Context: an optimization exercise on an open-source flow, tuned for small area and a short achievable clock period. The choices shown serve that exercise and are no tape-out recipe. Only simulation tests tie the RTL to the original design; equivalence was not proved. Not every run is shown, and edits may drop behaviour that the tests do not exercise. The flow treats the clock pin as an ideal source, which a real chip does not have. Power and IR drop assume default switching activity.

--- design/flow/design.v ---
module BRAM_SSP(
		clk, wen, wen_n, rsel, fwd, din, dout
		);
   input          clk;
   input  [255:0] wen;      
   input  [255:0] wen_n;    
   input  [63:0]  rsel;     
   input          fwd;      
   input  [31:0]  din;      
   output [31:0]  dout;     
   wire [31:0] 	  words [0:63];
   genvar w, b;
   generate
      for (w = 0; w < 64; w = w + 1) begin : g_w
	 reg  [31:0] word;
	 wire [31:0] nxt;
	 for (b = 0; b < 32; b = b + 1) begin : g_b
	    c_ao22 u (.a0(wen[4*w+b/8]), .b0(din[b]),
		      .a1(wen_n[4*w+b/8]), .b1(word[b]), .y(nxt[b]));
	 end
	 always @(posedge clk)
	   word <= nxt;
	 assign words[w] = word;
      end
      for (b = 0; b < 32; b = b + 1) begin : g_r
	 wire [22:0] t;
	 wire [5:0]  u;
	 wire [2:0]  v;
	 genvar k;
	 for (k = 0; k < 21; k = k + 1) begin : g_t
	    c_aoi222 a (.a0(rsel[3*k]),   .b0(words[3*k][b]),
			.a1(rsel[3*k+1]), .b1(words[3*k+1][b]),
			.a2(rsel[3*k+2]), .b2(words[3*k+2][b]), .y(t[k]));
	 end
	 c_nand2 a21 (.a(rsel[63]), .b(words[63][b]), .y(t[21]));
	 c_nand2 a22 (.a(fwd), .b(din[b]), .y(t[22]));
	 c_nand4 n0 (.a(t[0]),  .b(t[1]),  .c(t[2]),  .d(t[3]),  .y(u[0]));
	 c_nand4 n1 (.a(t[4]),  .b(t[5]),  .c(t[6]),  .d(t[7]),  .y(u[1]));
	 c_nand4 n2 (.a(t[8]),  .b(t[9]),  .c(t[10]), .d(t[11]), .y(u[2]));
	 c_nand4 n3 (.a(t[12]), .b(t[13]), .c(t[14]), .d(t[15]), .y(u[3]));
	 c_nand4 n4 (.a(t[16]), .b(t[17]), .c(t[18]), .d(t[19]), .y(u[4]));
	 c_nand3 n5 (.a(t[20]), .b(t[21]), .c(t[22]), .y(u[5]));
	 c_nor2  r0 (.a(u[0]), .b(u[1]), .y(v[0]));
	 c_nor2  r1 (.a(u[2]), .b(u[3]), .y(v[1]));
	 c_nor2  r2 (.a(u[4]), .b(u[5]), .y(v[2]));
	 c_nand3 o  (.a(v[0]), .b(v[1]), .c(v[2]), .y(dout[b]));
      end
   endgenerate
endmodule  
module c_ao22(a0, b0, a1, b1, y);
   input a0, b0, a1, b1;
   output y;
   assign y = (a0 & b0) | (a1 & b1);
endmodule
module c_aoi222(a0, b0, a1, b1, a2, b2, y);
   input a0, b0, a1, b1, a2, b2;
   output y;
   assign y = ~((a0 & b0) | (a1 & b1) | (a2 & b2));
endmodule
module c_and4(a, b, c, d, y);
   input a, b, c, d;
   output y;
   assign y = a & b & c & d;
endmodule
module c_and3(a, b, c, y);
   input a, b, c;
   output y;
   assign y = a & b & c;
endmodule
module c_nand4(a, b, c, d, y);
   input a, b, c, d;
   output y;
   assign y = ~(a & b & c & d);
endmodule
module c_nand3(a, b, c, y);
   input a, b, c;
   output y;
   assign y = ~(a & b & c);
endmodule
module c_nand2(a, b, y);
   input a, b;
   output y;
   assign y = ~(a & b);
endmodule
module c_nor2(a, b, y);
   input a, b;
   output y;
   assign y = ~(a | b);
endmodule
module mmu(
	   clk, resetb, dm_we,
	   im_addr, im_do, dm_addr, dm_di, dm_do,
	   dm_be, is_signed,
	   im_addr_out, im_data,
	   io_addr, io_en, io_we, io_data_read, io_data_write
	   );
   input wire clk, resetb, dm_we;
   input wire [31:0] im_addr, dm_addr, dm_di;
   input wire [3:0]  dm_be;
   input wire 	     is_signed;
   output wire [11:2] im_addr_out;
   input wire [31:0]  im_data, io_data_read;
   output reg [31:0]  io_data_write;
   output wire [31:0] dm_do;
   output reg [31:0]  im_do;
   output reg [7:0]   io_addr;
   output reg 	      io_en, io_we;
   assign im_addr_out[11:2] = im_addr[11:2];
   wire is_dm = (dm_addr[31] == 1'b0) && (dm_addr[30:28] != 3'b0);
   wire is_io = (dm_addr[31:8] == 24'h800000);
   wire [31:0] wdata;
   assign wdata[7:0]   = dm_di[7:0];
   assign wdata[15:8]  = dm_be[0] ? dm_di[15:8]  : dm_di[7:0];
   assign wdata[23:16] = dm_be[0] ? dm_di[23:16] : dm_di[7:0];
   assign wdata[31:24] = dm_be[0] ? dm_di[31:24] : (dm_be[2] ? dm_di[15:8] : dm_di[7:0]);
   wire [7:0] a_hi, a_lo;
   genvar k, l;
   generate
      for (k = 0; k < 8; k = k + 1) begin : g_pre
	 assign a_hi[k] = (dm_addr[7:5] == k);
	 assign a_lo[k] = (dm_addr[4:2] == k);
      end
   endgenerate
   wire [3:0]  lane_wr = {4{dm_we & is_dm}} & dm_be;
   wire [7:0]  a_lo_r  = a_lo & {8{~dm_we}};
   wire [31:0] a_lo_w;                  
   wire [255:0] wen, wen_n;
   wire [63:0] rsel;
   generate
      for (k = 0; k < 8; k = k + 1) begin : g_low
	 assign a_lo_w[4*k +: 4] = {4{a_lo[k]}} & lane_wr;
      end
      for (k = 0; k < 64; k = k + 1) begin : g_word
	 for (l = 0; l < 4; l = l + 1) begin : g_lane
	    c_nor2  we_p (.a(~a_hi[k/8]), .b(~a_lo_w[4*(k%8)+l]), .y(wen[4*k+l]));
	    c_nand2 we_n (.a(a_hi[k/8]), .b(a_lo_w[4*(k%8)+l]), .y(wen_n[4*k+l]));
	 end
	 c_nor2 rs (.a(~a_hi[k/8]), .b(~a_lo_r[k%8]), .y(rsel[k]));
      end
   endgenerate
   wire [31:0] ram_do;
   BRAM_SSP ram (
		 .clk(clk), .wen(wen), .wen_n(wen_n), .rsel(rsel), .fwd(dm_we),
		 .din(wdata), .dout(ram_do)
		 );
   wire b0001 = (dm_be == 4'b0001);
   wire b0010 = (dm_be == 4'b0010);
   wire b0011 = (dm_be == 4'b0011);
   wire b0100 = (dm_be == 4'b0100);
   wire b1000 = (dm_be == 4'b1000);
   wire b1100 = (dm_be == 4'b1100);
   wire b1111 = (dm_be == 4'b1111);
   wire [12:0] ctl = {
		      is_signed & b1000,                
		      is_signed & b0010,                
		      is_signed & (b1000 | b1100),      
		      is_signed & b0100,                
		      is_signed & (b0010 | b0011),      
		      is_signed & b0001,                
		      b1111,                            
		      b1100,                            
		      b1111 | b0011,                    
		      b1000,                            
		      b0100 | b1100,                    
		      b0010,                            
		      b1111 | b0011 | b0001             
		      };
   reg [12:0] cm;      
   reg [12:0] ci;      
   reg [31:0] rdata;   
   always @(posedge clk) begin
      cm <= ctl & {13{is_dm}};
      ci <= ctl & {13{is_io}};
      rdata <= ram_do;
      io_addr <= dm_addr[7:0];
      io_data_write <= wdata;
   end
   always @(posedge clk, negedge resetb) begin
      if (!resetb) begin
	 im_do <= 32'h00000013;
	 io_en <= 1'b0;
	 io_we <= 1'b0;
      end
      else begin
	 im_do <= im_data;
	 io_en <= is_io;
	 io_we <= is_io & dm_we;
      end
   end
   wire [31:0] v = io_data_read;
   wire [31:0] d = rdata;
   wire [15:0] st;
   wire        sbv_n, sbd_n, shv_n, shd_n;
   c_nand2 sb0 (.a(ci[7]),  .b(v[7]),  .y(st[0]));
   c_nand2 sb1 (.a(ci[11]), .b(v[15]), .y(st[1]));
   c_nand2 sb2 (.a(ci[9]),  .b(v[23]), .y(st[2]));
   c_nand2 sb3 (.a(ci[12]), .b(v[31]), .y(st[3]));
   c_and4  sbv (.a(st[0]), .b(st[1]), .c(st[2]), .d(st[3]), .y(sbv_n));
   c_nand2 sb4 (.a(cm[7]),  .b(d[7]),  .y(st[4]));
   c_nand2 sb5 (.a(cm[11]), .b(d[15]), .y(st[5]));
   c_nand2 sb6 (.a(cm[9]),  .b(d[23]), .y(st[6]));
   c_nand2 sb7 (.a(cm[12]), .b(d[31]), .y(st[7]));
   c_and4  sbd (.a(st[4]), .b(st[5]), .c(st[6]), .d(st[7]), .y(sbd_n));
   c_nand2 sh0 (.a(ci[7]),  .b(v[7]),  .y(st[8]));
   c_nand2 sh1 (.a(ci[8]),  .b(v[15]), .y(st[9]));
   c_nand2 sh2 (.a(ci[9]),  .b(v[23]), .y(st[10]));
   c_nand2 sh3 (.a(ci[10]), .b(v[31]), .y(st[11]));
   c_and4  shv (.a(st[8]), .b(st[9]), .c(st[10]), .d(st[11]), .y(shv_n));
   c_nand2 sh4 (.a(cm[7]),  .b(d[7]),  .y(st[12]));
   c_nand2 sh5 (.a(cm[8]),  .b(d[15]), .y(st[13]));
   c_nand2 sh6 (.a(cm[9]),  .b(d[23]), .y(st[14]));
   c_nand2 sh7 (.a(cm[10]), .b(d[31]), .y(st[15]));
   c_and4  shd (.a(st[12]), .b(st[13]), .c(st[14]), .d(st[15]), .y(shd_n));
   genvar j;
   generate
      for (j = 0; j < 8; j = j + 1) begin : g_lo
	 wire [7:0] t;
	 wire [1:0] a;
	 c_nand2 t0 (.a(ci[0]), .b(v[j]),    .y(t[0]));
	 c_nand2 t1 (.a(ci[1]), .b(v[8+j]),  .y(t[1]));
	 c_nand2 t2 (.a(ci[2]), .b(v[16+j]), .y(t[2]));
	 c_nand2 t3 (.a(ci[3]), .b(v[24+j]), .y(t[3]));
	 c_nand2 t4 (.a(cm[0]), .b(d[j]),    .y(t[4]));
	 c_nand2 t5 (.a(cm[1]), .b(d[8+j]),  .y(t[5]));
	 c_nand2 t6 (.a(cm[2]), .b(d[16+j]), .y(t[6]));
	 c_nand2 t7 (.a(cm[3]), .b(d[24+j]), .y(t[7]));
	 c_and4  a0 (.a(t[0]), .b(t[1]), .c(t[2]), .d(t[3]), .y(a[0]));
	 c_and4  a1 (.a(t[4]), .b(t[5]), .c(t[6]), .d(t[7]), .y(a[1]));
	 c_nand2 o  (.a(a[0]), .b(a[1]), .y(dm_do[j]));
      end
      for (j = 8; j < 16; j = j + 1) begin : g_mid
	 wire [3:0] t;
	 wire 	    a;
	 c_nand2 t0 (.a(ci[4]), .b(v[j]),    .y(t[0]));
	 c_nand2 t1 (.a(ci[5]), .b(v[j+16]), .y(t[1]));
	 c_nand2 t2 (.a(cm[4]), .b(d[j]),    .y(t[2]));
	 c_nand2 t3 (.a(cm[5]), .b(d[j+16]), .y(t[3]));
	 c_and4  a0 (.a(t[0]), .b(t[1]), .c(t[2]), .d(t[3]), .y(a));
	 c_nand3 o  (.a(a), .b(sbv_n), .c(sbd_n), .y(dm_do[j]));
      end
      for (j = 16; j < 32; j = j + 1) begin : g_hi
	 wire [1:0] t;
	 c_nand2 t0 (.a(ci[6]), .b(v[j]), .y(t[0]));
	 c_nand2 t1 (.a(cm[6]), .b(d[j]), .y(t[1]));
	 c_nand4 o  (.a(t[0]), .b(t[1]), .c(shv_n), .d(shd_n), .y(dm_do[j]));
      end
   endgenerate
endmodule  
--- design/flow/standard.sh ---
#!/bin/bash
# synth_recipe.tcl (not shown) runs the flow's synth.tcl, then flattens the netlist and writes it again
# the make line also repeats each setting of config.mk as NAME=value (left out here)
make -C /OpenROAD-flow-scripts/flow DESIGN_CONFIG=/design/flow/config.mk WORK_HOME=/design/flow/orfs CLKGATE_MAP_FILE= SYNTH_SCRIPT=/design/flow/synth_recipe.tcl "${@:-finish}"
--- design/flow/config.mk ---
export PLATFORM = sky130hd
export DESIGN_NAME = mmu
export DESIGN_NICKNAME = mmu
export VERILOG_FILES = /design/flow/design.v
export SDC_FILE = /design/flow/constraint.sdc
export NUM_CORES = 4
export LEC_CHECK = 0
export CAP_MARGIN = 20
export CORE_MARGIN = 2
export CORE_UTILIZATION = 70
export CTS_CLUSTER_DIAMETER = 100
export CTS_CLUSTER_SIZE = 30
export PLACE_DENSITY = 0.8
export SETUP_SLACK_MARGIN = 2.8
export SLEW_MARGIN = 20
export SYNTH_HIERARCHICAL = 1
--- design/flow/flow/run.sh ---
#!/bin/bash
set -euo pipefail
export BUFFER_PORTS_ARGS="-buffer_cell sky130_fd_sc_hd__buf_2"
export PRE_IO_PLACEMENT_TCL="$PWD/flow/io.tcl"
bash standard.sh > standard_make.log 2>&1
--- design/flow/flow/io.tcl ---
# Pin groups: each output beside the input it depends on most.
set_io_pin_constraint -group -order -pin_names {io_data_read[0] dm_do[0] io_data_read[1] dm_do[1] io_data_read[2] dm_do[2] io_data_read[3] dm_do[3] io_data_read[4] dm_do[4] io_data_read[5] dm_do[5] io_data_read[6] dm_do[6] io_data_read[7] dm_do[7] io_data_read[8] dm_do[8] io_data_read[9] dm_do[9] io_data_read[10] dm_do[10] io_data_read[11] dm_do[11] io_data_read[12] dm_do[12] io_data_read[13] dm_do[13] io_data_read[14] dm_do[14] io_data_read[15] dm_do[15] io_data_read[16] dm_do[16] io_data_read[17] dm_do[17] io_data_read[18] dm_do[18] io_data_read[19] dm_do[19] io_data_read[20] dm_do[20] io_data_read[21] dm_do[21] io_data_read[22] dm_do[22] io_data_read[23] dm_do[23] io_data_read[24] dm_do[24] io_data_read[25] dm_do[25] io_data_read[26] dm_do[26] io_data_read[27] dm_do[27] io_data_read[28] dm_do[28] io_data_read[29] dm_do[29] io_data_read[30] dm_do[30] io_data_read[31] dm_do[31]}
set_io_pin_constraint -group -order -pin_names {im_addr[2] im_addr_out[2] im_addr[3] im_addr_out[3] im_addr[4] im_addr_out[4] im_addr[5] im_addr_out[5] im_addr[6] im_addr_out[6] im_addr[7] im_addr_out[7] im_addr[8] im_addr_out[8] im_addr[9] im_addr_out[9] im_addr[10] im_addr_out[10] im_addr[11] im_addr_out[11]}
set_io_pin_constraint -group -order -pin_names {dm_di[0] io_data_write[0] dm_di[1] io_data_write[1] dm_di[2] io_data_write[2] dm_di[3] io_data_write[3] dm_di[4] io_data_write[4] dm_di[5] io_data_write[5] dm_di[6] io_data_write[6] dm_di[7] io_data_write[7] dm_di[8] io_data_write[8] dm_di[9] io_data_write[9] dm_di[10] io_data_write[10] dm_di[11] io_data_write[11] dm_di[12] io_data_write[12] dm_di[13] io_data_write[13] dm_di[14] io_data_write[14] dm_di[15] io_data_write[15] dm_di[16] io_data_write[16] dm_di[17] io_data_write[17] dm_di[18] io_data_write[18] dm_di[19] io_data_write[19] dm_di[20] io_data_write[20] dm_di[21] io_data_write[21] dm_di[22] io_data_write[22] dm_di[23] io_data_write[23] dm_di[24] io_data_write[24] dm_di[25] io_data_write[25] dm_di[26] io_data_write[26] dm_di[27] io_data_write[27] dm_di[28] io_data_write[28] dm_di[29] io_data_write[29] dm_di[30] io_data_write[30] dm_di[31] io_data_write[31]}
set_io_pin_constraint -group -order -pin_names {im_data[0] im_do[0] im_data[1] im_do[1] im_data[2] im_do[2] im_data[3] im_do[3] im_data[4] im_do[4] im_data[5] im_do[5] im_data[6] im_do[6] im_data[7] im_do[7] im_data[8] im_do[8] im_data[9] im_do[9] im_data[10] im_do[10] im_data[11] im_do[11] im_data[12] im_do[12] im_data[13] im_do[13] im_data[14] im_do[14] im_data[15] im_do[15] im_data[16] im_do[16] im_data[17] im_do[17] im_data[18] im_do[18] im_data[19] im_do[19] im_data[20] im_do[20] im_data[21] im_do[21] im_data[22] im_do[22] im_data[23] im_do[23] im_data[24] im_do[24] im_data[25] im_do[25] im_data[26] im_do[26] im_data[27] im_do[27] im_data[28] im_do[28] im_data[29] im_do[29] im_data[30] im_do[30] im_data[31] im_do[31]}
--- design/flow/constraint.sdc ---
create_clock -name core_clock -period 6.0 [get_ports {clk}]
set_input_delay 1.2000 -clock core_clock [delete_from_list [all_inputs] [get_ports {clk}]]
set_output_delay 1.2000 -clock core_clock [all_outputs]
set_load 0.01 [all_outputs]
Figure 1. Routed metal, one color a layer (run 1).
Bar = 100 um.
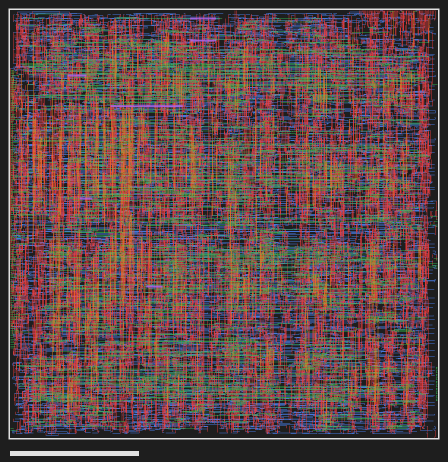
- orange: M4 (wire length 11,700 um)
- blue: M1 (wire length 96.7 mm)
- red: M2 (wire length 111 mm)
- green: M3 (wire length 37.8 mm)
- purple: M5 (wire length 123 um)
GRT Total Usage: 0.442
via count: 65,438
drt wl/cell: 31.3 um

Figure 2. Placement view (run 1).
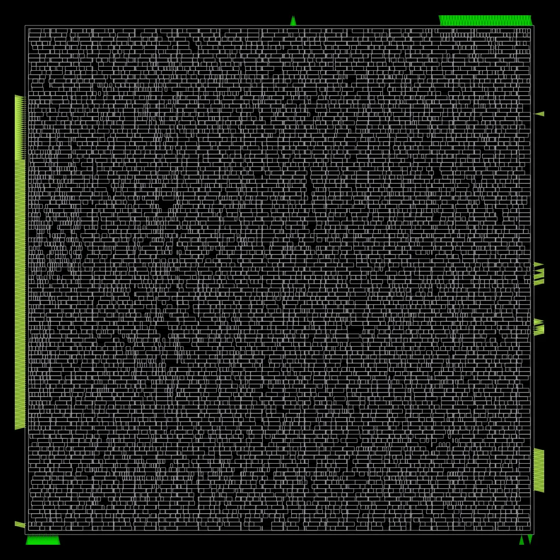
Post-Layout Cell Count: 8,213
Core Util, Final: 0.771
fillers: 7,123

==> impl_metrics.ini, run 1 <==
[outcome]
outcome = timing/DRC/antenna clean

[timing]
slew_headroom = 0.232
worstMarginPinSlew_ns = 1.15
fin_crit_ns = 3.43
finClkSkew_ns = 0.0133
fin_tns_setup_ns = 0
whs_ns = 0.482
hold_viol = 0
fmax_mhz = 292
rsz0062_at_grt = yes
period_share = 0.571
setup_ws_ns = 2.57

[logic_synthesis]
yosys_warnings = 8
synthMuxAreaShare = 0.00107
synth_fa_ha_area_frac = 0
synthXorXnorAreaFrac = 0.000117
synth_compound_area_frac = 0.330
synth-seq-cells = 2180
yosys.area_share.simple = 0.0819
synth_area_leaders = dfxtp_1, a22o_1, a222oi_1
synthesis.nets = 6497
netlist_area_mm2 = 0.0750
synthCells = 6329
synth_top_area_share = 0.573
synth-edff-count = 0

[hold_path]
hold_end = ram.g_w[28].word[0]
whs_path_depth = 1
min_from = ram.g_w[28].word[0]
min_path_type = register to register

[setup_path]
slowest_delay_ns = 0.85
required_ns = 6.61
cp_max_fo = 20
crit_start = dm_we
start_kind = input port
cpLargestDelayFamily = simple AND/OR/NAND/NOR gates
cp-end-kind = register
r2r_cells = 4
crit_top_cell = buf_4
rr_startpoint = ram.g_w[36].word[1]
crit_type = input port to register
crit_buf_inv = 2
crit_arrival_ns = 4.04

[drt]
drt-pass1-iter-count = 12
drt_iter0_drc = 14521
wl_met3_mm = 37.8
top_layer = met5
viasPerCell = 7.97
drc_errors = 0
antenna_left = 0

[clock_network]
htree_levels = 3
clk_pin_slew_ns = 0.11
postCtsHoldBufs = 0
clockBufferDepth = 3
post-cts-setup-buffers = 4
cts_tree = done
clockRootBuffer = clkbuf_16
cts_buffers = 82
cts_resized = 86
clock_sinks = 2180

[pwr]
sw_frac_of_total = 0.235
power_density_mw_per_mm2 = 292
p_leak_nw = 30.9
power_frac_seq = 0.647
p_int_w = 0.0184
power_switching_w = 0.00564
combinationalPowerShare = 0.063
p_total_w = 0.0240

[grt]
grt_pass1_wl_mm = 380
antenna_found_initial = 10
busiest_layer = met2
grt_use_met3 = 0.133
use_met1 = 0.606
grt_start_max_net_pins = 68

[job]
max_cap_violations = 0

[final_layout]
multi_input_area_mm2 = 0.0318
final_cell_mix = dfxtp_1, a22o_1, a222oi_1, nand2_1, nor2_1
drive_above_1_share = 0.110
fin_area_mm2 = 0.0822
final_common_cell = dfxtp_1
regArea_mm2 = 0.0438

[place]
place_hpwl_mm = 171
dp.cells = 8099
place_area_mm2 = 0.0792
place_congestion = 1.02
portBuffers = 241

[floorplan]
start_util = 0.703
coreArea_mm2 = 0.107
Figure 3. Placement by cell class (run 1).
Bar = 100 um. Fill, decap, tap and diode cells in gray.
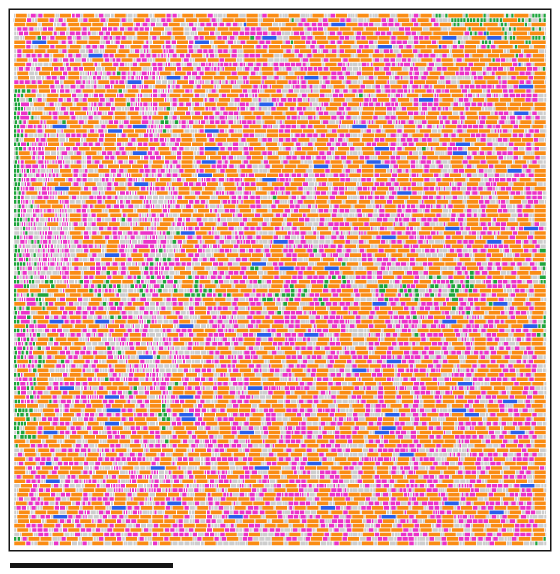
- green: remaining buffers and delay cells (cells 409)
- orange: registers (cells 2,180)
- blue: clock drivers and dummy loads (cells 94)
- magenta: remaining logic cells (cells 4,124)

Figure 4. Final layout (run 1).
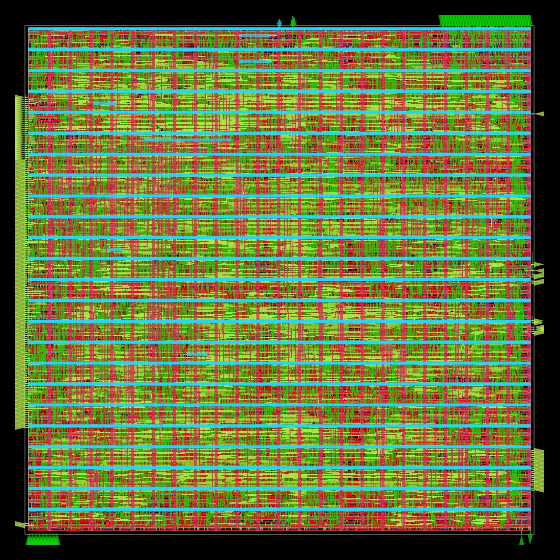
WL final: 257 mm
IO Count: 284
Cell Rows: 120
die area: 0.110 mm2
Die Y: 331 um

[run 1: power by group through the flow]
stage / clock [W] / combinational, W / sequential [W]
3_5_place_dp: 0 / 0.00141 / 0.0158
6_report: 0.00697 / 0.00151 / 0.0155
4_1_cts: 0.00696 / 0.00143 / 0.0155
5_1_grt: 0.00741 / 0.00156 / 0.0156
3_3_place_gp: 0 / 0.00136 / 0.0158
2_1_floorplan: 0 / 0.000819 / 0.0157
[run 1: synthesized netlist by cell type (2+ instances only)]
cell and n:
a222oi_1 672, a22o_1 2048, and3_1 2, and3b_1 2, and4_1 28, buf_2 5, buf_4 12, clkbuf_1 11
dfrtp_1 31, dfstp_2 3, dfxtp_1 2146, inv_1 8, inv_2 2, mux2i_1 8, nand2_1 557, nand2b_1 10
nand3_1 76, nand3b_1 5, nand4_1 177, nand4b_1 4, nor2_1 465, nor3_1 7, nor3_2 9, nor3b_1 2
nor4_1 6, nor4b_2 3, o21ai_0 9, or2_2 2, or3_1 3, or3b_2 4
[run 1: Yosys stat by module, one instance, submodules excluded]
| module | cells | times used |
|---|---|---|
| c_nand3 | 1 | 72 |
| c_and4 | 1 | 28 |
| c_nand4 | 1 | 176 |
| mmu | 397 | 1 |
| c_aoi222 | 1 | 672 |
| BRAM_SSP | 2048 | 1 |
| c_nor2 | 1 | 416 |
| c_nand2 | 1 | 472 |
| c_ao22 | 1 | 2048 |
[run 1: worst max path at each step]
| stage | slack, ns | to | cells past startpoint |
|---|---|---|---|
| after floorplan | 2.43 | rdata[0] | 6 |
| after CTS | 2.76 | ram.g_w[36].word[0] | 6 |
| after global routing | 2.66 | ram.g_w[32].word[29] | 6 |
| after global placement | 1.57 | rdata[13] | 9 |
| final | 2.57 | ram.g_w[62].word[15] | 6 |
| after detailed placement | 1.55 | rdata[13] | 9 |
[run 1: final cells by class]
class | count | area share
clock buffers | 93 | 0.0273
repair buffers | 409 | 0.0307
clock inverters | 1 | 0.000137
inverters | 10 | 0.000624
diodes | 3 | 0.0000913
multi-input cells | 4114 | 0.387
flip-flops and latches | 2180 | 0.533
well taps | 1403 | 0.0214
[run 1: sequential cells by signal, summed over array words and instances (netlist names)]
| signal | cells |
|---|---|
| io_addr | 8 |
| im_do | 32 |
| rdata | 32 |
| ram.g_w.word | 2048 |
| io_data_write | 32 |
| ci | 13 |
| io_en | 1 |
| cm | 13 |
| io_we | 1 |
Figure 5. Logic cells by family (run 1).
Bar = 100 um.
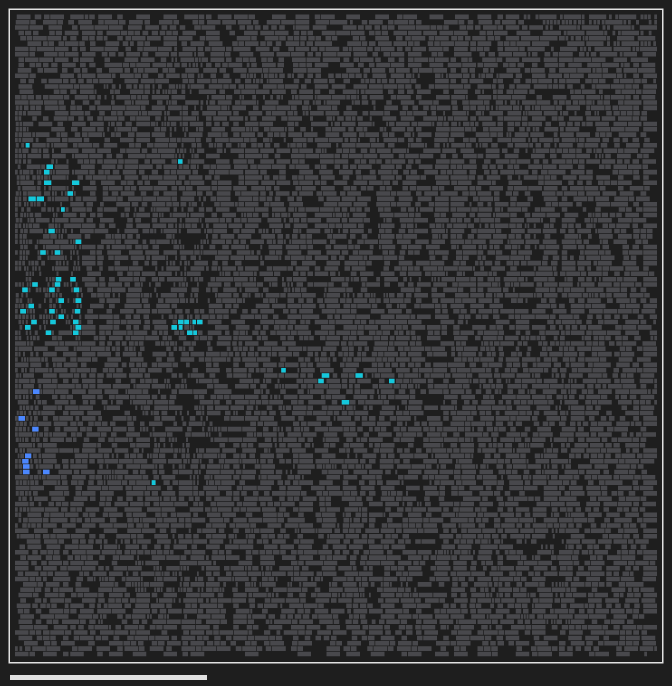

## Run 2: what changed since run 1
==> design/flow/flow/run.sh (replaced) <==
#!/bin/bash
set -euo pipefail
export BUFFER_PORTS_ARGS="-buffer_cell sky130_fd_sc_hd__buf_2"
export PRE_IO_PLACEMENT_TCL="$PWD/flow/io.tcl"
export FASTROUTE_TCL="$PWD/flow/fastroute.tcl"
export POST_CTS_TCL="$PWD/flow/post_cts.tcl"
bash standard.sh > standard_make.log 2>&1
==> design/flow/flow/fastroute.tcl (new file) <==
# Global routing layer capacities: reserve more of met1 and met2 for pin
# access, so that global routes use met3 and met4 more.
set_global_routing_layer_adjustment met1 0.45
set_global_routing_layer_adjustment met2 0.3
set_global_routing_layer_adjustment met3-met5 0.15
set_routing_layers -clock met3-met5
set_routing_layers -signal met1-met5
==> design/flow/flow/post_cts.tcl (new file) <==
# After CTS (sourced by ORFS's cts step through POST_CTS_TCL): further setup
# repair in steps of rising margin, then legalize the placement again.
estimate_parasitics -placement
proc my_wns {} { return [sta::time_sta_ui [sta::worst_slack_cmd max]] }
puts "post_cts: start wns [my_wns] area [rsz::design_area]"
foreach m {2.9 3.0 3.1 3.2} {
  repair_timing -setup -setup_margin $m -repair_tns 100 -match_cell_footprint -verbose
  puts "post_cts: margin $m wns [my_wns] area [rsz::design_area]"
}
detailed_placement
check_placement -verbose
estimate_parasitics -placement
puts "post_cts: end wns [my_wns] area [rsz::design_area]"
Figure 6. Logic cells by family (run 2).
Bar = 100 um.
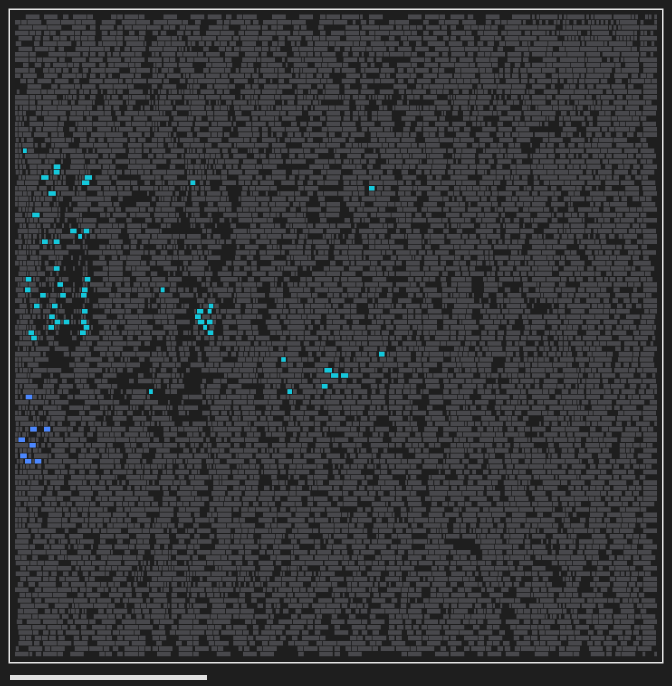
- blue: mux cells (cells 8)
- cyan: and/or cells (cells 53)
fraction of area in multi-input gates: 0.387
most common cell after layout, fill and taps aside: dfxtp_1

Figure 7. Placement view (run 2).
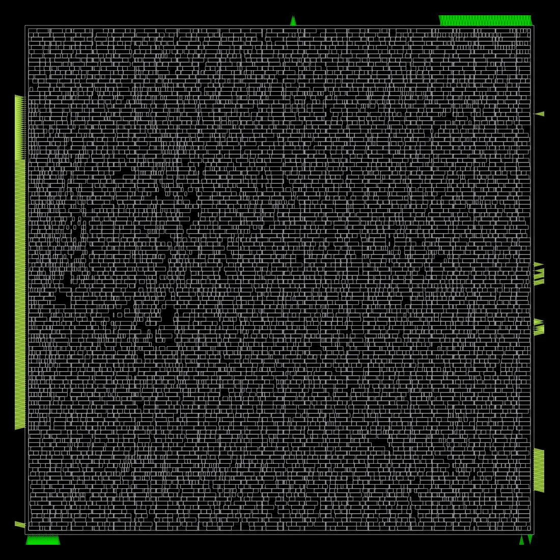
Core Util, Final: 0.781
# Taps: 1,403
FF+latch count: 2,180
Seq/total area: 0.526
fillers: 6,998

Figure 8. Final layout (run 2).
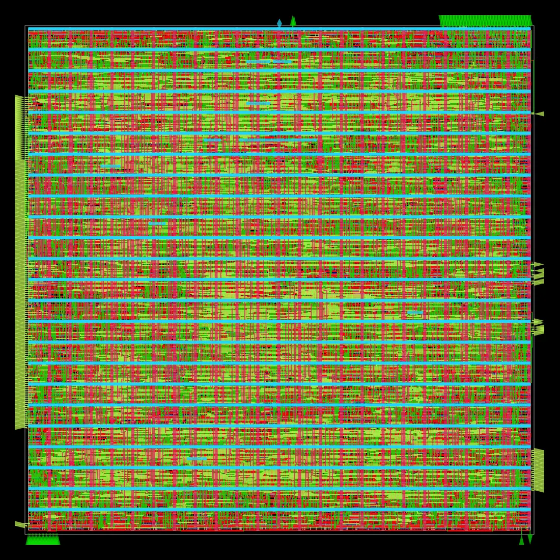
Post-Layout Cell Count: 8,244
fin area: 0.0833 mm2
die width: 331 um
WL final: 264 mm

==> run 2 against run 1 <==
  * Highest routed layer unchanged
  * Non-clock buffer count increased by 23
  * First-iteration DRC count decreased by 30%
  * Synthesized cell count unchanged
  * Final cell count increased by 0.38%
  * Utilization increased by 1.0 points
  * Global-route usage increased by 9.1 points
  * Via count decreased by 0.69%
  * Total power increased by 0.33%
  * Clock skew increased by 0.0044 ns
  * Combinational power increased by 4%
  * Sequential power about the same
==> impl_metrics.ini, run 2 <==
[outcome]
outcome = timing/DRC/antenna clean

[final_layout]
largest_reg_flops = 2048
drive_above_1_share = 0.130
final_cell_mix = dfxtp_1, a22o_1, a222oi_1, nand2_1, nor2_1
multi_input_area_mm2 = 0.0322
synthToLayoutAreaGrowth_pct = 11.1
regArea_mm2 = 0.0439
regMostFlops = ram.g_w.word
nNetsFinal = 6995

[logic_synthesis]
yosys_warnings = 8
synth_top_area_share = 0.573
synth_cell_type_count = 42
synth_area_leaders = dfxtp_1, a22o_1, a222oi_1
async_flop_share = 0.0156
synthesis.nets = 6497
synth-main-ff-cell = dfxtp_1
syn_avg_cell_area_um2 = 11.8
synthCells = 6329
synth_area_leader_cell = dfxtp_1
synth-seq-cells = 2180
synth-edff-count = 0
synth.most_common_cell = dfxtp_1
netlist_area_mm2 = 0.0750
synth_seq_area_share = 0.585
ys_top_cells_by_count = dfxtp_1, a22o_1, a222oi_1

[timing]
fin_tns_setup_ns = 0
drv_slew = 0
period_share = 0.526
fin_crit_ns = 3.15
fmax_mhz = 317
setup_viol = 0
rsz0062_at_grt = no
finClkSkew_ns = 0.0177
hold_viol = 0
worstMarginPinSlew_ns = 1.07
slew_headroom = 0.290
whs_ns = 0.482

[floorplan]
ioPinCount = 284
num_rows = 120
coreArea_mm2 = 0.107
dieArea_mm2 = 0.110
start_util = 0.703

[setup_path]
path_cells = buf_4, and3b_2, nand2_4, buf_4, nor2_2, buf_4, a222oi_1, nand4_1, nor2_1, nand3_1
rr_startpoint = ram.g_w[12].word[27]
cp-end-kind = register
slowest_stage = a222oi_1
slowest_delay_ns = 0.57
start_kind = input port
crit_top_cell = buf_4
cp_max_fo = 32
rrSetupSlack_ns = 4.15
r2r_cells = 4
crit_type = input port to register
crit_arrival_ns = 3.75
required_ns = 6.59
r2r_end = rdata[27]

[drt]
viasPerCell = 7.88
top_layer = met5
wl_met1_mm = 92.1
drc_errors = 0
route.met2.wl_mm = 107
wl_met3_mm = 45.1
vias = 64987
drt-pass1-iter-count = 10
drt_iter0_drc = 10233
antenna_left = 0
routedWlPerCell_um = 32.0

[pwr]
vdd_drop_max_mv = 0.290
power_density_mw_per_mm2 = 289
p_leak_nw = 31.4

[clock_network]
clock_sinks = 2180
clk_pin_slew_ns = 0.11
clk_latency_ns = 0.73
cts_tree = done

[hold_path]
min_path_type = register to register
min_from = ram.g_w[63].word[17]
hold_end = ram.g_w[63].word[17]
whs_path_depth = 1

[grt]
grt_use_met3 = 0.319
track_usage = 0.533
antenna_found_initial = 10
busiest_layer = met1
grt_start_max_net_pins = 69
use_met1 = 0.740
grt_overflow_total = 0
grt_pass1_vias = 65444
grt_pass1_wl_mm = 393
grtUsageMet2 = 0.739

[place]
portBuffers = 241
place_congestion = 1.04
place_hpwl_mm = 172

[job]
max_cap_violations = 0
[run 2: cell counts after synthesis]
No cell type changed its count.
[run 2: modules after synthesis (local to each module, per instance)]
module | flip-flops and latches | cells | area, um2 | copies in the design
BRAM_SSP | 2048 | 2048 | 41000 | 1
c_and4 | 0 | 1 | 8.76 | 28
c_ao22 | 0 | 1 | 8.76 | 2048
c_aoi222 | 0 | 1 | 10.0 | 672
c_nand2 | 0 | 1 | 3.75 | 472
c_nand3 | 0 | 1 | 5.00 | 72
c_nand4 | 0 | 1 | 6.26 | 176
c_nor2 | 0 | 1 | 3.75 | 416
mmu | 132 | 397 | 4260 | 1
[run 2: critical path, delay by kind of cell]
family,cells,cell delay [ns]
and+or+nand+nor,6,1.28
buffers and inverters,3,0.68
AOI/OAI and AO/OA,1,0.57
[run 2: area by class of cell]
type,instances,share of cell area
Sequential cell,2180,0.526
Timing Repair Buffer,432,0.0379
Timing Repair inverter,2,0.000180
Multi-Input combinational cell,4119,0.387
Inverter,10,0.000691
Tap cell,1403,0.0211
Clock inverter,3,0.000571
Clock buffer,92,0.0264
Antenna cell,3,0.0000901
[run 2: cell families after synthesis]
group | Yosys count | share of synthesized area
compound gates | 2729 | 0.330
flops | 2180 | 0.585
simple gates | 1372 | 0.0819
buf+inv | 39 | 0.00274
mux | 8 | 0.00107
xor+xnor | 1 | 0.000117
[run 2: where the power goes]
part	total [W]	internal (W)	switching [W]
clock network	0.00698	0.00268	0.00431
logic	0.00157	0.000600	0.000974
registers	0.0155	0.0151	0.000408
[run 2: worst max-delay path by stage]
| stage | from | to | cells past startpoint |
|---|---|---|---|
| global route | io_data_read[31] | dm_do[11] | 5 |
| finish | dm_addr[3] | rdata[27] | 10 |
| floorplan | dm_addr[6] | rdata[0] | 6 |
| global placement | dm_we | ram.g_w[54].word[6] | 6 |
| detailed placement | dm_we | ram.g_w[58].word[0] | 6 |
[run 2: per-stage QoR]
stage | area [um2] | setup slack [ns] | utilization | instances | power (W)
floorplan | 75200 | 2.43 | - | 6329 | 0.0165
global placement | 79200 | 1.53 | 0.743 | 8091 | 0.0171
detailed placement | 79200 | 1.47 | 0.743 | 8091 | 0.0172
global route | 83300 | 2.83 | 0.781 | 8242 | 0.0247
finish | 83300 | 2.85 | 0.781 | 8244 | 0.0241
Figure 9. Placement by cell class (run 2).
Bar = 100 um. Fill, decap, tap and diode cells in gray.
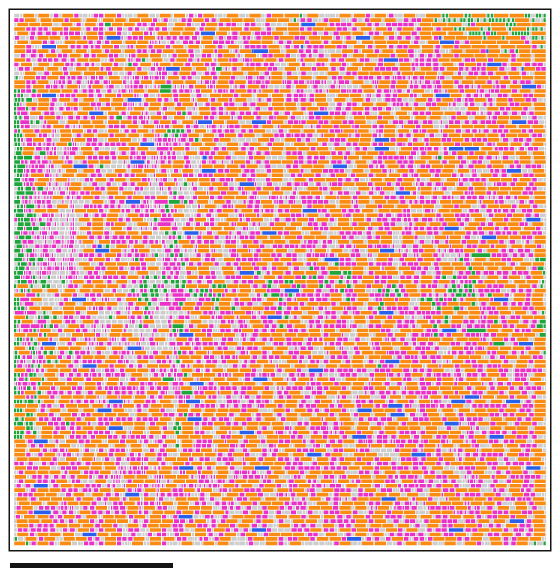

## Run 3: what changed since run 2
==> design/flow/flow/run.sh (replaced) <==
#!/bin/bash
set -euo pipefail
export BUFFER_PORTS_ARGS="-buffer_cell sky130_fd_sc_hd__buf_1"
export PRE_IO_PLACEMENT_TCL="$PWD/flow/io.tcl"
export FASTROUTE_TCL="$PWD/flow/fastroute.tcl"
export POST_CTS_TCL="$PWD/flow/post_cts.tcl"
bash standard.sh > standard_make.log 2>&1
--- a/design/flow/flow/post_cts.tcl
+++ b/design/flow/flow/post_cts.tcl
@@ -3,7 +3,7 @@
 estimate_parasitics -placement
 proc my_wns {} { return [sta::time_sta_ui [sta::worst_slack_cmd max]] }
 puts "post_cts: start wns [my_wns] area [rsz::design_area]"
-foreach m {2.9 3.0 3.1 3.2} {
+foreach m {2.9 3.0 3.1 3.2 3.3 3.4} {
   repair_timing -setup -setup_margin $m -repair_tns 100 -match_cell_footprint -verbose
   puts "post_cts: margin $m wns [my_wns] area [rsz::design_area]"
 }
--- a/design/flow/config.mk
+++ b/design/flow/config.mk
@@ -11,6 +11,6 @@
 export CTS_CLUSTER_DIAMETER = 100
 export CTS_CLUSTER_SIZE = 30
 export PLACE_DENSITY = 0.8
-export SETUP_SLACK_MARGIN = 2.8
+export SETUP_SLACK_MARGIN = 3.1
 export SLEW_MARGIN = 20
 export SYNTH_HIERARCHICAL = 1
Figure 10. Placement by cell class (run 3).
Bar = 100 um. Fill, decap, tap and diode cells in gray.
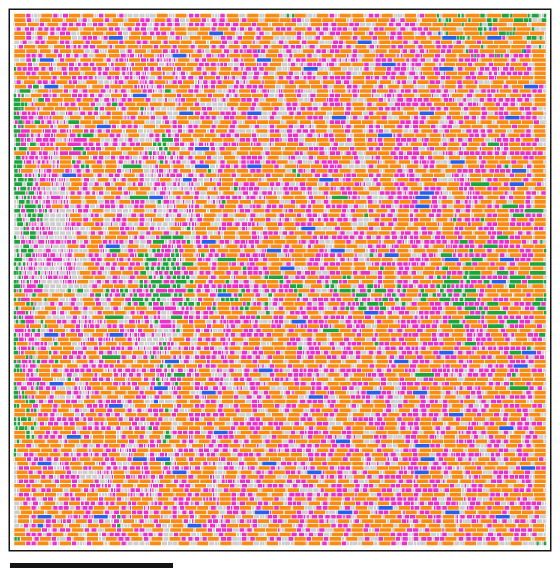
- orange: registers (cells 2,180)
- magenta: remaining logic cells (cells 4,129)
- blue: clock drivers and dummy loads (cells 91)
- green: remaining buffers and delay cells (cells 520)

Figure 11. Final layout (run 3).
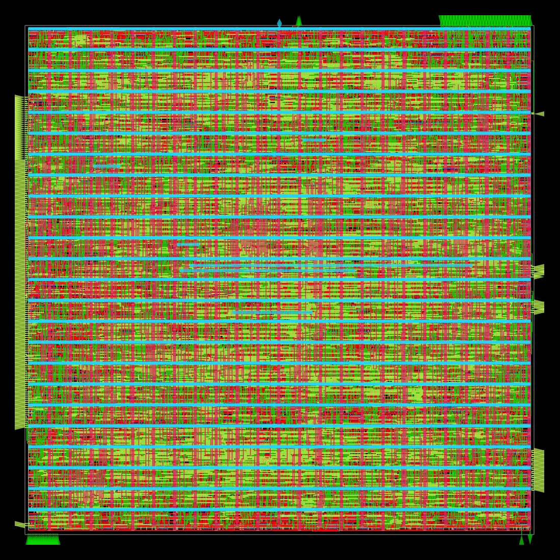
Post-Layout Cell Count: 8,334
WL final: 275 mm
fin area: 0.0849 mm2
Core Util, Final: 0.797

==> run 3 against run 2 <==
  * Critical path depth shrank 5
  * Still clean on timing, DRC and antenna
  * Largest cell class unchanged
  * Critical endpoint is now dm_do[8]
  * Sequential share of layout area shrank 0.99 points
  * Register-to-register slack got worse by 0.03 ns
  * Clock-buffer cell count decreased by 4
  * Cell area rose by 1.9%
  * Global-route usage rose by 1.9 points
==> impl_metrics.ini, run 3 <==
[logic_synthesis]
synthXorXnorAreaFrac = 0.000117
synthesis.nets = 6497
synth_area_leader_cell = dfxtp_1
synth_top_area_share = 0.573
synth_top_family_by_area = compound AO/OA/AOI/OAI gates
synth_seq_area_share = 0.585
synth_compound_area_frac = 0.330
async_flop_share = 0.0156
synth.most_common_cell = dfxtp_1
synthMuxAreaShare = 0.00107
syn_avg_cell_area_um2 = 11.8
synth-edff-count = 0
netlist_area_mm2 = 0.0750
yosys_warnings = 8
synth-main-ff-cell = dfxtp_1
synth_cell_type_count = 42
ys_top_cells_by_count = dfxtp_1, a22o_1, a222oi_1
synth-seq-cells = 2180
synthCells = 6329

[setup_path]
rr_startpoint = ram.g_w[39].word[18]
start_kind = input port
path_cells = buf_12, nand2_2, and4_4, nand3_2, buf_2
crit_buf_inv = 2
crit_type = input port to output port
cp_max_fo = 8
r2r_cells = 4
cpLargestDelayFamily = simple AND/OR/NAND/NOR gates
crit_arrival_ns = 1.98

[timing]
fin_crit_ns = 3.18
worstMarginPinSlew_ns = 1.11
setup_viol = 0
whs_ns = 0.479
rsz0062_at_grt = yes
drv_slew = 0
hold_viol = 0
slew_headroom = 0.258
period_share = 0.529
finClkSkew_ns = 0.0331

[final_layout]
regMostFlops = ram.g_w.word
drive_above_1_share = 0.123
synthToLayoutAreaGrowth_pct = 13.3
largest_reg_flops = 2048
final_cell_mix = dfxtp_1, a22o_1, a222oi_1, nand2_1, nor2_1
final_common_cell = dfxtp_1
nNetsFinal = 7081

[grt]
grt_overflow_total = 0
grt_pass1_vias = 66369
grt_start_max_net_pins = 68
track_usage = 0.552

[drt]
drt_iter0_drc = 10208
antenna_left = 0
drt-pass1-iter-count = 14
routedWlPerCell_um = 33.0

[place]
place_area_mm2 = 0.0790
portBuffers = 241
place_congestion = 1.01

[floorplan]
num_rows = 120
fp.dieW_um = 331
dieArea_mm2 = 0.110
ioPinCount = 284
die_y_um = 331

[pwr]
power_density_mw_per_mm2 = 284
p_leak_nw = 31.6
vdd_drop_max_mv = 0.298

[job]
max_cap_violations = 0

[hold_path]
whs_path_depth = 1
hold_end = ram.g_w[58].word[3]
min_from = ram.g_w[58].word[3]
min_path_type = register to register

[clock_network]
clk_latency_ns = 0.73
cts_tree = done

[outcome]
outcome = timing/DRC/antenna clean
Figure 12. Routed metal, one color a layer (run 3).
Bar = 100 um.
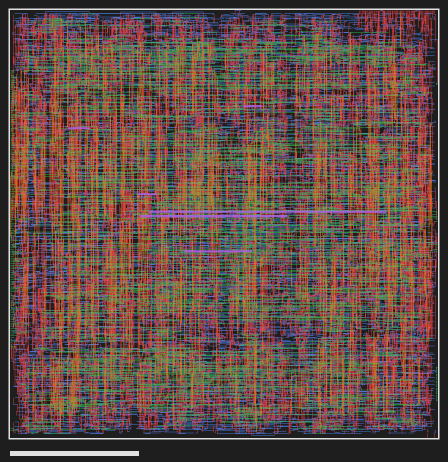
- blue: M1 (wire length 94.0 mm)
- orange: M4 (wire length 23.4 mm)
- red: M2 (wire length 109 mm)
- green: M3 (wire length 48.4 mm)
- purple: M5 (wire length 386 um)

-- run 3: layout make-up --
cell class	instances	area, um2
Tap cell	1403	1760
Antenna cell	11	27.5
Inverter	10	72.6
Sequential cell	2180	43900
Timing Repair Buffer	520	4500
Multi-Input combinational cell	4118	32500
Fill cell	6578	21700
Timing Repair inverter	1	7.51
Clock buffer	88	2120
Clock inverter	3	36.3
-- run 3: cell families (layout without fill, tap and decap cells) --
family,Yosys count,in the layout
flip-flops,2180,2180
other,0,11
AO/OA/AOI/OAI,2729,2730
AND/OR/NAND/NOR,1372,1379
XOR/XNOR,1,1
multiplexers,8,8
buffers and inverters,39,622
-- run 3: routing by layer --
layer,share of wire,global-route usage
met5,0.0014,0.0130
met3,0.18,0.335
met2,0.40,0.745
met4,0.085,0.358
met1,0.34,0.752
-- run 3: power by group --
group	switching [W]	leakage [nW]	internal, W
Combinational	0.00102	12.7	0.000634
Clock	0.00435	1.06	0.00256
Sequential	0.000422	17.8	0.0151
Total	0.00579	31.6	0.0183
-- run 3: modules after synthesis, one instance, submodules excluded, a selection --
module    cell area, um2  flip-flops and latches
c_nor2              3.75                       0
mmu                 4260                     132
c_nand4             6.26                       0
c_aoi222            10.0                       0
BRAM_SSP           41000                    2048
c_nand2             3.75                       0
c_nand3             5.00                       0
-- run 3: worst max path at each step --
stage | from | to | slack, ns | cells after the start
final | io_data_read[15] | dm_do[8] | 2.82 | 5
after global routing | io_data_read[31] | dm_do[8] | 2.82 | 5
after floorplan | dm_addr[6] | rdata[0] | 2.43 | 6
after detailed placement | dm_addr[3] | rdata[13] | 1.22 | 9
after global placement | dm_addr[4] | rdata[13] | 1.26 | 9
-- run 3: through the flow --
| stage | std cells | setup slack, ns | power, W |
|---|---|---|---|
| detailed placement | 8095 | 1.22 | 0.0172 |
| global route | 8326 | 2.82 | 0.0246 |
| finish | 8334 | 2.82 | 0.0241 |
| global placement | 8094 | 1.26 | 0.0171 |
| floorplan | 6329 | 2.43 | 0.0165 |
Figure 13. Logic cells by family (run 3).
Bar = 100 um.
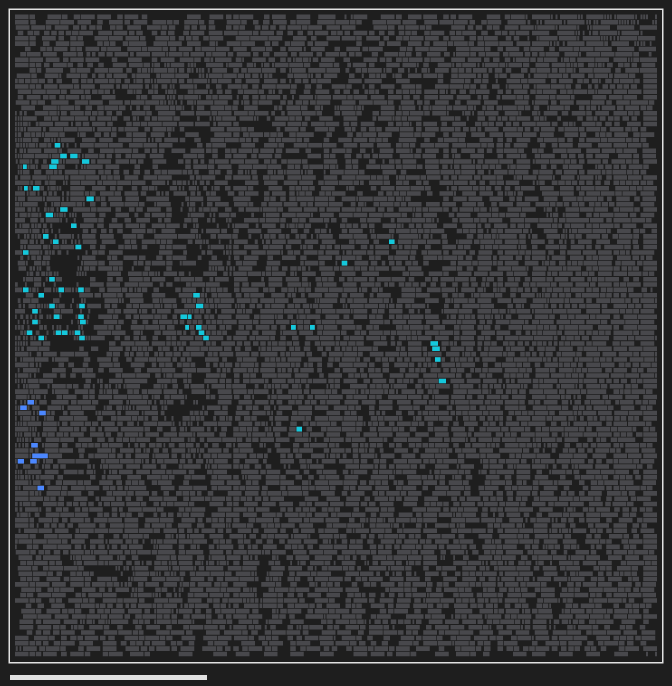

## Run 4: what changed since run 3
--- a/design/flow/design.v
+++ b/design/flow/design.v
@@ -100,7 +100,7 @@
    input wire 	     is_signed;
    output wire [11:2] im_addr_out;
    input wire [31:0]  im_data, io_data_read;
-   output reg [31:0]  io_data_write;
+   output wire [31:0] io_data_write;
    output wire [31:0] dm_do;
    output reg [31:0]  im_do;
    output reg [7:0]   io_addr;
@@ -122,7 +122,8 @@
       end
    endgenerate
    wire [3:0]  lane_wr = {4{dm_we & is_dm}} & dm_be;
-   wire [7:0]  a_lo_r  = a_lo & {8{~dm_we}};
+   wire        ld_dm   = ~dm_addr[31] & ~dm_we;
+   wire [7:0]  a_lo_r  = a_lo & {8{ld_dm}};
    wire [31:0] a_lo_w;                  
    wire [255:0] wen, wen_n;
    wire [63:0] rsel;
@@ -140,7 +141,7 @@
    endgenerate
    wire [31:0] ram_do;
    BRAM_SSP ram (
-		 .clk(clk), .wen(wen), .wen_n(wen_n), .rsel(rsel), .fwd(dm_we),
+		 .clk(clk), .wen(wen), .wen_n(wen_n), .rsel(rsel), .fwd(~ld_dm),
 		 .din(wdata), .dout(ram_do)
 		 );
    wire b0001 = (dm_be == 4'b0001);
@@ -167,13 +168,12 @@
 		      };
    reg [12:0] cm;      
    reg [12:0] ci;      
-   reg [31:0] rdata;   
+   reg [31:0] rdata;
    always @(posedge clk) begin
       cm <= ctl & {13{is_dm}};
       ci <= ctl & {13{is_io}};
       rdata <= ram_do;
       io_addr <= dm_addr[7:0];
-      io_data_write <= wdata;
    end
    always @(posedge clk, negedge resetb) begin
       if (!resetb) begin
@@ -189,6 +189,7 @@
    end
    wire [31:0] v = io_data_read;
    wire [31:0] d = rdata;
+   assign io_data_write = rdata;
    wire [15:0] st;
    wire        sbv_n, sbd_n, shv_n, shd_n;
    c_nand2 sb0 (.a(ci[7]),  .b(v[7]),  .y(st[0]));
==> design/flow/flow/run.sh (replaced) <==
#!/bin/bash
set -euo pipefail
export BUFFER_PORTS_ARGS="-buffer_cell sky130_fd_sc_hd__buf_2"
export PRE_IO_PLACEMENT_TCL="$PWD/flow/io.tcl"
export FASTROUTE_TCL="$PWD/flow/fastroute.tcl"
export POST_CTS_TCL="$PWD/flow/post_cts.tcl"
bash standard.sh > standard_make.log 2>&1
--- a/design/flow/flow/post_cts.tcl
+++ b/design/flow/flow/post_cts.tcl
@@ -3,7 +3,7 @@
 estimate_parasitics -placement
 proc my_wns {} { return [sta::time_sta_ui [sta::worst_slack_cmd max]] }
 puts "post_cts: start wns [my_wns] area [rsz::design_area]"
-foreach m {2.9 3.0 3.1 3.2 3.3 3.4} {
+foreach m {2.9 3.0 3.1 3.2} {
   repair_timing -setup -setup_margin $m -repair_tns 100 -match_cell_footprint -verbose
   puts "post_cts: margin $m wns [my_wns] area [rsz::design_area]"
 }
--- a/design/flow/config.mk
+++ b/design/flow/config.mk
@@ -11,6 +11,6 @@
 export CTS_CLUSTER_DIAMETER = 100
 export CTS_CLUSTER_SIZE = 30
 export PLACE_DENSITY = 0.8
-export SETUP_SLACK_MARGIN = 3.1
+export SETUP_SLACK_MARGIN = 2.8
 export SLEW_MARGIN = 20
 export SYNTH_HIERARCHICAL = 1
Figure 14. Logic cells by family (run 4).
Bar = 100 um.
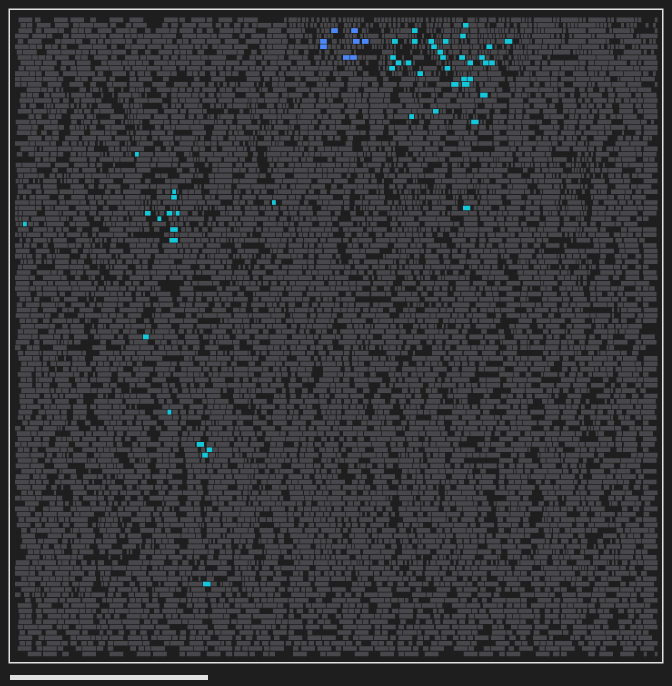
Post-Layout Cell Count: 8,222
fraction of area in multi-input gates: 0.391

Figure 15. Final layout (run 4).
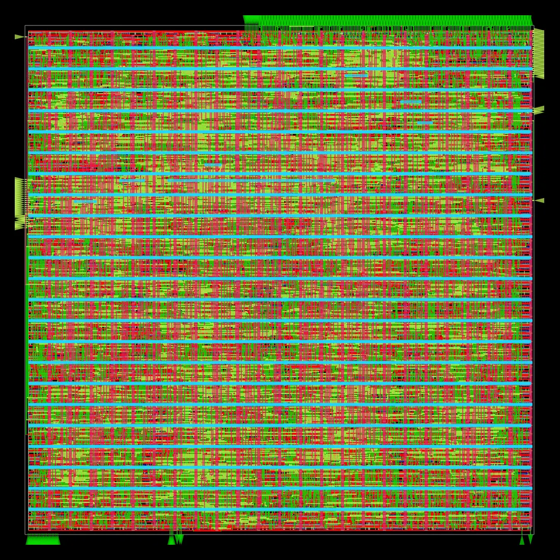
Cell Rows: 119
die area: 0.109 mm2
die width: 330 um
Die Y: 330 um
Core Util, Final: 0.789

==> run 4 against run 3 <==
  * Still clean on timing, DRC and antenna
  * Sequential power is essentially flat
  * Clock skew shrank 0.0051 ns
  * Clock-buffer cell count rose by 3
  * Global-route usage down 0.36 points
  * Utilization shrank 0.78 points
  * Largest cell class unchanged
  * Largest power group unchanged
  * Highest routed layer unchanged
==> impl_metrics.ini, run 4 <==
[pwr]
p_leak_nw = 31.2
power_frac_seq = 0.644
combinationalPowerShare = 0.066
p_total_w = 0.0238
power_density_mw_per_mm2 = 286
p_clk_frac = 0.291
power_switching_w = 0.00567
p_int_w = 0.0181
sw_frac_of_total = 0.238
vdd_drop_max_mv = 0.281

[setup_path]
path_cells = buf_8, nand3_2, buf_12, nor2_2, buf_4, a222oi_1, nand4_1, nor2_2, nand3_1
cp-end-kind = register
crit_top_cell = nor2_2
required_ns = 6.51
cp_max_fo = 20
start_kind = input port
cpLargestDelayFamily = simple AND/OR/NAND/NOR gates
crit_arrival_ns = 3.79
crit_type = input port to register
critical_path_depth = 9
slowest_delay_ns = 0.47
slowest_stage = a222oi_1
crit_buf_inv = 3
rrSetupSlack_ns = 3.96
r2r_cells = 4

[grt]
grt_pass1_wl_mm = 395
track_usage = 0.548
antenna_found_initial = 10
grt_pass1_vias = 64883
grt_overflow_total = 0
grt_start_max_net_pins = 67

[final_layout]
largest_reg_flops = 2048
drive_above_1_share = 0.140
regMostFlops = ram.g_w.word
synthToLayoutAreaGrowth_pct = 11.7
multi_input_area_mm2 = 0.0325
regArea_mm2 = 0.0432
fin_area_mm2 = 0.0831
final_cell_mix = dfxtp_1, a22o_1, a222oi_1, nand2_1, nor2_1
n_fill_cell = 6735
final_common_cell = dfxtp_1
top_regs = ram.g_w.word x2048, im_do x32, rdata x32
nNetsFinal = 6987

[logic_synthesis]
synth.most_common_cell = dfxtp_1
async_flop_share = 0.0158
synth_area_leaders = dfxtp_1, a22o_1, a222oi_1
synth_top_area_share = 0.569
synth-edff-count = 0
netlist_area_mm2 = 0.0744
synthesis.nets = 6472
synth-main-ff-cell = dfxtp_1
synth-seq-cells = 2148
synth_cell_type_count = 44
synth_area_leader_cell = dfxtp_1
ys_top_cells_by_count = dfxtp_1, a22o_1, a222oi_1
synth_seq_area_share = 0.580
yosys_warnings = 8
syn_avg_cell_area_um2 = 11.8
synthCells = 6304

[place]
place_area_mm2 = 0.0786
dp.cells = 8055
portBuffers = 241
pre_cts_ws_ns = 1.41
place_hpwl_mm = 172
place_congestion = 1.07

[clock_network]
clk_pin_slew_ns = 0.11
cts_tree = done
clk_latency_ns = 0.74
clock_sinks = 2148

[drt]
viasPerCell = 7.93
vias = 65212
antenna_left = 0
wl_mm = 268
routedWlPerCell_um = 32.6
drt_iter0_drc = 9643
drc_errors = 0
drt-pass1-iter-count = 29

[timing]
hold_viol = 0
fin_crit_ns = 3.28
fmax_mhz = 305
period_share = 0.547
worstMarginPinSlew_ns = 1.06
rsz0062_at_grt = no
setup_viol = 0
drv_slew = 0
fin_tns_setup_ns = 0
slew_headroom = 0.292
whs_ns = 0.480
setup_ws_ns = 2.72
finClkSkew_ns = 0.0280

[hold_path]
min_path_type = register to register
whs_path_depth = 1

[floorplan]
ioPinCount = 284
coreArea_mm2 = 0.105
start_util = 0.706

[job]
max_cap_violations = 0

[outcome]
outcome = timing/DRC/antenna clean
Figure 16. Where the registers sit (run 4).
Other sequential cells in the stronger gray, the rest of the logic in the fainter gray.
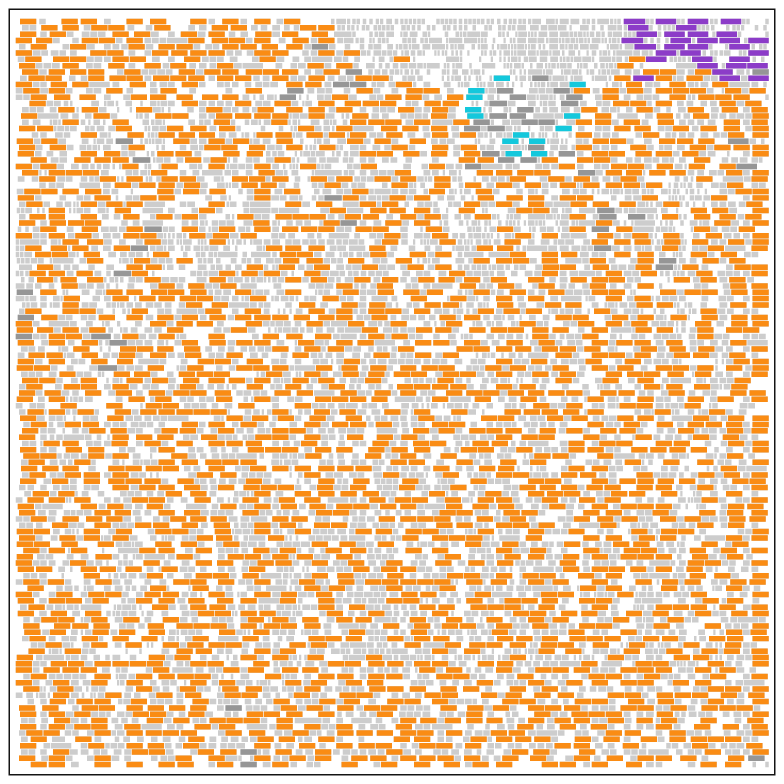
- orange: ram.g_w.word (placed flops 2,048; where spread over the die)
- cyan: cm (placed flops 13)
- purple: im_do (placed flops 32; where top right)
- not colored: 55

-- run 4: worst paths after layout --
kind,end,from
min in group asynchronous,io_we,resetb
max in group asynchronous,im_do[18],resetb
hold reg to reg,ram.g_w[4].word[24],ram.g_w[4].word[24]
hold / removal,ram.g_w[4].word[24],ram.g_w[4].word[24]
setup / recovery,rdata[17],dm_addr[5]
setup reg to reg,rdata[17],ram.g_w[53].word[17]
-- run 4: area by class of cell --
type,instances,share of cell area
diodes,2,0.0000602
clock buffers,91,0.0264
clock inverters,2,0.000301
inverters,11,0.000767
multi-input cells,4125,0.391
flip-flops and latches,2148,0.520
well taps,1391,0.0209
repair buffers,451,0.0406
repair inverters,1,0.0000903
-- run 4: cells by family (layout without fill, tap and decap cells) --
kind of cell    after synthesis  after routing  share of synthesized area
compound gates             2729           2730                      0.332
flops                      2148           2148                      0.580
simple gates               1378           1386                     0.0835
buf+inv                      40            556                    0.00301
mux                           8              8                    0.00108
xor+xnor                      1              1                   0.000118
other cells                   0              2                          0
-- run 4: power by group through the flow --
stage | Combinational (W) | Sequential, W | Clock (W)
global placement | 0.00133 | 0.0156 | 0
finish | 0.00157 | 0.0153 | 0.00692
detailed placement | 0.00139 | 0.0156 | 0
global route | 0.00163 | 0.0154 | 0.00733
floorplan | 0.000822 | 0.0155 | 0
-- run 4: per-module statistics from Yosys (local to each module, per instance), excerpt --
module / cell area [um2] / times used / flip-flops and latches
BRAM_SSP: 41000 / 1 / 2048
mmu: 3710 / 1 / 100
c_ao22: 8.76 / 2048 / 0
c_and4: 8.76 / 28 / 0
c_nand4: 6.26 / 176 / 0
c_nand3: 5.00 / 72 / 0
c_nor2: 3.75 / 416 / 0
c_nand2: 3.75 / 472 / 0
-- run 4: worst register-to-register path, cell delays in order (launching register included) --
cell	delay (ns)
dfxtp_1	0.33
a222oi_1	0.58
nand4_1	0.37
nor2_2	0.25
nand3_1	0.28
-- run 4: layer usage --
| metal | GRT usage | part of all wire | up-vias | wire (um) |
|---|---|---|---|---|
| li1 | - | - | 27556 | - |
| met1 | 0.756 | 0.35 | 31245 | 92400 |
| met4 | 0.379 | 0.095 | 15 | 25600 |
| met5 | 0.00826 | 0.00066 | - | 176 |
| met2 | 0.741 | 0.40 | 5023 | 107000 |
| met3 | 0.309 | 0.16 | 1373 | 43000 |
Figure 17. Routed metal, one color a layer (run 4).
Bar = 100 um.
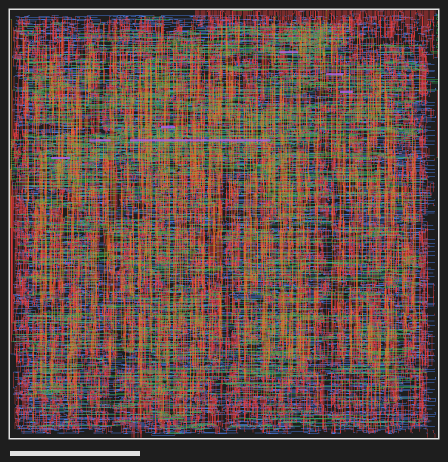

## Run 5: what changed since run 4
==> design/flow/flow/run.sh (replaced) <==
#!/bin/bash
set -euo pipefail
export BUFFER_PORTS_ARGS="-buffer_cell sky130_fd_sc_hd__buf_2"
export PRE_IO_PLACEMENT_TCL="$PWD/flow/io.tcl"
export FASTROUTE_TCL="$PWD/flow/fastroute.tcl"
bash standard.sh > standard_make.log 2>&1
removed: design/flow/flow/post_cts.tcl
Figure 18. Routed metal, one color a layer (run 5).
Bar = 100 um.
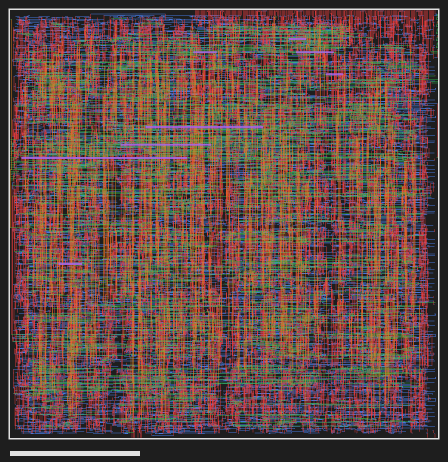
via count: 64,437
WL final: 261 mm
drt wl/cell: 31.9 um
GRT Total Usage: 0.532

Figure 19. Final layout (run 5).
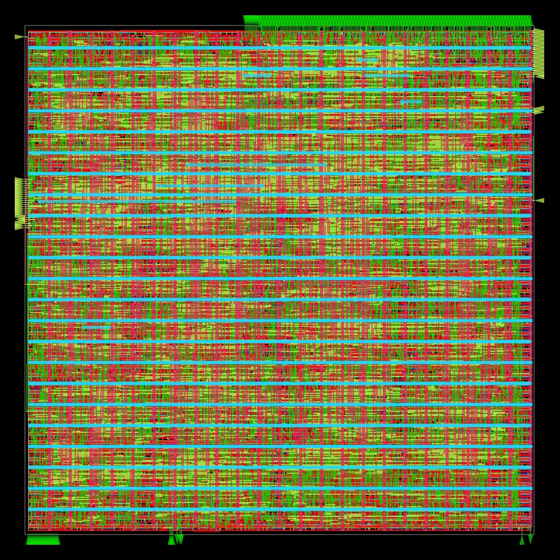
Post-Layout Cell Count: 8,188
Core Util, Final: 0.777
fin area: 0.0819 mm2

Figure 20. Placement view (run 5).
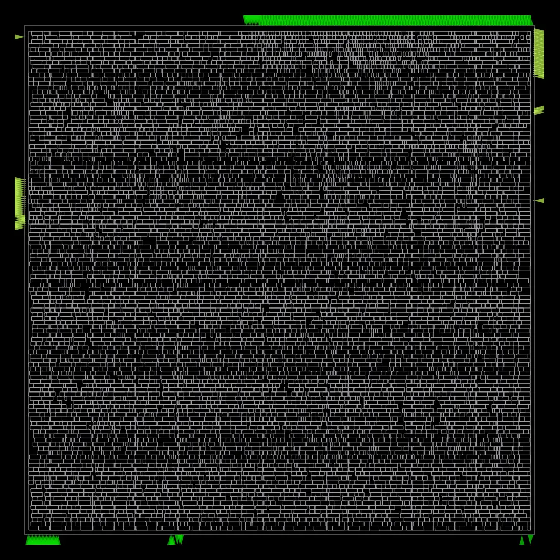
core box area: 0.105 mm2
# Taps: 1,391

==> run 5 against run 4 <==
  * Utilization shrank 1.2 points
  * Synthesized cell count is the same
  * Sequential share of layout area rose by 0.77 points
  * Critical endpoint is now ram.g_w[49].word[8]
  * Clock skew fell by 0.0031 ns
  * Register-to-register slack gained 0.03 ns
  * Largest power group unchanged
  * Still clean
  * Total power shrank 0.43%
==> impl_metrics.ini, run 5 <==
[outcome]
outcome = timing/DRC/antenna clean

[timing]
setup_ws_ns = 2.53
drv_slew = 0
fin_tns_setup_ns = 0
hold_viol = 0
slew_headroom = 0.253
fmax_mhz = 288
finClkSkew_ns = 0.0249
setup_viol = 0
period_share = 0.578
worstMarginPinSlew_ns = 1.12
whs_ns = 0.478
rsz0062_at_grt = yes
fin_crit_ns = 3.47

[hold_path]
min_from = ram.g_w[27].word[29]
hold_end = ram.g_w[27].word[29]
min_path_type = register to register
whs_path_depth = 1

[setup_path]
critical_path_depth = 6
crit_type = input port to register
rr_startpoint = ram.g_w[9].word[14]
rrSetupSlack_ns = 3.99
cp-end-kind = register
cpLargestDelayFamily = simple AND/OR/NAND/NOR gates
crit_buf_inv = 2
slowest_stage = nand2_1
slowest_delay_ns = 0.74
cp_max_fo = 8
r2r_end = rdata[14]
crit_start = dm_we
r2r_cells = 4
required_ns = 6.67
cp-endpoint = ram.g_w[49].word[8]
start_kind = input port
path_cells = buf_2, inv_2, nor4b_2, nand2_1, nor2_1, a22o_1
crit_arrival_ns = 4.14

[floorplan]
num_rows = 119
fp.dieW_um = 330
start_util = 0.706
die_y_um = 330
dieArea_mm2 = 0.109
ioPinCount = 284

[logic_synthesis]
synth_area_leaders = dfxtp_1, a22o_1, a222oi_1
synth.most_common_cell = dfxtp_1
synth_cell_type_count = 44
netlist_area_mm2 = 0.0744
ys_top_cells_by_count = dfxtp_1, a22o_1, a222oi_1
synth_area_leader_cell = dfxtp_1
synthCells = 6304
async_flop_share = 0.0158
syn_avg_cell_area_um2 = 11.8
synth-main-ff-cell = dfxtp_1
synth-seq-cells = 2148
synthesis.nets = 6472
synth_top_area_share = 0.569
synth_seq_area_share = 0.580
yosys_warnings = 8
synth-edff-count = 0

[grt]
busiest_layer = met1
grt_overflow_total = 0
grt_use_met3 = 0.285
grt_start_max_net_pins = 67
antenna_found_initial = 8
grt_pass1_vias = 63724
grt_pass1_wl_mm = 384
use_met1 = 0.746
grtUsageMet2 = 0.719

[pwr]
p_leak_nw = 30.7
power_density_mw_per_mm2 = 289
vdd_drop_max_mv = 0.268
p_total_w = 0.0237

[place]
place_congestion = 1.07
place_hpwl_mm = 172
portBuffers = 241
pre_cts_ws_ns = 1.41

[drt]
viasPerCell = 7.87
drt_iter0_drc = 9145
drt-pass1-iter-count = 27
drc_errors = 0
antenna_left = 0

[final_layout]
synthToLayoutAreaGrowth_pct = 10.0
regArea_mm2 = 0.0432
drive_above_1_share = 0.114
multi_input_area_mm2 = 0.0320
n_fill_cell = 6988
regMostFlops = ram.g_w.word
final_common_cell = dfxtp_1
nNetsFinal = 6950
top_regs = ram.g_w.word x2048, im_do x32, rdata x32
final_cell_mix = dfxtp_1, a22o_1, a222oi_1, nand2_1, nor2_1
largest_reg_flops = 2048

[clock_network]
cts_tree = done
htree_levels = 3
clk_pin_slew_ns = 0.11
cts_buffers = 81
clockBufferDepth = 3
clockRootBuffer = clkbuf_16
postCtsHoldBufs = 0
clock_sinks = 2148
clk_latency_ns = 0.73

[job]
max_cap_violations = 0
[run 5: cell counts after synthesis]
No cell type changed its count.
[run 5: layer usage]
| layer | vias to the layer above | routed length [um] | share of wire |
|---|---|---|---|
| met1 | 30903 | 91300 | 0.35 |
| met2 | 4742 | 104000 | 0.40 |
| met5 | - | 368 | 0.0014 |
| met4 | 16 | 25400 | 0.097 |
| li1 | 27478 | - | - |
| met3 | 1298 | 40300 | 0.15 |
[run 5: timing repair]
item / in CTS / in global routing
pin swaps: 11 / 38
setup endpoints to repair: 601 / 1776
buffers inserted: 9 / 21
cloned: 1 / 3
resized for setup: 90 / 135
[run 5: cells by family (layout without fill, tap and decap cells)]
| logic type | Yosys count | count (layout) | share of synthesized area |
|---|---|---|---|
| AOI/OAI and AO/OA | 2729 | 2729 | 0.332 |
| xor gates and xnor gates | 1 | 1 | 0.000118 |
| buffers and inverters | 40 | 524 | 0.00301 |
| DFF | 2148 | 2148 | 0.580 |
| muxes | 8 | 8 | 0.00108 |
| other | 0 | 5 | 0 |
| and+or+nand+nor | 1378 | 1382 | 0.0835 |
[run 5: where the power goes]
part           internal [W]  switching (W)  total [W]
sequential           0.0149       0.000415     0.0153
clock               0.00263        0.00426    0.00689
combinational      0.000571       0.000925    0.00150
[run 5: area by class of cell]
class | count | share of cell area
antenna | 5 | 0.000153
clock buffer | 91 | 0.0268
clock inverter | 2 | 0.000306
inverter | 11 | 0.000733
multi-input combinational | 4120 | 0.391
sequential | 2148 | 0.527
tap | 1391 | 0.0213
timing repair buffer | 420 | 0.0325
[run 5: modules after synthesis, one instance, submodules excluded]
| module | flip-flops and latches | cells |
|---|---|---|
| c_nand3 | 0 | 1 |
| mmu | 100 | 372 |
| c_nand4 | 0 | 1 |
| c_and4 | 0 | 1 |
| c_nand2 | 0 | 1 |
| c_nor2 | 0 | 1 |
| c_aoi222 | 0 | 1 |
| c_ao22 | 0 | 1 |
| BRAM_SSP | 2048 | 2048 |
[run 5: stage by stage]
stage,instances,area [um2]
6_report,8188,81900
5_1_grt,8185,81900
2_1_floorplan,6304,74700
3_5_place_dp,8055,78600
3_3_place_gp,8055,78600
4_1_cts,8158,81200
Figure 21. Logic cells by family (run 5).
Bar = 100 um.
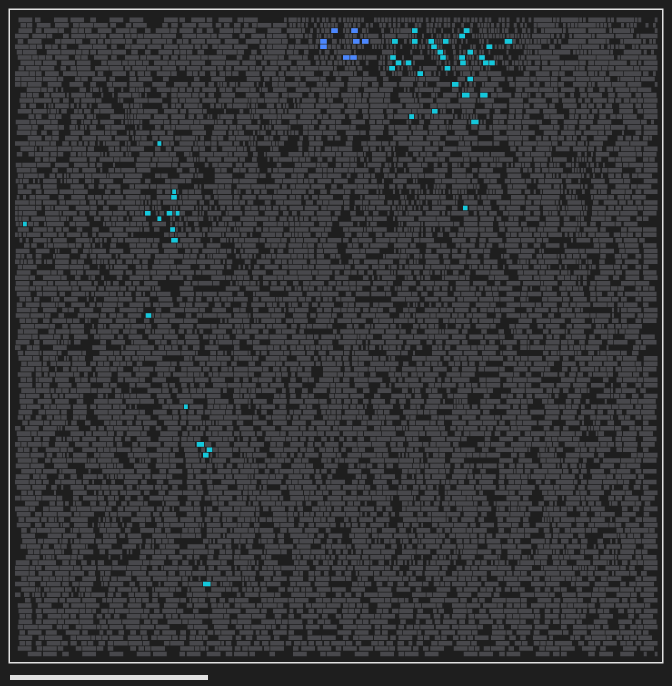

## Run 6: what changed since run 5
--- a/design/flow/design.v
+++ b/design/flow/design.v
@@ -56,6 +56,11 @@
    input a0, b0, a1, b1, a2, b2;
    output y;
    assign y = ~((a0 & b0) | (a1 & b1) | (a2 & b2));
+endmodule
+module c_and2(a, b, y);
+   input a, b;
+   output y;
+   assign y = a & b;
 endmodule
 module c_and4(a, b, c, d, y);
    input a, b, c, d;
@@ -100,7 +105,7 @@
    input wire 	     is_signed;
    output wire [11:2] im_addr_out;
    input wire [31:0]  im_data, io_data_read;
-   output wire [31:0] io_data_write;
+   output reg [31:0]  io_data_write;
    output wire [31:0] dm_do;
    output reg [31:0]  im_do;
    output reg [7:0]   io_addr;
@@ -121,27 +126,31 @@
 	 assign a_lo[k] = (dm_addr[4:2] == k);
       end
    endgenerate
-   wire [3:0]  lane_wr = {4{dm_we & is_dm}} & dm_be;
-   wire        ld_dm   = ~dm_addr[31] & ~dm_we;
-   wire [7:0]  a_lo_r  = a_lo & {8{ld_dm}};
-   wire [31:0] a_lo_w;                  
+   wire [3:0]   lane_wr = {4{dm_we & is_dm}} & dm_be;
+   wire 	rd_n = dm_we;
+   wire [31:0]  a_lo_w, a_lo_w_n;        
+   wire [7:0] 	a_lo_r_n;                
    wire [255:0] wen, wen_n;
-   wire [63:0] rsel;
+   wire [63:0]  rsel;
    generate
       for (k = 0; k < 8; k = k + 1) begin : g_low
-	 assign a_lo_w[4*k +: 4] = {4{a_lo[k]}} & lane_wr;
+	 for (l = 0; l < 4; l = l + 1) begin : g_lane
+	    c_nand2 wn (.a(a_lo[k]), .b(lane_wr[l]), .y(a_lo_w_n[4*k+l]));
+	    c_and2  wp (.a(a_lo[k]), .b(lane_wr[l]), .y(a_lo_w[4*k+l]));
+	 end
+	 c_nand2 rn (.a(a_lo[k]), .b(~rd_n), .y(a_lo_r_n[k]));
       end
       for (k = 0; k < 64; k = k + 1) begin : g_word
 	 for (l = 0; l < 4; l = l + 1) begin : g_lane
-	    c_nor2  we_p (.a(~a_hi[k/8]), .b(~a_lo_w[4*(k%8)+l]), .y(wen[4*k+l]));
-	    c_nand2 we_n (.a(a_hi[k/8]), .b(a_lo_w[4*(k%8)+l]), .y(wen_n[4*k+l]));
-	 end
-	 c_nor2 rs (.a(~a_hi[k/8]), .b(~a_lo_r[k%8]), .y(rsel[k]));
+	    c_nor2  we_p (.a(~a_hi[k/8]), .b(a_lo_w_n[4*(k%8)+l]), .y(wen[4*k+l]));
+	    c_nand2 we_n (.a(a_hi[k/8]),  .b(a_lo_w[4*(k%8)+l]),   .y(wen_n[4*k+l]));
+	 end
+	 c_nor2 rs (.a(~a_hi[k/8]), .b(a_lo_r_n[k%8]), .y(rsel[k]));
       end
    endgenerate
    wire [31:0] ram_do;
    BRAM_SSP ram (
-		 .clk(clk), .wen(wen), .wen_n(wen_n), .rsel(rsel), .fwd(~ld_dm),
+		 .clk(clk), .wen(wen), .wen_n(wen_n), .rsel(rsel), .fwd(dm_we),
 		 .din(wdata), .dout(ram_do)
 		 );
    wire b0001 = (dm_be == 4'b0001);
@@ -168,12 +177,13 @@
 		      };
    reg [12:0] cm;      
    reg [12:0] ci;      
-   reg [31:0] rdata;
+   reg [31:0] rdata;   
    always @(posedge clk) begin
       cm <= ctl & {13{is_dm}};
       ci <= ctl & {13{is_io}};
       rdata <= ram_do;
       io_addr <= dm_addr[7:0];
+      io_data_write <= wdata;
    end
    always @(posedge clk, negedge resetb) begin
       if (!resetb) begin
@@ -189,7 +199,6 @@
    end
    wire [31:0] v = io_data_read;
    wire [31:0] d = rdata;
-   assign io_data_write = rdata;
    wire [15:0] st;
    wire        sbv_n, sbd_n, shv_n, shd_n;
    c_nand2 sb0 (.a(ci[7]),  .b(v[7]),  .y(st[0]));
==> design/flow/flow/run.sh (replaced) <==
#!/bin/bash
set -euo pipefail
export BUFFER_PORTS_ARGS="-buffer_cell sky130_fd_sc_hd__buf_2"
export PRE_IO_PLACEMENT_TCL="$PWD/flow/io.tcl"
export FASTROUTE_TCL="$PWD/flow/fastroute.tcl"
export POST_CTS_TCL="$PWD/flow/post_cts.tcl"
bash standard.sh > standard_make.log 2>&1
==> design/flow/flow/post_cts.tcl (new file) <==
# After CTS (sourced by ORFS's cts step through POST_CTS_TCL): further setup
# repair in steps of rising margin, then legalize the placement again.
estimate_parasitics -placement
proc my_wns {} { return [sta::time_sta_ui [sta::worst_slack_cmd max]] }
puts "post_cts: start wns [my_wns] area [rsz::design_area]"
foreach m {2.9 3.0 3.1 3.2} {
  repair_timing -setup -setup_margin $m -repair_tns 100 -match_cell_footprint -verbose
  puts "post_cts: margin $m wns [my_wns] area [rsz::design_area]"
}
detailed_placement
check_placement -verbose
estimate_parasitics -placement
puts "post_cts: end wns [my_wns] area [rsz::design_area]"
Figure 22. Logic cells by family (run 6).
Bar = 100 um.
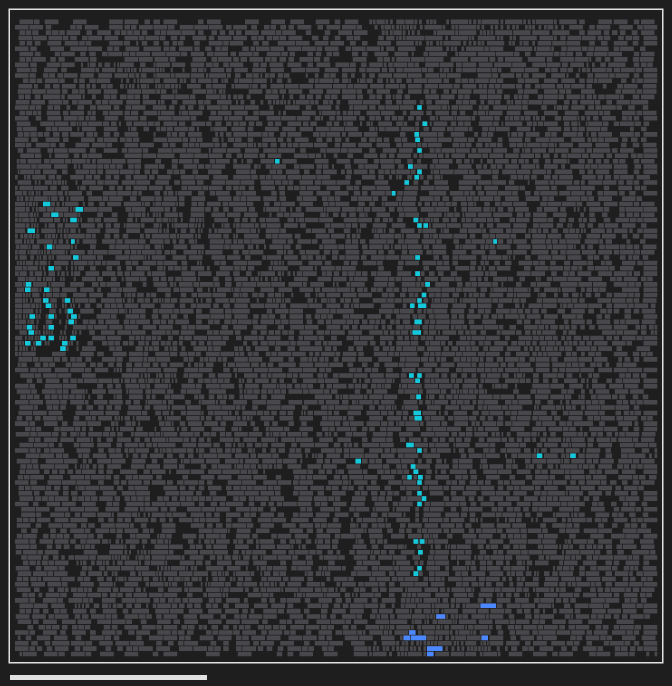
fraction of area in multi-input gates: 0.389
Post-Layout Cell Count: 8,202

Figure 23. Placement by cell class (run 6).
Bar = 100 um. Fill, decap, tap and diode cells in gray.
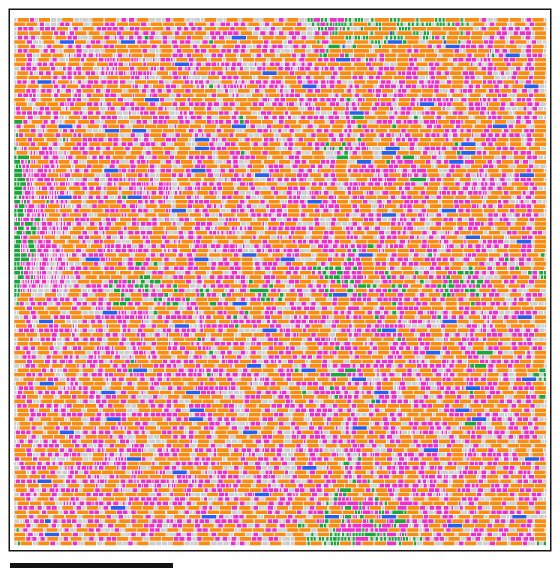
core box area: 0.106 mm2
fin area: 0.0835 mm2
Seq/total area: 0.525
Core Util, Final: 0.790

Figure 24. Routed metal, one color a layer (run 6).
Bar = 100 um.
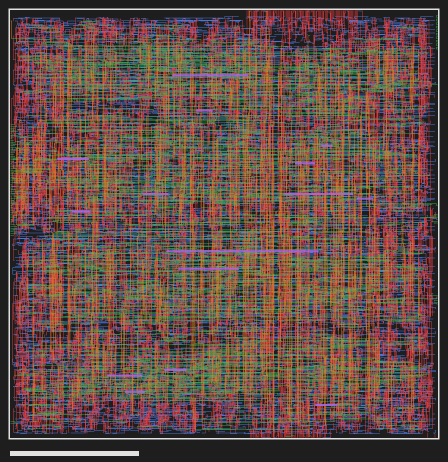
- red: M2 (wire length 108 mm)
- green: M3 (wire length 47.9 mm)
- blue: M1 (wire length 91.3 mm)
- orange: M4 (wire length 23.1 mm)
- purple: M5 (wire length 438 um)
GRT Total Usage: 0.549
WL final: 271 mm
via count: 65,206
drt wl/cell: 33.0 um

==> run 6 against run 5 <==
  * Still clean on timing, DRC and antenna
  * Setup slack better by 0.26 ns
  * Synthesized area up 0.64%
  * Global-route usage up 1.8 points
  * Clock-buffer cell count down 1
  * Worst hold slack better by 0.0021 ns
  * Synthesized cell count about the same
  * Final cell count up 0.17%
  * Register-to-register slack better by 0.05 ns
  * Utilization up 1.3 points
  * Cell area up 1.9%
  * Routed wire length up 3.6%
  * Sequential power about the same
  * Largest cell class unchanged
  * Largest power group unchanged
==> impl_metrics.ini, run 6 <==
[outcome]
outcome = timing/DRC/antenna clean

[drt]
drc_errors = 0
drt_iter0_drc = 9280
viasPerCell = 7.95
antenna_left = 0
drt-pass1-iter-count = 10

[job]
max_cap_violations = 0

[setup_path]
rr_startpoint = ram.g_w[42].word[21]
slowest_stage = a222oi_1
cp_max_fo = 32
required_ns = 6.60
start_kind = input port
crit_start = dm_addr[3]
rrSetupSlack_ns = 4.04
slowest_delay_ns = 0.67
cp-end-kind = register
crit_arrival_ns = 3.81

[logic_synthesis]
netlist_area_mm2 = 0.0749
synth_cell_type_count = 34
synth_area_leader_cell = dfxtp_1
async_flop_share = 0.0156
ys_top_cells_by_count = dfxtp_1, a22o_1, a222oi_1
synth.most_common_cell = dfxtp_1
synthesis.nets = 6478
synth_seq_area_share = 0.585
synth_area_leaders = dfxtp_1, a22o_1, a222oi_1
synthCells = 6310
syn_avg_cell_area_um2 = 11.9
synth-seq-cells = 2180
synth_top_area_share = 0.574

[timing]
fmax_mhz = 311
setup_ws_ns = 2.79
drv_slew = 0
fin_crit_ns = 3.21
period_share = 0.535
finClkSkew_ns = 0.0196
slew_headroom = 0.239
fin_tns_setup_ns = 0
rsz0062_at_grt = no
hold_viol = 0
worstMarginPinSlew_ns = 1.12
setup_viol = 0

[final_layout]
nNetsFinal = 6962
final_cell_mix = dfxtp_1, a22o_1, a222oi_1, nand2_1, nor2_2
regMostFlops = ram.g_w.word
drive_above_1_share = 0.145
final_common_cell = dfxtp_1
largest_reg_flops = 2048
synthToLayoutAreaGrowth_pct = 11.5

[clock_network]
clk_latency_ns = 0.72
clock_sinks = 2180
cts_tree = done

[pwr]
power_frac_seq = 0.643
power_switching_w = 0.00576
p_clk_frac = 0.288
p_int_w = 0.0184
vdd_drop_max_mv = 0.256
p_leak_nw = 31.3
power_density_mw_per_mm2 = 289
combinationalPowerShare = 0.069

[grt]
grt_overflow_total = 0
grt_use_met3 = 0.353
grt_pass1_wl_mm = 397
use_met1 = 0.732
grt_start_max_net_pins = 68

[floorplan]
ioPinCount = 284
fp.dieW_um = 331
dieArea_mm2 = 0.110
die_y_um = 331
num_rows = 119
start_util = 0.708

[place]
pre_cts_ws_ns = 1.71
portBuffers = 241
place_hpwl_mm = 174

[hold_path]
min_path_type = register to register
## run 6: changes by cell type after synthesis, moves of 3 or more
cell      before   now
clkbuf_1       9     4
nor4b_2        3     0
dfxtp_1     2114  2146
and2_1         1    32
nand2_1      562   559
nor2_1       460   436
and3_1         1     6
nor2_2         7     0
## run 6: metrics by stage
step                hold slack [ns]  utilization  instance area [um2]  total power, W  std cells
finish                        0.480        0.790                83500          0.0241       8202
global route                  0.491        0.790                83500          0.0247       8196
global placement              0.450        0.748                79100          0.0172       8056
detailed placement            0.451        0.748                79100          0.0172       8056
floorplan                     0.438            -                75100          0.0165       6310
## run 6: logic make-up (layout without fill, tap and decap cells)
logic type / Yosys count / count (layout) / synth area share
flip-flops: 2180 / 2180 / 0.585
multiplexers: 8 / 8 / 0.00107
other: 0 / 9 / 0
buffers and inverters: 30 / 513 / 0.00224
AO/OA/AOI/OAI: 2729 / 2733 / 0.330
XOR/XNOR: 1 / 1 / 0.000117
AND/OR/NAND/NOR: 1362 / 1367 / 0.0815
## run 6: cell type report
class	instances	area, um2	area share
Tap cell	1391	1740	0.0208
Timing Repair inverter	1	7.51	0.0000899
Timing Repair Buffer	411	3080	0.0369
Clock inverter	2	20.0	0.000240
Inverter	9	60.1	0.000719
Clock buffer	90	2190	0.0262
Antenna cell	9	22.5	0.000270
Sequential cell	2180	43900	0.525
Multi-Input combinational cell	4109	32500	0.389
## run 6: power by group through the flow
stage	combinational [W]	clock, W	sequential [W]
after floorplan	0.000809	0	0.0157
after global placement	0.00137	0	0.0158
after detailed placement	0.00143	0	0.0158
after global routing	0.00172	0.00741	0.0156
final	0.00166	0.00695	0.0155
## run 6: path summary, 6_finish.rpt
kind | cells past startpoint | to
max reg2reg | 4 | rdata[21]
max | 10 | rdata[21]
min in group asynchronous | 1 | im_do[9]
min reg2reg | 1 | ram.g_w[49].word[3]
max in group asynchronous | 1 | im_do[29]
min | 1 | ram.g_w[49].word[3]
## run 6: layer usage
| layer | vias to the layer above | part of all wire |
|---|---|---|
| li1 | 27514 | - |
| met1 | 31367 | 0.34 |
| met2 | 4984 | 0.40 |
| met3 | 1311 | 0.18 |
| met4 | 30 | 0.085 |
| met5 | - | 0.0016 |
## run 6: worst max-delay path, delay by kind of cell
kind                   cells  cell delay, ns
AND/OR/NAND/NOR            6            1.31
buffers and inverters      3            0.59
AO/OA/AOI/OAI              1            0.67
Figure 25. Final layout (run 6).
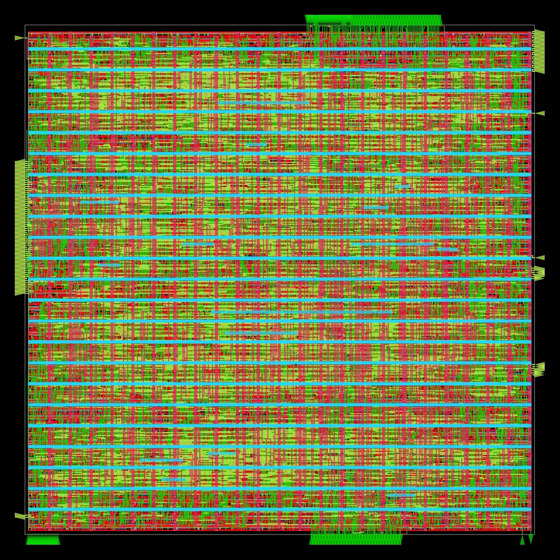

## Run 7: what changed since run 6
--- a/design/flow/design.v
+++ b/design/flow/design.v
@@ -56,11 +56,6 @@
    input a0, b0, a1, b1, a2, b2;
    output y;
    assign y = ~((a0 & b0) | (a1 & b1) | (a2 & b2));
-endmodule
-module c_and2(a, b, y);
-   input a, b;
-   output y;
-   assign y = a & b;
 endmodule
 module c_and4(a, b, c, d, y);
    input a, b, c, d;
@@ -126,26 +121,21 @@
 	 assign a_lo[k] = (dm_addr[4:2] == k);
       end
    endgenerate
-   wire [3:0]   lane_wr = {4{dm_we & is_dm}} & dm_be;
-   wire 	rd_n = dm_we;
-   wire [31:0]  a_lo_w, a_lo_w_n;        
-   wire [7:0] 	a_lo_r_n;                
+   wire [3:0]  lane_wr = {4{dm_we & is_dm}} & dm_be;
+   wire [7:0]  a_lo_r  = a_lo & {8{~dm_we}};
+   wire [31:0] a_lo_w;                  
    wire [255:0] wen, wen_n;
-   wire [63:0]  rsel;
+   wire [63:0] rsel;
    generate
       for (k = 0; k < 8; k = k + 1) begin : g_low
-	 for (l = 0; l < 4; l = l + 1) begin : g_lane
-	    c_nand2 wn (.a(a_lo[k]), .b(lane_wr[l]), .y(a_lo_w_n[4*k+l]));
-	    c_and2  wp (.a(a_lo[k]), .b(lane_wr[l]), .y(a_lo_w[4*k+l]));
-	 end
-	 c_nand2 rn (.a(a_lo[k]), .b(~rd_n), .y(a_lo_r_n[k]));
+	 assign a_lo_w[4*k +: 4] = {4{a_lo[k]}} & lane_wr;
       end
       for (k = 0; k < 64; k = k + 1) begin : g_word
 	 for (l = 0; l < 4; l = l + 1) begin : g_lane
-	    c_nor2  we_p (.a(~a_hi[k/8]), .b(a_lo_w_n[4*(k%8)+l]), .y(wen[4*k+l]));
-	    c_nand2 we_n (.a(a_hi[k/8]),  .b(a_lo_w[4*(k%8)+l]),   .y(wen_n[4*k+l]));
+	    c_nor2  we_p (.a(~a_hi[k/8]), .b(~a_lo_w[4*(k%8)+l]), .y(wen[4*k+l]));
+	    c_nand2 we_n (.a(a_hi[k/8]), .b(a_lo_w[4*(k%8)+l]), .y(wen_n[4*k+l]));
 	 end
-	 c_nor2 rs (.a(~a_hi[k/8]), .b(a_lo_r_n[k%8]), .y(rsel[k]));
+	 c_nor2 rs (.a(~a_hi[k/8]), .b(~a_lo_r[k%8]), .y(rsel[k]));
       end
    endgenerate
    wire [31:0] ram_do;
@@ -199,28 +189,37 @@
    end
    wire [31:0] v = io_data_read;
    wire [31:0] d = rdata;
-   wire [15:0] st;
-   wire        sbv_n, sbd_n, shv_n, shd_n;
-   c_nand2 sb0 (.a(ci[7]),  .b(v[7]),  .y(st[0]));
-   c_nand2 sb1 (.a(ci[11]), .b(v[15]), .y(st[1]));
-   c_nand2 sb2 (.a(ci[9]),  .b(v[23]), .y(st[2]));
-   c_nand2 sb3 (.a(ci[12]), .b(v[31]), .y(st[3]));
-   c_and4  sbv (.a(st[0]), .b(st[1]), .c(st[2]), .d(st[3]), .y(sbv_n));
-   c_nand2 sb4 (.a(cm[7]),  .b(d[7]),  .y(st[4]));
-   c_nand2 sb5 (.a(cm[11]), .b(d[15]), .y(st[5]));
-   c_nand2 sb6 (.a(cm[9]),  .b(d[23]), .y(st[6]));
-   c_nand2 sb7 (.a(cm[12]), .b(d[31]), .y(st[7]));
-   c_and4  sbd (.a(st[4]), .b(st[5]), .c(st[6]), .d(st[7]), .y(sbd_n));
-   c_nand2 sh0 (.a(ci[7]),  .b(v[7]),  .y(st[8]));
-   c_nand2 sh1 (.a(ci[8]),  .b(v[15]), .y(st[9]));
-   c_nand2 sh2 (.a(ci[9]),  .b(v[23]), .y(st[10]));
-   c_nand2 sh3 (.a(ci[10]), .b(v[31]), .y(st[11]));
-   c_and4  shv (.a(st[8]), .b(st[9]), .c(st[10]), .d(st[11]), .y(shv_n));
-   c_nand2 sh4 (.a(cm[7]),  .b(d[7]),  .y(st[12]));
-   c_nand2 sh5 (.a(cm[8]),  .b(d[15]), .y(st[13]));
-   c_nand2 sh6 (.a(cm[9]),  .b(d[23]), .y(st[14]));
-   c_nand2 sh7 (.a(cm[10]), .b(d[31]), .y(st[15]));
-   c_and4  shd (.a(st[12]), .b(st[13]), .c(st[14]), .d(st[15]), .y(shd_n));
+   wire [1:0]  sbv_n, sbd_n;             
+   wire [3:0]  shv_n, shd_n;             
+   genvar c;
+   generate
+      for (c = 0; c < 2; c = c + 1) begin : g_sb
+	 wire [7:0] st;
+	 c_nand2 sb0 (.a(ci[7]),  .b(v[7]),  .y(st[0]));
+	 c_nand2 sb1 (.a(ci[11]), .b(v[15]), .y(st[1]));
+	 c_nand2 sb2 (.a(ci[9]),  .b(v[23]), .y(st[2]));
+	 c_nand2 sb3 (.a(ci[12]), .b(v[31]), .y(st[3]));
+	 c_and4  sbv (.a(st[0]), .b(st[1]), .c(st[2]), .d(st[3]), .y(sbv_n[c]));
+	 c_nand2 sb4 (.a(cm[7]),  .b(d[7]),  .y(st[4]));
+	 c_nand2 sb5 (.a(cm[11]), .b(d[15]), .y(st[5]));
+	 c_nand2 sb6 (.a(cm[9]),  .b(d[23]), .y(st[6]));
+	 c_nand2 sb7 (.a(cm[12]), .b(d[31]), .y(st[7]));
+	 c_and4  sbd (.a(st[4]), .b(st[5]), .c(st[6]), .d(st[7]), .y(sbd_n[c]));
+      end
+      for (c = 0; c < 4; c = c + 1) begin : g_sh
+	 wire [7:0] st;
+	 c_nand2 sh0 (.a(ci[7]),  .b(v[7]),  .y(st[0]));
+	 c_nand2 sh1 (.a(ci[8]),  .b(v[15]), .y(st[1]));
+	 c_nand2 sh2 (.a(ci[9]),  .b(v[23]), .y(st[2]));
+	 c_nand2 sh3 (.a(ci[10]), .b(v[31]), .y(st[3]));
+	 c_and4  shv (.a(st[0]), .b(st[1]), .c(st[2]), .d(st[3]), .y(shv_n[c]));
+	 c_nand2 sh4 (.a(cm[7]),  .b(d[7]),  .y(st[4]));
+	 c_nand2 sh5 (.a(cm[8]),  .b(d[15]), .y(st[5]));
+	 c_nand2 sh6 (.a(cm[9]),  .b(d[23]), .y(st[6]));
+	 c_nand2 sh7 (.a(cm[10]), .b(d[31]), .y(st[7]));
+	 c_and4  shd (.a(st[4]), .b(st[5]), .c(st[6]), .d(st[7]), .y(shd_n[c]));
+      end
+   endgenerate
    genvar j;
    generate
       for (j = 0; j < 8; j = j + 1) begin : g_lo
@@ -246,13 +245,13 @@
 	 c_nand2 t2 (.a(cm[4]), .b(d[j]),    .y(t[2]));
 	 c_nand2 t3 (.a(cm[5]), .b(d[j+16]), .y(t[3]));
 	 c_and4  a0 (.a(t[0]), .b(t[1]), .c(t[2]), .d(t[3]), .y(a));
-	 c_nand3 o  (.a(a), .b(sbv_n), .c(sbd_n), .y(dm_do[j]));
+	 c_nand3 o  (.a(a), .b(sbv_n[(j-8)/4]), .c(sbd_n[(j-8)/4]), .y(dm_do[j]));
       end
       for (j = 16; j < 32; j = j + 1) begin : g_hi
 	 wire [1:0] t;
 	 c_nand2 t0 (.a(ci[6]), .b(v[j]), .y(t[0]));
 	 c_nand2 t1 (.a(cm[6]), .b(d[j]), .y(t[1]));
-	 c_nand4 o  (.a(t[0]), .b(t[1]), .c(shv_n), .d(shd_n), .y(dm_do[j]));
+	 c_nand4 o  (.a(t[0]), .b(t[1]), .c(shv_n[(j-16)/4]), .d(shd_n[(j-16)/4]), .y(dm_do[j]));
       end
    endgenerate
 endmodule  
--- a/design/flow/flow/run.sh
+++ b/design/flow/flow/run.sh
@@ -4,4 +4,5 @@
 export PRE_IO_PLACEMENT_TCL="$PWD/flow/io.tcl"
 export FASTROUTE_TCL="$PWD/flow/fastroute.tcl"
 export POST_CTS_TCL="$PWD/flow/post_cts.tcl"
+export PRE_GLOBAL_ROUTE_TCL="$PWD/flow/pre_grt.tcl"
 bash standard.sh > standard_make.log 2>&1
==> design/flow/flow/pre_grt.tcl (new file) <==
# Before global routing (sourced by ORFS's global route step through
# PRE_GLOBAL_ROUTE_TCL): the setup repair that follows global routing aims
# for a larger margin than the earlier steps.
set ::env(SETUP_SLACK_MARGIN) 3.0
Figure 26. Final layout (run 7).
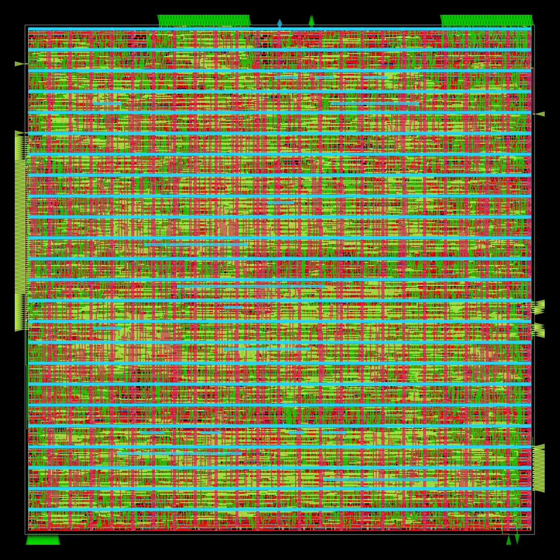
die width: 332 um
fin area: 0.0836 mm2
Die Y: 332 um
Core Util, Final: 0.783
Post-Layout Cell Count: 8,294

Figure 27. Routed metal, one color a layer (run 7).
Bar = 100 um.
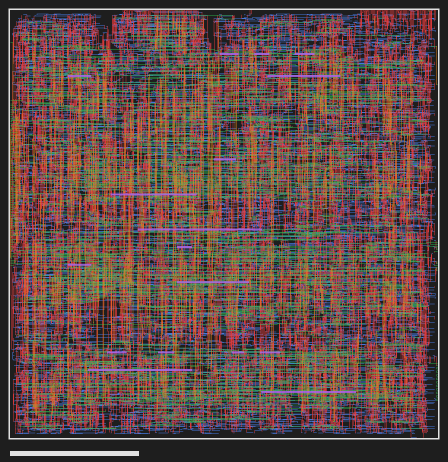
- purple: M5 (wire length 563 um)
- blue: M1 (wire length 91.3 mm)
- green: M3 (wire length 43.9 mm)
- orange: M4 (wire length 19,200 um)
- red: M2 (wire length 108 mm)
via count: 65,283
drt wl/cell: 31.7 um
GRT Total Usage: 0.528
WL final: 263 mm

==> run 7 against run 6 <==
  * Still clean on timing, DRC and antenna
  * Clock skew is 0.0034 ns higher
  * Global-route usage down 2.1 points
  * Sequential share of layout area shrank 0.057 points
  * Total power decreased by 0.61%
  * Clock power fell by 0.9%
  * Synthesized cell count up 0.94%
  * Worst hold slack better by 0.0017 ns
  * Highest routed layer unchanged
==> impl_metrics.ini, run 7 <==
[outcome]
outcome = timing/DRC/antenna clean

[pwr]
vdd_drop_max_mv = 0.285
sw_frac_of_total = 0.237
combinationalPower_w = 0.00158
p_int_w = 0.0183
power_switching_w = 0.00568
p_clk_frac = 0.287
p_leak_nw = 31.4
combinationalPowerShare = 0.066
power_frac_seq = 0.647
p_total_w = 0.0240
pg_clk_w = 0.00689
maxPowerGroup = sequential cells
p_seq_w = 0.0155
power_density_mw_per_mm2 = 287

[setup_path]
start_kind = input port
cp_max_fo = 8
crit_buf_inv = 2
critical_path_depth = 5
r2r_end = rdata[22]
slowest_stage = and4_4
crit_start = io_data_read[15]
rr_startpoint = ram.g_w[45].word[22]
required_ns = 4.80
cp-end-kind = output port
path_cells = buf_12, nand2_4, and4_4, nand4_1, buf_2
cp-endpoint = dm_do[26]
slowest_delay_ns = 0.27
crit_arrival_ns = 1.94
cpLargestDelayFamily = simple AND/OR/NAND/NOR gates
crit_type = input port to output port
rrSetupSlack_ns = 4.15
r2r_cells = 4

[drt]
drc_errors = 0
drt-pass1-iter-count = 12
viasPerCell = 7.87
drt_iter0_drc = 9536
antenna_left = 0

[final_layout]
final_common_cell = dfxtp_1
synthToLayoutAreaGrowth_pct = 11.2
final_cell_mix = dfxtp_1, a22o_1, a222oi_1, nand2_1, nor2_1
largest_reg_flops = 2048
nNetsFinal = 7040
regMostFlops = ram.g_w.word
drive_above_1_share = 0.133

[place]
place_congestion = 1.04
place_area_mm2 = 0.0795
place_hpwl_mm = 175
pre_cts_ws_ns = 1.42
portBuffers = 241

[timing]
setup_ws_ns = 2.86
fmax_mhz = 318
rsz0062_at_grt = yes
fin_crit_ns = 3.14
finClkSkew_ns = 0.0231
setup_viol = 0
worstMarginPinSlew_ns = 1.04
period_share = 0.523
hold_viol = 0
drv_slew = 0
fin_tns_setup_ns = 0
slew_headroom = 0.306

[clock_network]
clock_sinks = 2180
clk_latency_ns = 0.73
cts_tree = done
clk_pin_slew_ns = 0.10

[logic_synthesis]
synth-main-ff-cell = dfxtp_1
synth_area_leaders = dfxtp_1, a22o_1, a222oi_1
synth.most_common_cell = dfxtp_1
synth-edff-count = 0
netlist_area_mm2 = 0.0751
synthCells = 6369
yosys_warnings = 8
synth_seq_area_share = 0.583
async_flop_share = 0.0156
ys_top_cells_by_count = dfxtp_1, a22o_1, a222oi_1
synth_cell_type_count = 42
synth_top_area_share = 0.572
syn_avg_cell_area_um2 = 11.8
synth-seq-cells = 2180
synthesis.nets = 6537
synth_area_leader_cell = dfxtp_1

[grt]
antenna_found_initial = 14
grt_pass1_vias = 64961
grt_pass1_wl_mm = 392
grt_start_max_net_pins = 69
grt_overflow_total = 0

[floorplan]
ioPinCount = 284
start_util = 0.704
dieArea_mm2 = 0.110

[job]
max_cap_violations = 0

[hold_path]
min_path_type = register to register
Figure 28. Placement view (run 7).
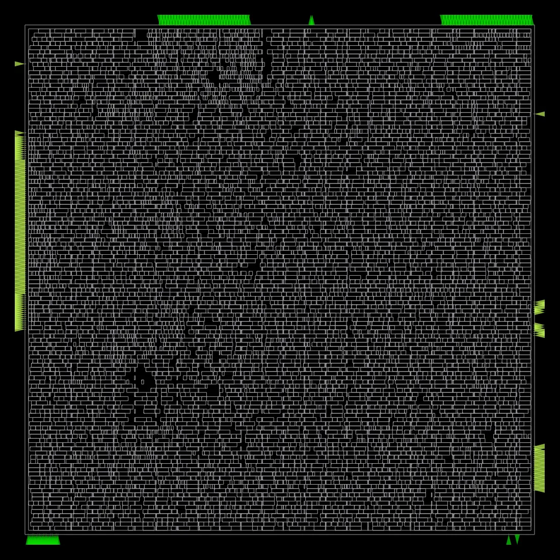
Cell Rows: 120
Seq/total area: 0.525
fillers: 6,914
# Taps: 1,403
core box area: 0.107 mm2

run 7: layout make-up:
type / count / area [um2] / share of cell area
Inverter: 10 / 57.6 / 0.000689
Multi-Input combinational cell: 4155 / 32500 / 0.388
Antenna cell: 8 / 20.0 / 0.000240
Clock buffer: 87 / 2090 / 0.0250
Timing Repair Buffer: 442 / 3220 / 0.0385
Clock inverter: 8 / 103 / 0.00123
Sequential cell: 2180 / 43900 / 0.525
Tap cell: 1403 / 1760 / 0.0210
Timing Repair inverter: 1 / 7.51 / 0.0000898
run 7: stage by stage:
step / cells / hold WS, ns / util
global placement: 8154 / 0.450 / 0.745
detailed placement: 8154 / 0.452 / 0.745
finish: 8294 / 0.482 / 0.783
floorplan: 6369 / 0.438 / -
global route: 8288 / 0.490 / 0.783
run 7: worst min path at each step:
| stage | startpoint | end | cells after the start |
|---|---|---|---|
| 2_1_floorplan | ram.g_w[0].word[0] | ram.g_w[0].word[0] | 1 |
| 3_3_place_gp | ram.g_w[6].word[31] | ram.g_w[6].word[31] | 1 |
| 3_5_place_dp | ram.g_w[0].word[4] | ram.g_w[0].word[4] | 1 |
| 5_1_grt | ram.g_w[58].word[0] | ram.g_w[58].word[0] | 1 |
| 6_report | ram.g_w[52].word[8] | ram.g_w[52].word[8] | 1 |
run 7: cells by family (layout without fill, tap and decap cells):
kind of cell	after synthesis	in the layout	synth area share
DFF	2180	2180	0.583
and+or+nand+nor	1412	1417	0.0842
buffers and inverters	39	548	0.00273
muxes	8	8	0.00107
other	0	8	0
AOI/OAI and AO/OA	2729	2729	0.329
xor gates and xnor gates	1	1	0.000117
run 7: routing by layer:
metal  share of wire  track usage  wire length [um]  vias up
li1                -            -                 -    27748
met1            0.35        0.735             91300    31420
met2            0.41        0.748            108000     4886
met3            0.17        0.302             43900     1195
met4           0.073        0.289             19200       34
met5          0.0021       0.0195               563        -
run 7: Yosys stat by module (local to each module, per instance):
module	flip-flops and latches	cells inside	area [um2]	copies in the design
c_and4	0	1	8.76	36
c_aoi222	0	1	10.0	672
c_nand3	0	1	5.00	72
BRAM_SSP	2048	2048	41000	1
c_nand4	0	1	6.26	176
mmu	132	397	4260	1
c_ao22	0	1	8.76	2048
c_nor2	0	1	3.75	416
c_nand2	0	1	3.75	504
Figure 29. Logic cells by family (run 7).
Bar = 100 um.
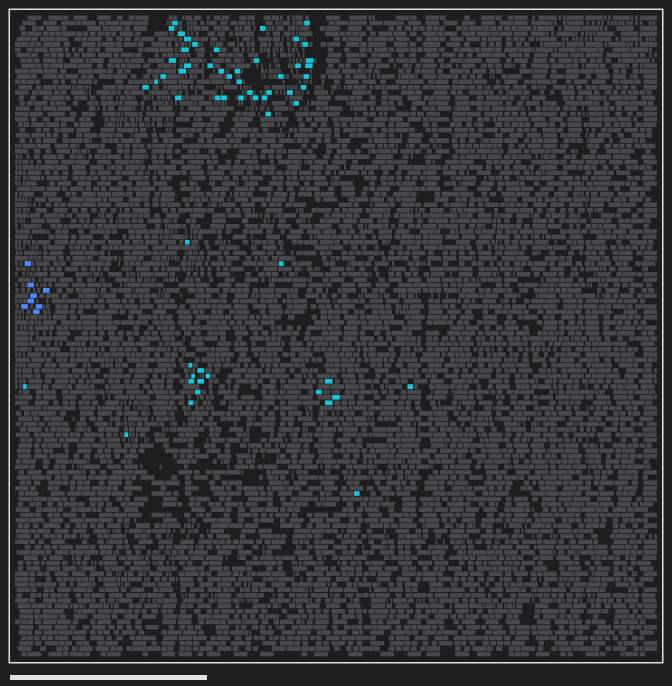

## Run 8: what changed since run 7
==> design/flow/flow/run.sh (replaced) <==
#!/bin/bash
set -euo pipefail
export BUFFER_PORTS_ARGS="-buffer_cell sky130_fd_sc_hd__buf_1"
export PRE_IO_PLACEMENT_TCL="$PWD/flow/io.tcl"
export FASTROUTE_TCL="$PWD/flow/fastroute.tcl"
export POST_CTS_TCL="$PWD/flow/post_cts.tcl"
export PRE_GLOBAL_ROUTE_TCL="$PWD/flow/pre_grt.tcl"
bash standard.sh > standard_make.log 2>&1
==> design/flow/flow/pre_grt.tcl (replaced) <==
# Before global routing (sourced by ORFS's global route step through
# PRE_GLOBAL_ROUTE_TCL): the setup repair that follows global routing aims
# for a larger margin than the earlier steps.
set ::env(SETUP_SLACK_MARGIN) 3.1
Figure 30. Logic cells by family (run 8).
Bar = 100 um.
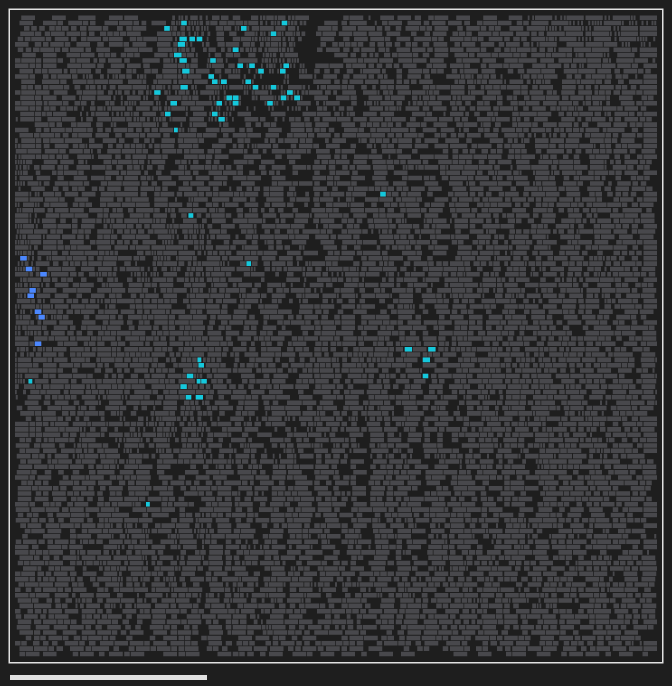
- cyan: and/or cells (cells 57)
- blue: mux cells (cells 8; where left middle)

Figure 31. Final layout (run 8).
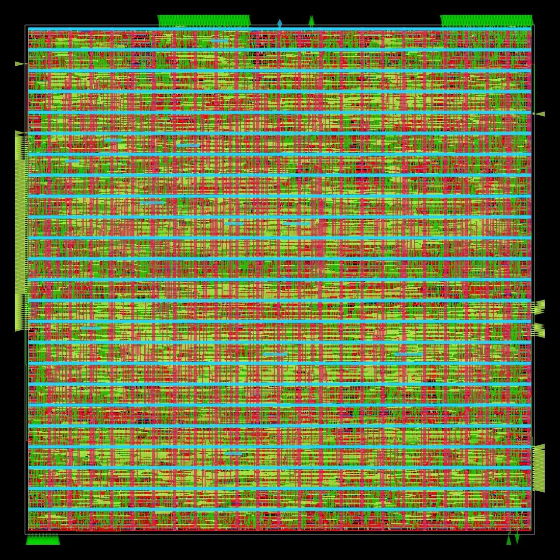
Core Util, Final: 0.788
WL final: 266 mm
die area: 0.110 mm2
fin area: 0.0841 mm2
Post-Layout Cell Count: 8,312

==> run 8 against run 7 <==
  * Clock power about the same
  * Clock skew down 0.0045 ns
  * Still clean on timing, DRC and antenna
  * Largest power group unchanged
  * Non-clock buffer count up 24
  * Critical path type unchanged
==> impl_metrics.ini, run 8 <==
[outcome]
outcome = timing/DRC/antenna clean

[place]
place_congestion = 1.05
place_hpwl_mm = 175
portBuffers = 241

[drt]
drt_iter0_drc = 9801
drc_errors = 0
routedWlPerCell_um = 32.0
vias = 65440
antenna_left = 0
viasPerCell = 7.87
drt-pass1-iter-count = 10

[clock_network]
clk_latency_ns = 0.72
clock_sinks = 2180
cts_tree = done
clk_pin_slew_ns = 0.11

[timing]
fmax_mhz = 320
fin_crit_ns = 3.12
period_share = 0.521
rsz0062_at_grt = yes
whs_ns = 0.480
fin_tns_setup_ns = 0
slew_headroom = 0.311
finClkSkew_ns = 0.0186
drv_slew = 0
worstMarginPinSlew_ns = 1.03
hold_viol = 0
setup_viol = 0

[grt]
grt_overflow_total = 0
grt_pass1_vias = 65072
grt_pass1_wl_mm = 394
busiest_layer = met1
track_usage = 0.531
grtUsageMet2 = 0.743
antenna_found_initial = 13
use_met1 = 0.743
grt_start_max_net_pins = 67
grt_use_met3 = 0.311

[logic_synthesis]
syn_avg_cell_area_um2 = 11.8
synthesis.nets = 6537
synth_cell_type_count = 42
yosys_warnings = 8
synth_top_area_share = 0.572
synth_seq_area_share = 0.583
netlist_area_mm2 = 0.0751
ys_top_cells_by_count = dfxtp_1, a22o_1, a222oi_1
synth-main-ff-cell = dfxtp_1
synth-edff-count = 0
synth.most_common_cell = dfxtp_1
synth_area_leader_cell = dfxtp_1
synth_area_leaders = dfxtp_1, a22o_1, a222oi_1
async_flop_share = 0.0156
synth-seq-cells = 2180
synthCells = 6369

[pwr]
vdd_drop_max_mv = 0.259
p_leak_nw = 31.1
p_int_w = 0.0183
power_switching_w = 0.00569
power_density_mw_per_mm2 = 286
power_frac_seq = 0.646
p_clk_frac = 0.288
sw_frac_of_total = 0.237
combinationalPowerShare = 0.066
p_total_w = 0.0240

[setup_path]
r2r_cells = 4
cp-end-kind = output port
rr_startpoint = ram.g_w[42].word[25]
cp_max_fo = 8
start_kind = input port
crit_arrival_ns = 1.92
crit_start = io_data_read[15]
rrSetupSlack_ns = 4.12
crit_type = input port to output port
r2r_end = rdata[25]
cp-endpoint = dm_do[28]
required_ns = 4.80

[final_layout]
synthToLayoutAreaGrowth_pct = 11.9
largest_reg_flops = 2048
final_common_cell = dfxtp_1
regMostFlops = ram.g_w.word
drive_above_1_share = 0.122
nNetsFinal = 7065
final_cell_mix = dfxtp_1, a22o_1, a222oi_1, nand2_1, nor2_1

[hold_path]
min_from = ram.g_w[49].word[4]
min_path_type = register to register
whs_path_depth = 1
hold_end = ram.g_w[49].word[4]

[floorplan]
start_util = 0.704
coreArea_mm2 = 0.107
fp.dieW_um = 332
die_y_um = 332
ioPinCount = 284
num_rows = 120

[job]
max_cap_violations = 0
Figure 32. Where the registers sit (run 8).
Other sequential cells in the stronger gray, the rest of the logic in the fainter gray.
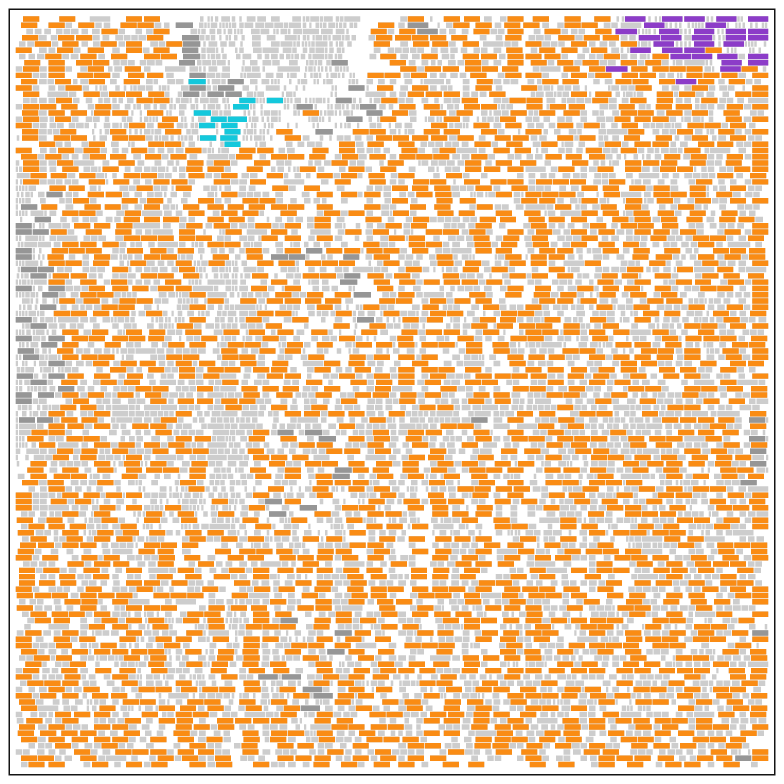
- purple: im_do (placed flops 32; where top right)
- orange: ram.g_w.word (placed flops 2,048; where spread over the die)
- cyan: cm (placed flops 13)

-- run 8: cell types whose count changed in the layout (fill, tap and decap cells not counted), moves of 12 or more --
cell	change
buf_1	+167
buf_2	-165
nor2_1	-47
nor2_2	+41
buf_6	-23
buf_4	+15
nand2_1	-13
buf_12	+12
-- run 8: metrics by stage --
step	util	worst slack, ns	std cells	area (um2)
2_1_floorplan	-	2.43	6369	75400
3_3_place_gp	0.742	1.29	8142	79200
3_5_place_dp	0.742	1.18	8143	79200
5_1_grt	0.788	2.86	8310	84100
6_report	0.788	2.88	8312	84100
-- run 8: area by class of cell --
| class | count | area [um2] |
|---|---|---|
| repair buffers | 466 | 3400 |
| diodes | 4 | 10.0 |
| inverters | 10 | 68.8 |
| flip-flops and latches | 2180 | 43900 |
| multi-input cells | 4155 | 32800 |
| well taps | 1403 | 1760 |
| clock buffers | 90 | 2170 |
| repair inverters | 2 | 15.0 |
| clock inverters | 2 | 27.5 |
| fillers | 6853 | 22700 |
-- run 8: logic make-up after synthesis --
group | share of synthesized area
mux | 0.00107
compound gates | 0.329
buf+inv | 0.00273
xor+xnor | 0.000117
simple gates | 0.0842
flops | 0.583
-- run 8: power by group through the flow --
stage | combinational, W | clock, W | sequential (W)
after global routing | 0.00166 | 0.00737 | 0.0156
after global placement | 0.00133 | 0 | 0.0158
final | 0.00159 | 0.00691 | 0.0155
after floorplan | 0.000820 | 0 | 0.0157
after detailed placement | 0.00139 | 0 | 0.0158
-- run 8: routing by layer --
layer,share of wire,up-vias
met5,0.00048,-
met4,0.075,22
met3,0.17,1236
met2,0.41,5026
met1,0.35,31368
li1,-,27788
-- run 8: Yosys stat by module (local to each module, per instance), excerpt --
module    cell area, um2  cells  copies in the design  flip-flops and latches
c_aoi222            10.0      1                   672                       0
c_nor2              3.75      1                   416                       0
c_and4              8.76      1                    36                       0
c_nand3             5.00      1                    72                       0
BRAM_SSP           41000   2048                     1                    2048
c_nand4             6.26      1                   176                       0
mmu                 4260    397                     1                     132
c_nand2             3.75      1                   504                       0
-- run 8: worst max-delay path, cell delays in order --
cell     delay [ns]
buf_12         0.12
nand2_2        0.05
and4_4         0.26
nand4_1        0.12
buf_2          0.17
Figure 33. Placement view (run 8).
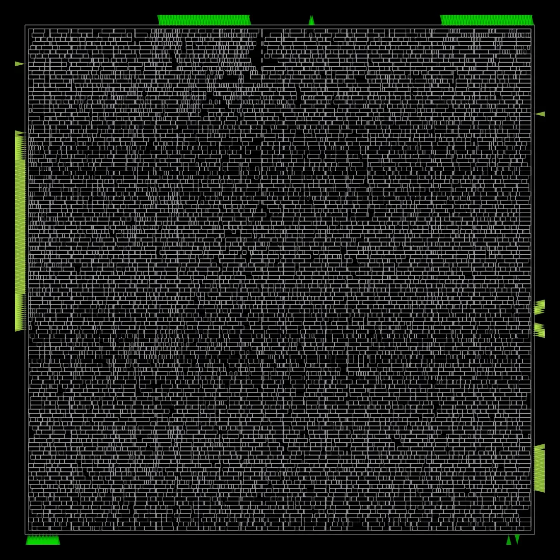

## Run 9: what changed since run 8
--- a/design/flow/design.v
+++ b/design/flow/design.v
@@ -100,7 +100,7 @@
    input wire 	     is_signed;
    output wire [11:2] im_addr_out;
    input wire [31:0]  im_data, io_data_read;
-   output reg [31:0]  io_data_write;
+   output wire [31:0] io_data_write;
    output wire [31:0] dm_do;
    output reg [31:0]  im_do;
    output reg [7:0]   io_addr;
@@ -122,7 +122,8 @@
       end
    endgenerate
    wire [3:0]  lane_wr = {4{dm_we & is_dm}} & dm_be;
-   wire [7:0]  a_lo_r  = a_lo & {8{~dm_we}};
+   wire        ld_dm   = ~dm_addr[31] & ~dm_we;
+   wire [7:0]  a_lo_r  = a_lo & {8{ld_dm}};
    wire [31:0] a_lo_w;                  
    wire [255:0] wen, wen_n;
    wire [63:0] rsel;
@@ -140,7 +141,7 @@
    endgenerate
    wire [31:0] ram_do;
    BRAM_SSP ram (
-		 .clk(clk), .wen(wen), .wen_n(wen_n), .rsel(rsel), .fwd(dm_we),
+		 .clk(clk), .wen(wen), .wen_n(wen_n), .rsel(rsel), .fwd(~ld_dm),
 		 .din(wdata), .dout(ram_do)
 		 );
    wire b0001 = (dm_be == 4'b0001);
@@ -167,13 +168,12 @@
 		      };
    reg [12:0] cm;      
    reg [12:0] ci;      
-   reg [31:0] rdata;   
+   reg [31:0] rdata;
    always @(posedge clk) begin
       cm <= ctl & {13{is_dm}};
       ci <= ctl & {13{is_io}};
       rdata <= ram_do;
       io_addr <= dm_addr[7:0];
-      io_data_write <= wdata;
    end
    always @(posedge clk, negedge resetb) begin
       if (!resetb) begin
@@ -189,6 +189,7 @@
    end
    wire [31:0] v = io_data_read;
    wire [31:0] d = rdata;
+   assign io_data_write = rdata;
    wire [1:0]  sbv_n, sbd_n;             
    wire [3:0]  shv_n, shd_n;             
    genvar c;
==> design/flow/flow/run.sh (replaced) <==
#!/bin/bash
set -euo pipefail
export BUFFER_PORTS_ARGS="-buffer_cell sky130_fd_sc_hd__buf_2"
export PRE_IO_PLACEMENT_TCL="$PWD/flow/io.tcl"
export FASTROUTE_TCL="$PWD/flow/fastroute.tcl"
export POST_CTS_TCL="$PWD/flow/post_cts.tcl"
export PRE_GLOBAL_ROUTE_TCL="$PWD/flow/pre_grt.tcl"
bash standard.sh > standard_make.log 2>&1
==> design/flow/flow/pre_grt.tcl (replaced) <==
# Before global routing (sourced by ORFS's global route step through
# PRE_GLOBAL_ROUTE_TCL): the setup repair that follows global routing aims
# for a larger margin than the earlier steps.
set ::env(SETUP_SLACK_MARGIN) 3.0
Figure 34. Placement view (run 9).
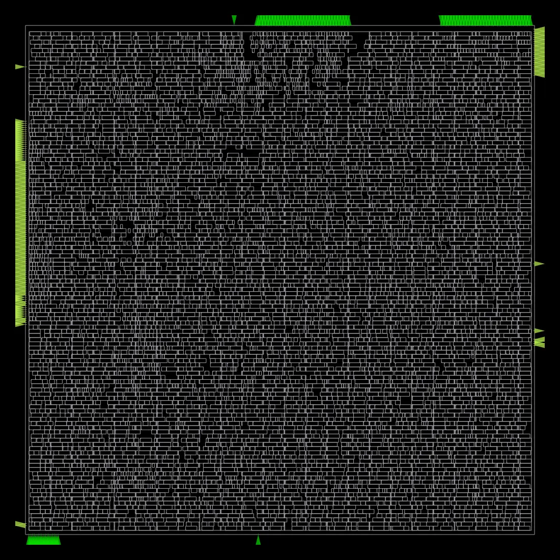
Core Util, Final: 0.792
Post-Layout Cell Count: 8,281
FF+latch count: 2,148
# Taps: 1,391

Figure 35. Final layout (run 9).
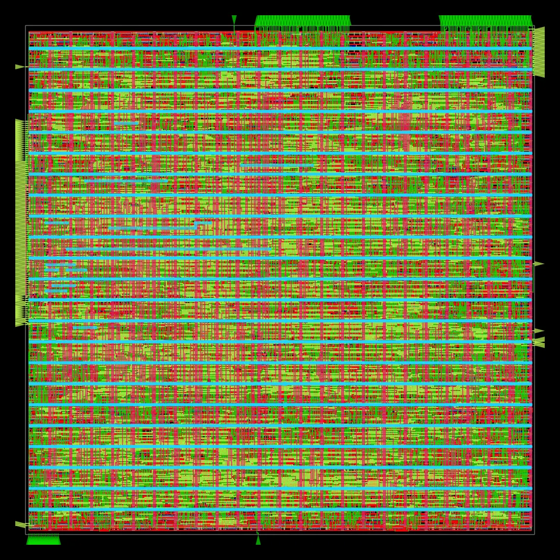
WL final: 273 mm
die width: 330 um
fin area: 0.0836 mm2

==> run 9 against run 8 <==
  * Still clean
  * Worst hold slack gained 0.00052 ns
  * Utilization grew 0.40 points
  * Synthesized area shrank 0.73%
  * Cell area shrank 0.60%
  * Non-clock buffer count shrank 16
  * Final cell count shrank 0.37%
  * Register-to-register slack gained 0.05 ns
  * Die area shrank 0.72%
  * Sequential power is essentially flat
  * Highest routed layer unchanged
==> impl_metrics.ini, run 9 <==
[drt]
viasPerCell = 7.99
drt_iter0_drc = 9770
antenna_left = 0
drt-pass1-iter-count = 13
drc_errors = 0

[grt]
antenna_found_initial = 25
grt_use_met3 = 0.351
grtUsageMet2 = 0.762
grt_overflow_total = 0
grt_pass1_wl_mm = 399
grt_start_max_net_pins = 67
busiest_layer = met2
use_met1 = 0.747
grt_pass1_vias = 65263

[logic_synthesis]
synth-main-ff-cell = dfxtp_1
ys_top_cells_by_count = dfxtp_1, a22o_1, a222oi_1
yosys_warnings = 8
synthCells = 6344
synth-seq-cells = 2148
syn_avg_cell_area_um2 = 11.8
netlist_area_mm2 = 0.0746
synth_area_leaders = dfxtp_1, a22o_1, a222oi_1
synth.most_common_cell = dfxtp_1
async_flop_share = 0.0158
synth_top_area_share = 0.567
synthesis.nets = 6512
synth_area_leader_cell = dfxtp_1
synth_seq_area_share = 0.579
synth_cell_type_count = 44
synth-edff-count = 0

[final_layout]
largest_reg_flops = 2048
n_fill_cell = 6730
synthToLayoutAreaGrowth_pct = 12.0
nNetsFinal = 7029
drive_above_1_share = 0.142
regMostFlops = ram.g_w.word
multi_input_area_mm2 = 0.0327
final_cell_mix = dfxtp_1, a22o_1, a222oi_1, nand2_1, nor2_1
top_regs = ram.g_w.word x2048, im_do x32, rdata x32
regArea_mm2 = 0.0433
final_common_cell = dfxtp_1

[place]
dp.cells = 8079
portBuffers = 241
place_congestion = 1.06
place_hpwl_mm = 178
place_area_mm2 = 0.0787

[setup_path]
cp-end-kind = register
crit_arrival_ns = 3.92
path_cells = buf_2, inv_2, nor4_4, nand2_1, nor2_1, a22o_1
crit_type = input port to register
r2r_end = rdata[12]
start_kind = input port
cp_max_fo = 8
rrSetupSlack_ns = 4.17
rr_startpoint = ram.g_w[51].word[12]
crit_buf_inv = 2
crit_start = dm_we
cp-endpoint = ram.g_w[50].word[29]
required_ns = 6.67
slowest_delay_ns = 0.73
critical_path_depth = 6
slowest_stage = nor2_1
r2r_cells = 4
cpLargestDelayFamily = simple AND/OR/NAND/NOR gates

[floorplan]
coreArea_mm2 = 0.106
start_util = 0.707
dieArea_mm2 = 0.109
ioPinCount = 284
num_rows = 119

[timing]
worstMarginPinSlew_ns = 1.05
fin_tns_setup_ns = 0
setup_viol = 0
period_share = 0.543
fmax_mhz = 307
fin_crit_ns = 3.26
hold_viol = 0
rsz0062_at_grt = yes
drv_slew = 0
slew_headroom = 0.300
finClkSkew_ns = 0.0172

[job]
max_cap_violations = 0

[hold_path]
hold_end = ram.g_w[45].word[24]
min_from = ram.g_w[45].word[24]
whs_path_depth = 1
min_path_type = register to register

[pwr]
p_leak_nw = 31.2
power_density_mw_per_mm2 = 285
vdd_drop_max_mv = 0.285

[clock_network]
clk_pin_slew_ns = 0.10
clk_latency_ns = 0.73
cts_tree = done
clock_sinks = 2148

[outcome]
outcome = timing/DRC/antenna clean
Figure 36. Routed metal, one color a layer (run 9).
Bar = 100 um.
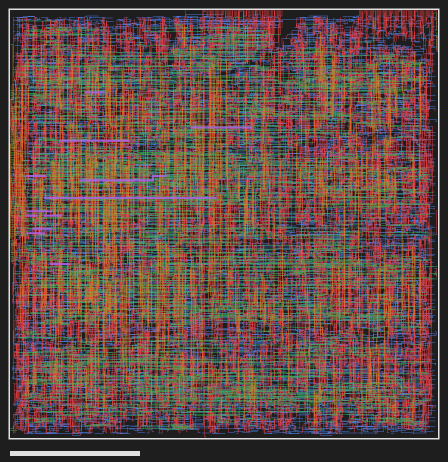
via count: 66,198
drt wl/cell: 32.9 um
GRT Total Usage: 0.553

-- run 9: changes by cell type after synthesis, sizes merged, moves of 2 or more --
cell,previous run,this run
clkbuf,11,9
dfxtp,2146,2114
nor2,465,468
buf,18,20
nand2,589,594
or4b,2,0
or2,2,4
-- run 9: Yosys stat by module (local to each module, per instance), excerpt --
module / cells inside / copies in the design / cell area [um2]
mmu: 372 / 1 / 3710
c_nor2: 1 / 416 / 3.75
c_nand3: 1 / 72 / 5.00
BRAM_SSP: 2048 / 1 / 41000
c_and4: 1 / 36 / 8.76
c_aoi222: 1 / 672 / 10.0
c_nand4: 1 / 176 / 6.26
-- run 9: power by group --
part	leakage [nW]	internal (W)	switching (W)
Sequential	17.6	0.0149	0.000460
Clock	1.07	0.00258	0.00425
Combinational	12.6	0.000617	0.000992
Total	31.2	0.0181	0.00570
-- run 9: logic make-up (layout without fill, tap and decap cells) --
family                 after synthesis  after routing  share of synthesized area
AO/OA/AOI/OAI                     2729           2729                      0.331
flip-flops                        2148           2148                      0.579
AND/OR/NAND/NOR                   1418           1427                     0.0859
buffers and inverters               40            558                    0.00300
multiplexers                         8              8                    0.00107
XOR/XNOR                             1              1                   0.000117
other                                0             19                          0
-- run 9: cell type report --
cell class | count | area share
Antenna cell | 19 | 0.000569
Clock buffer | 89 | 0.0256
Clock inverter | 4 | 0.000419
Timing Repair Buffer | 450 | 0.0422
Inverter | 11 | 0.000808
Timing Repair inverter | 4 | 0.000359
Tap cell | 1391 | 0.0208
Sequential cell | 2148 | 0.518
Multi-Input combinational cell | 4165 | 0.392
-- run 9: metal layers --
layer | share of wire | vias to the layer above
met4 | 0.075 | 26
met5 | 0.0015 | -
met1 | 0.34 | 31858
li1 | - | 27695
met3 | 0.18 | 1382
met2 | 0.41 | 5237
-- run 9: stage by stage --
step	power, W	worst slack [ns]	util	hold WS, ns
2_1_floorplan	0.0163	2.43	-	0.438
3_3_place_gp	0.0170	1.62	0.745	0.450
3_5_place_dp	0.0170	1.61	0.745	0.452
5_1_grt	0.0243	2.79	0.791	0.492
6_report	0.0238	2.74	0.792	0.480

==> what the ideal ports hide <==
How much do the figures lean on ideal ports? The routed layouts below were timed once more, with nothing changed but the port constraints. Step 1, drivers: a clkbuf_16 drives clk and a buf_2 each remaining input, both assumed. Step 2 times the ports against the registers' clock, not the clock port: input delays grow and output delays shrink by t, the midpoint of the rising clock arrivals with the driver on. Slacks: ideal / step 1 / step 2; pairs: ideal / step 1.
| run | t (ns) | setup slack, ns | slew at the worst register clock pin (ns) |
|---|---|---|---|
| run 1 | 0.790 | 2.574 / 2.621 / 1.832 | 0.12 / 0.12 |
| run 2 | 0.800 | 2.845 / 2.803 / 2.089 | 0.12 / 0.12 |
| run 3 | 0.797 | 2.824 / 2.755 / 1.958 | 0.12 / 0.12 |
| run 4 | 0.802 | 2.719 / 2.760 / 1.957 | 0.12 / 0.12 |
| run 5 | 0.799 | 2.531 / 2.569 / 1.770 | 0.12 / 0.12 |
| run 6 | 0.792 | 2.788 / 2.786 / 1.994 | 0.12 / 0.12 |
| run 7 | 0.797 | 2.859 / 2.777 / 2.109 | 0.12 / 0.12 |
| run 8 | 0.790 | 2.875 / 2.769 / 2.152 | 0.12 / 0.12 |
| run 9 | 0.799 | 2.743 / 2.730 / 1.930 | 0.12 / 0.12 |
After both steps setup and hold are still met in every run listed. For run 3, which loses most, drivers alone change the setup slack by -0.069 ns; drivers and shift together by -0.866 ns.
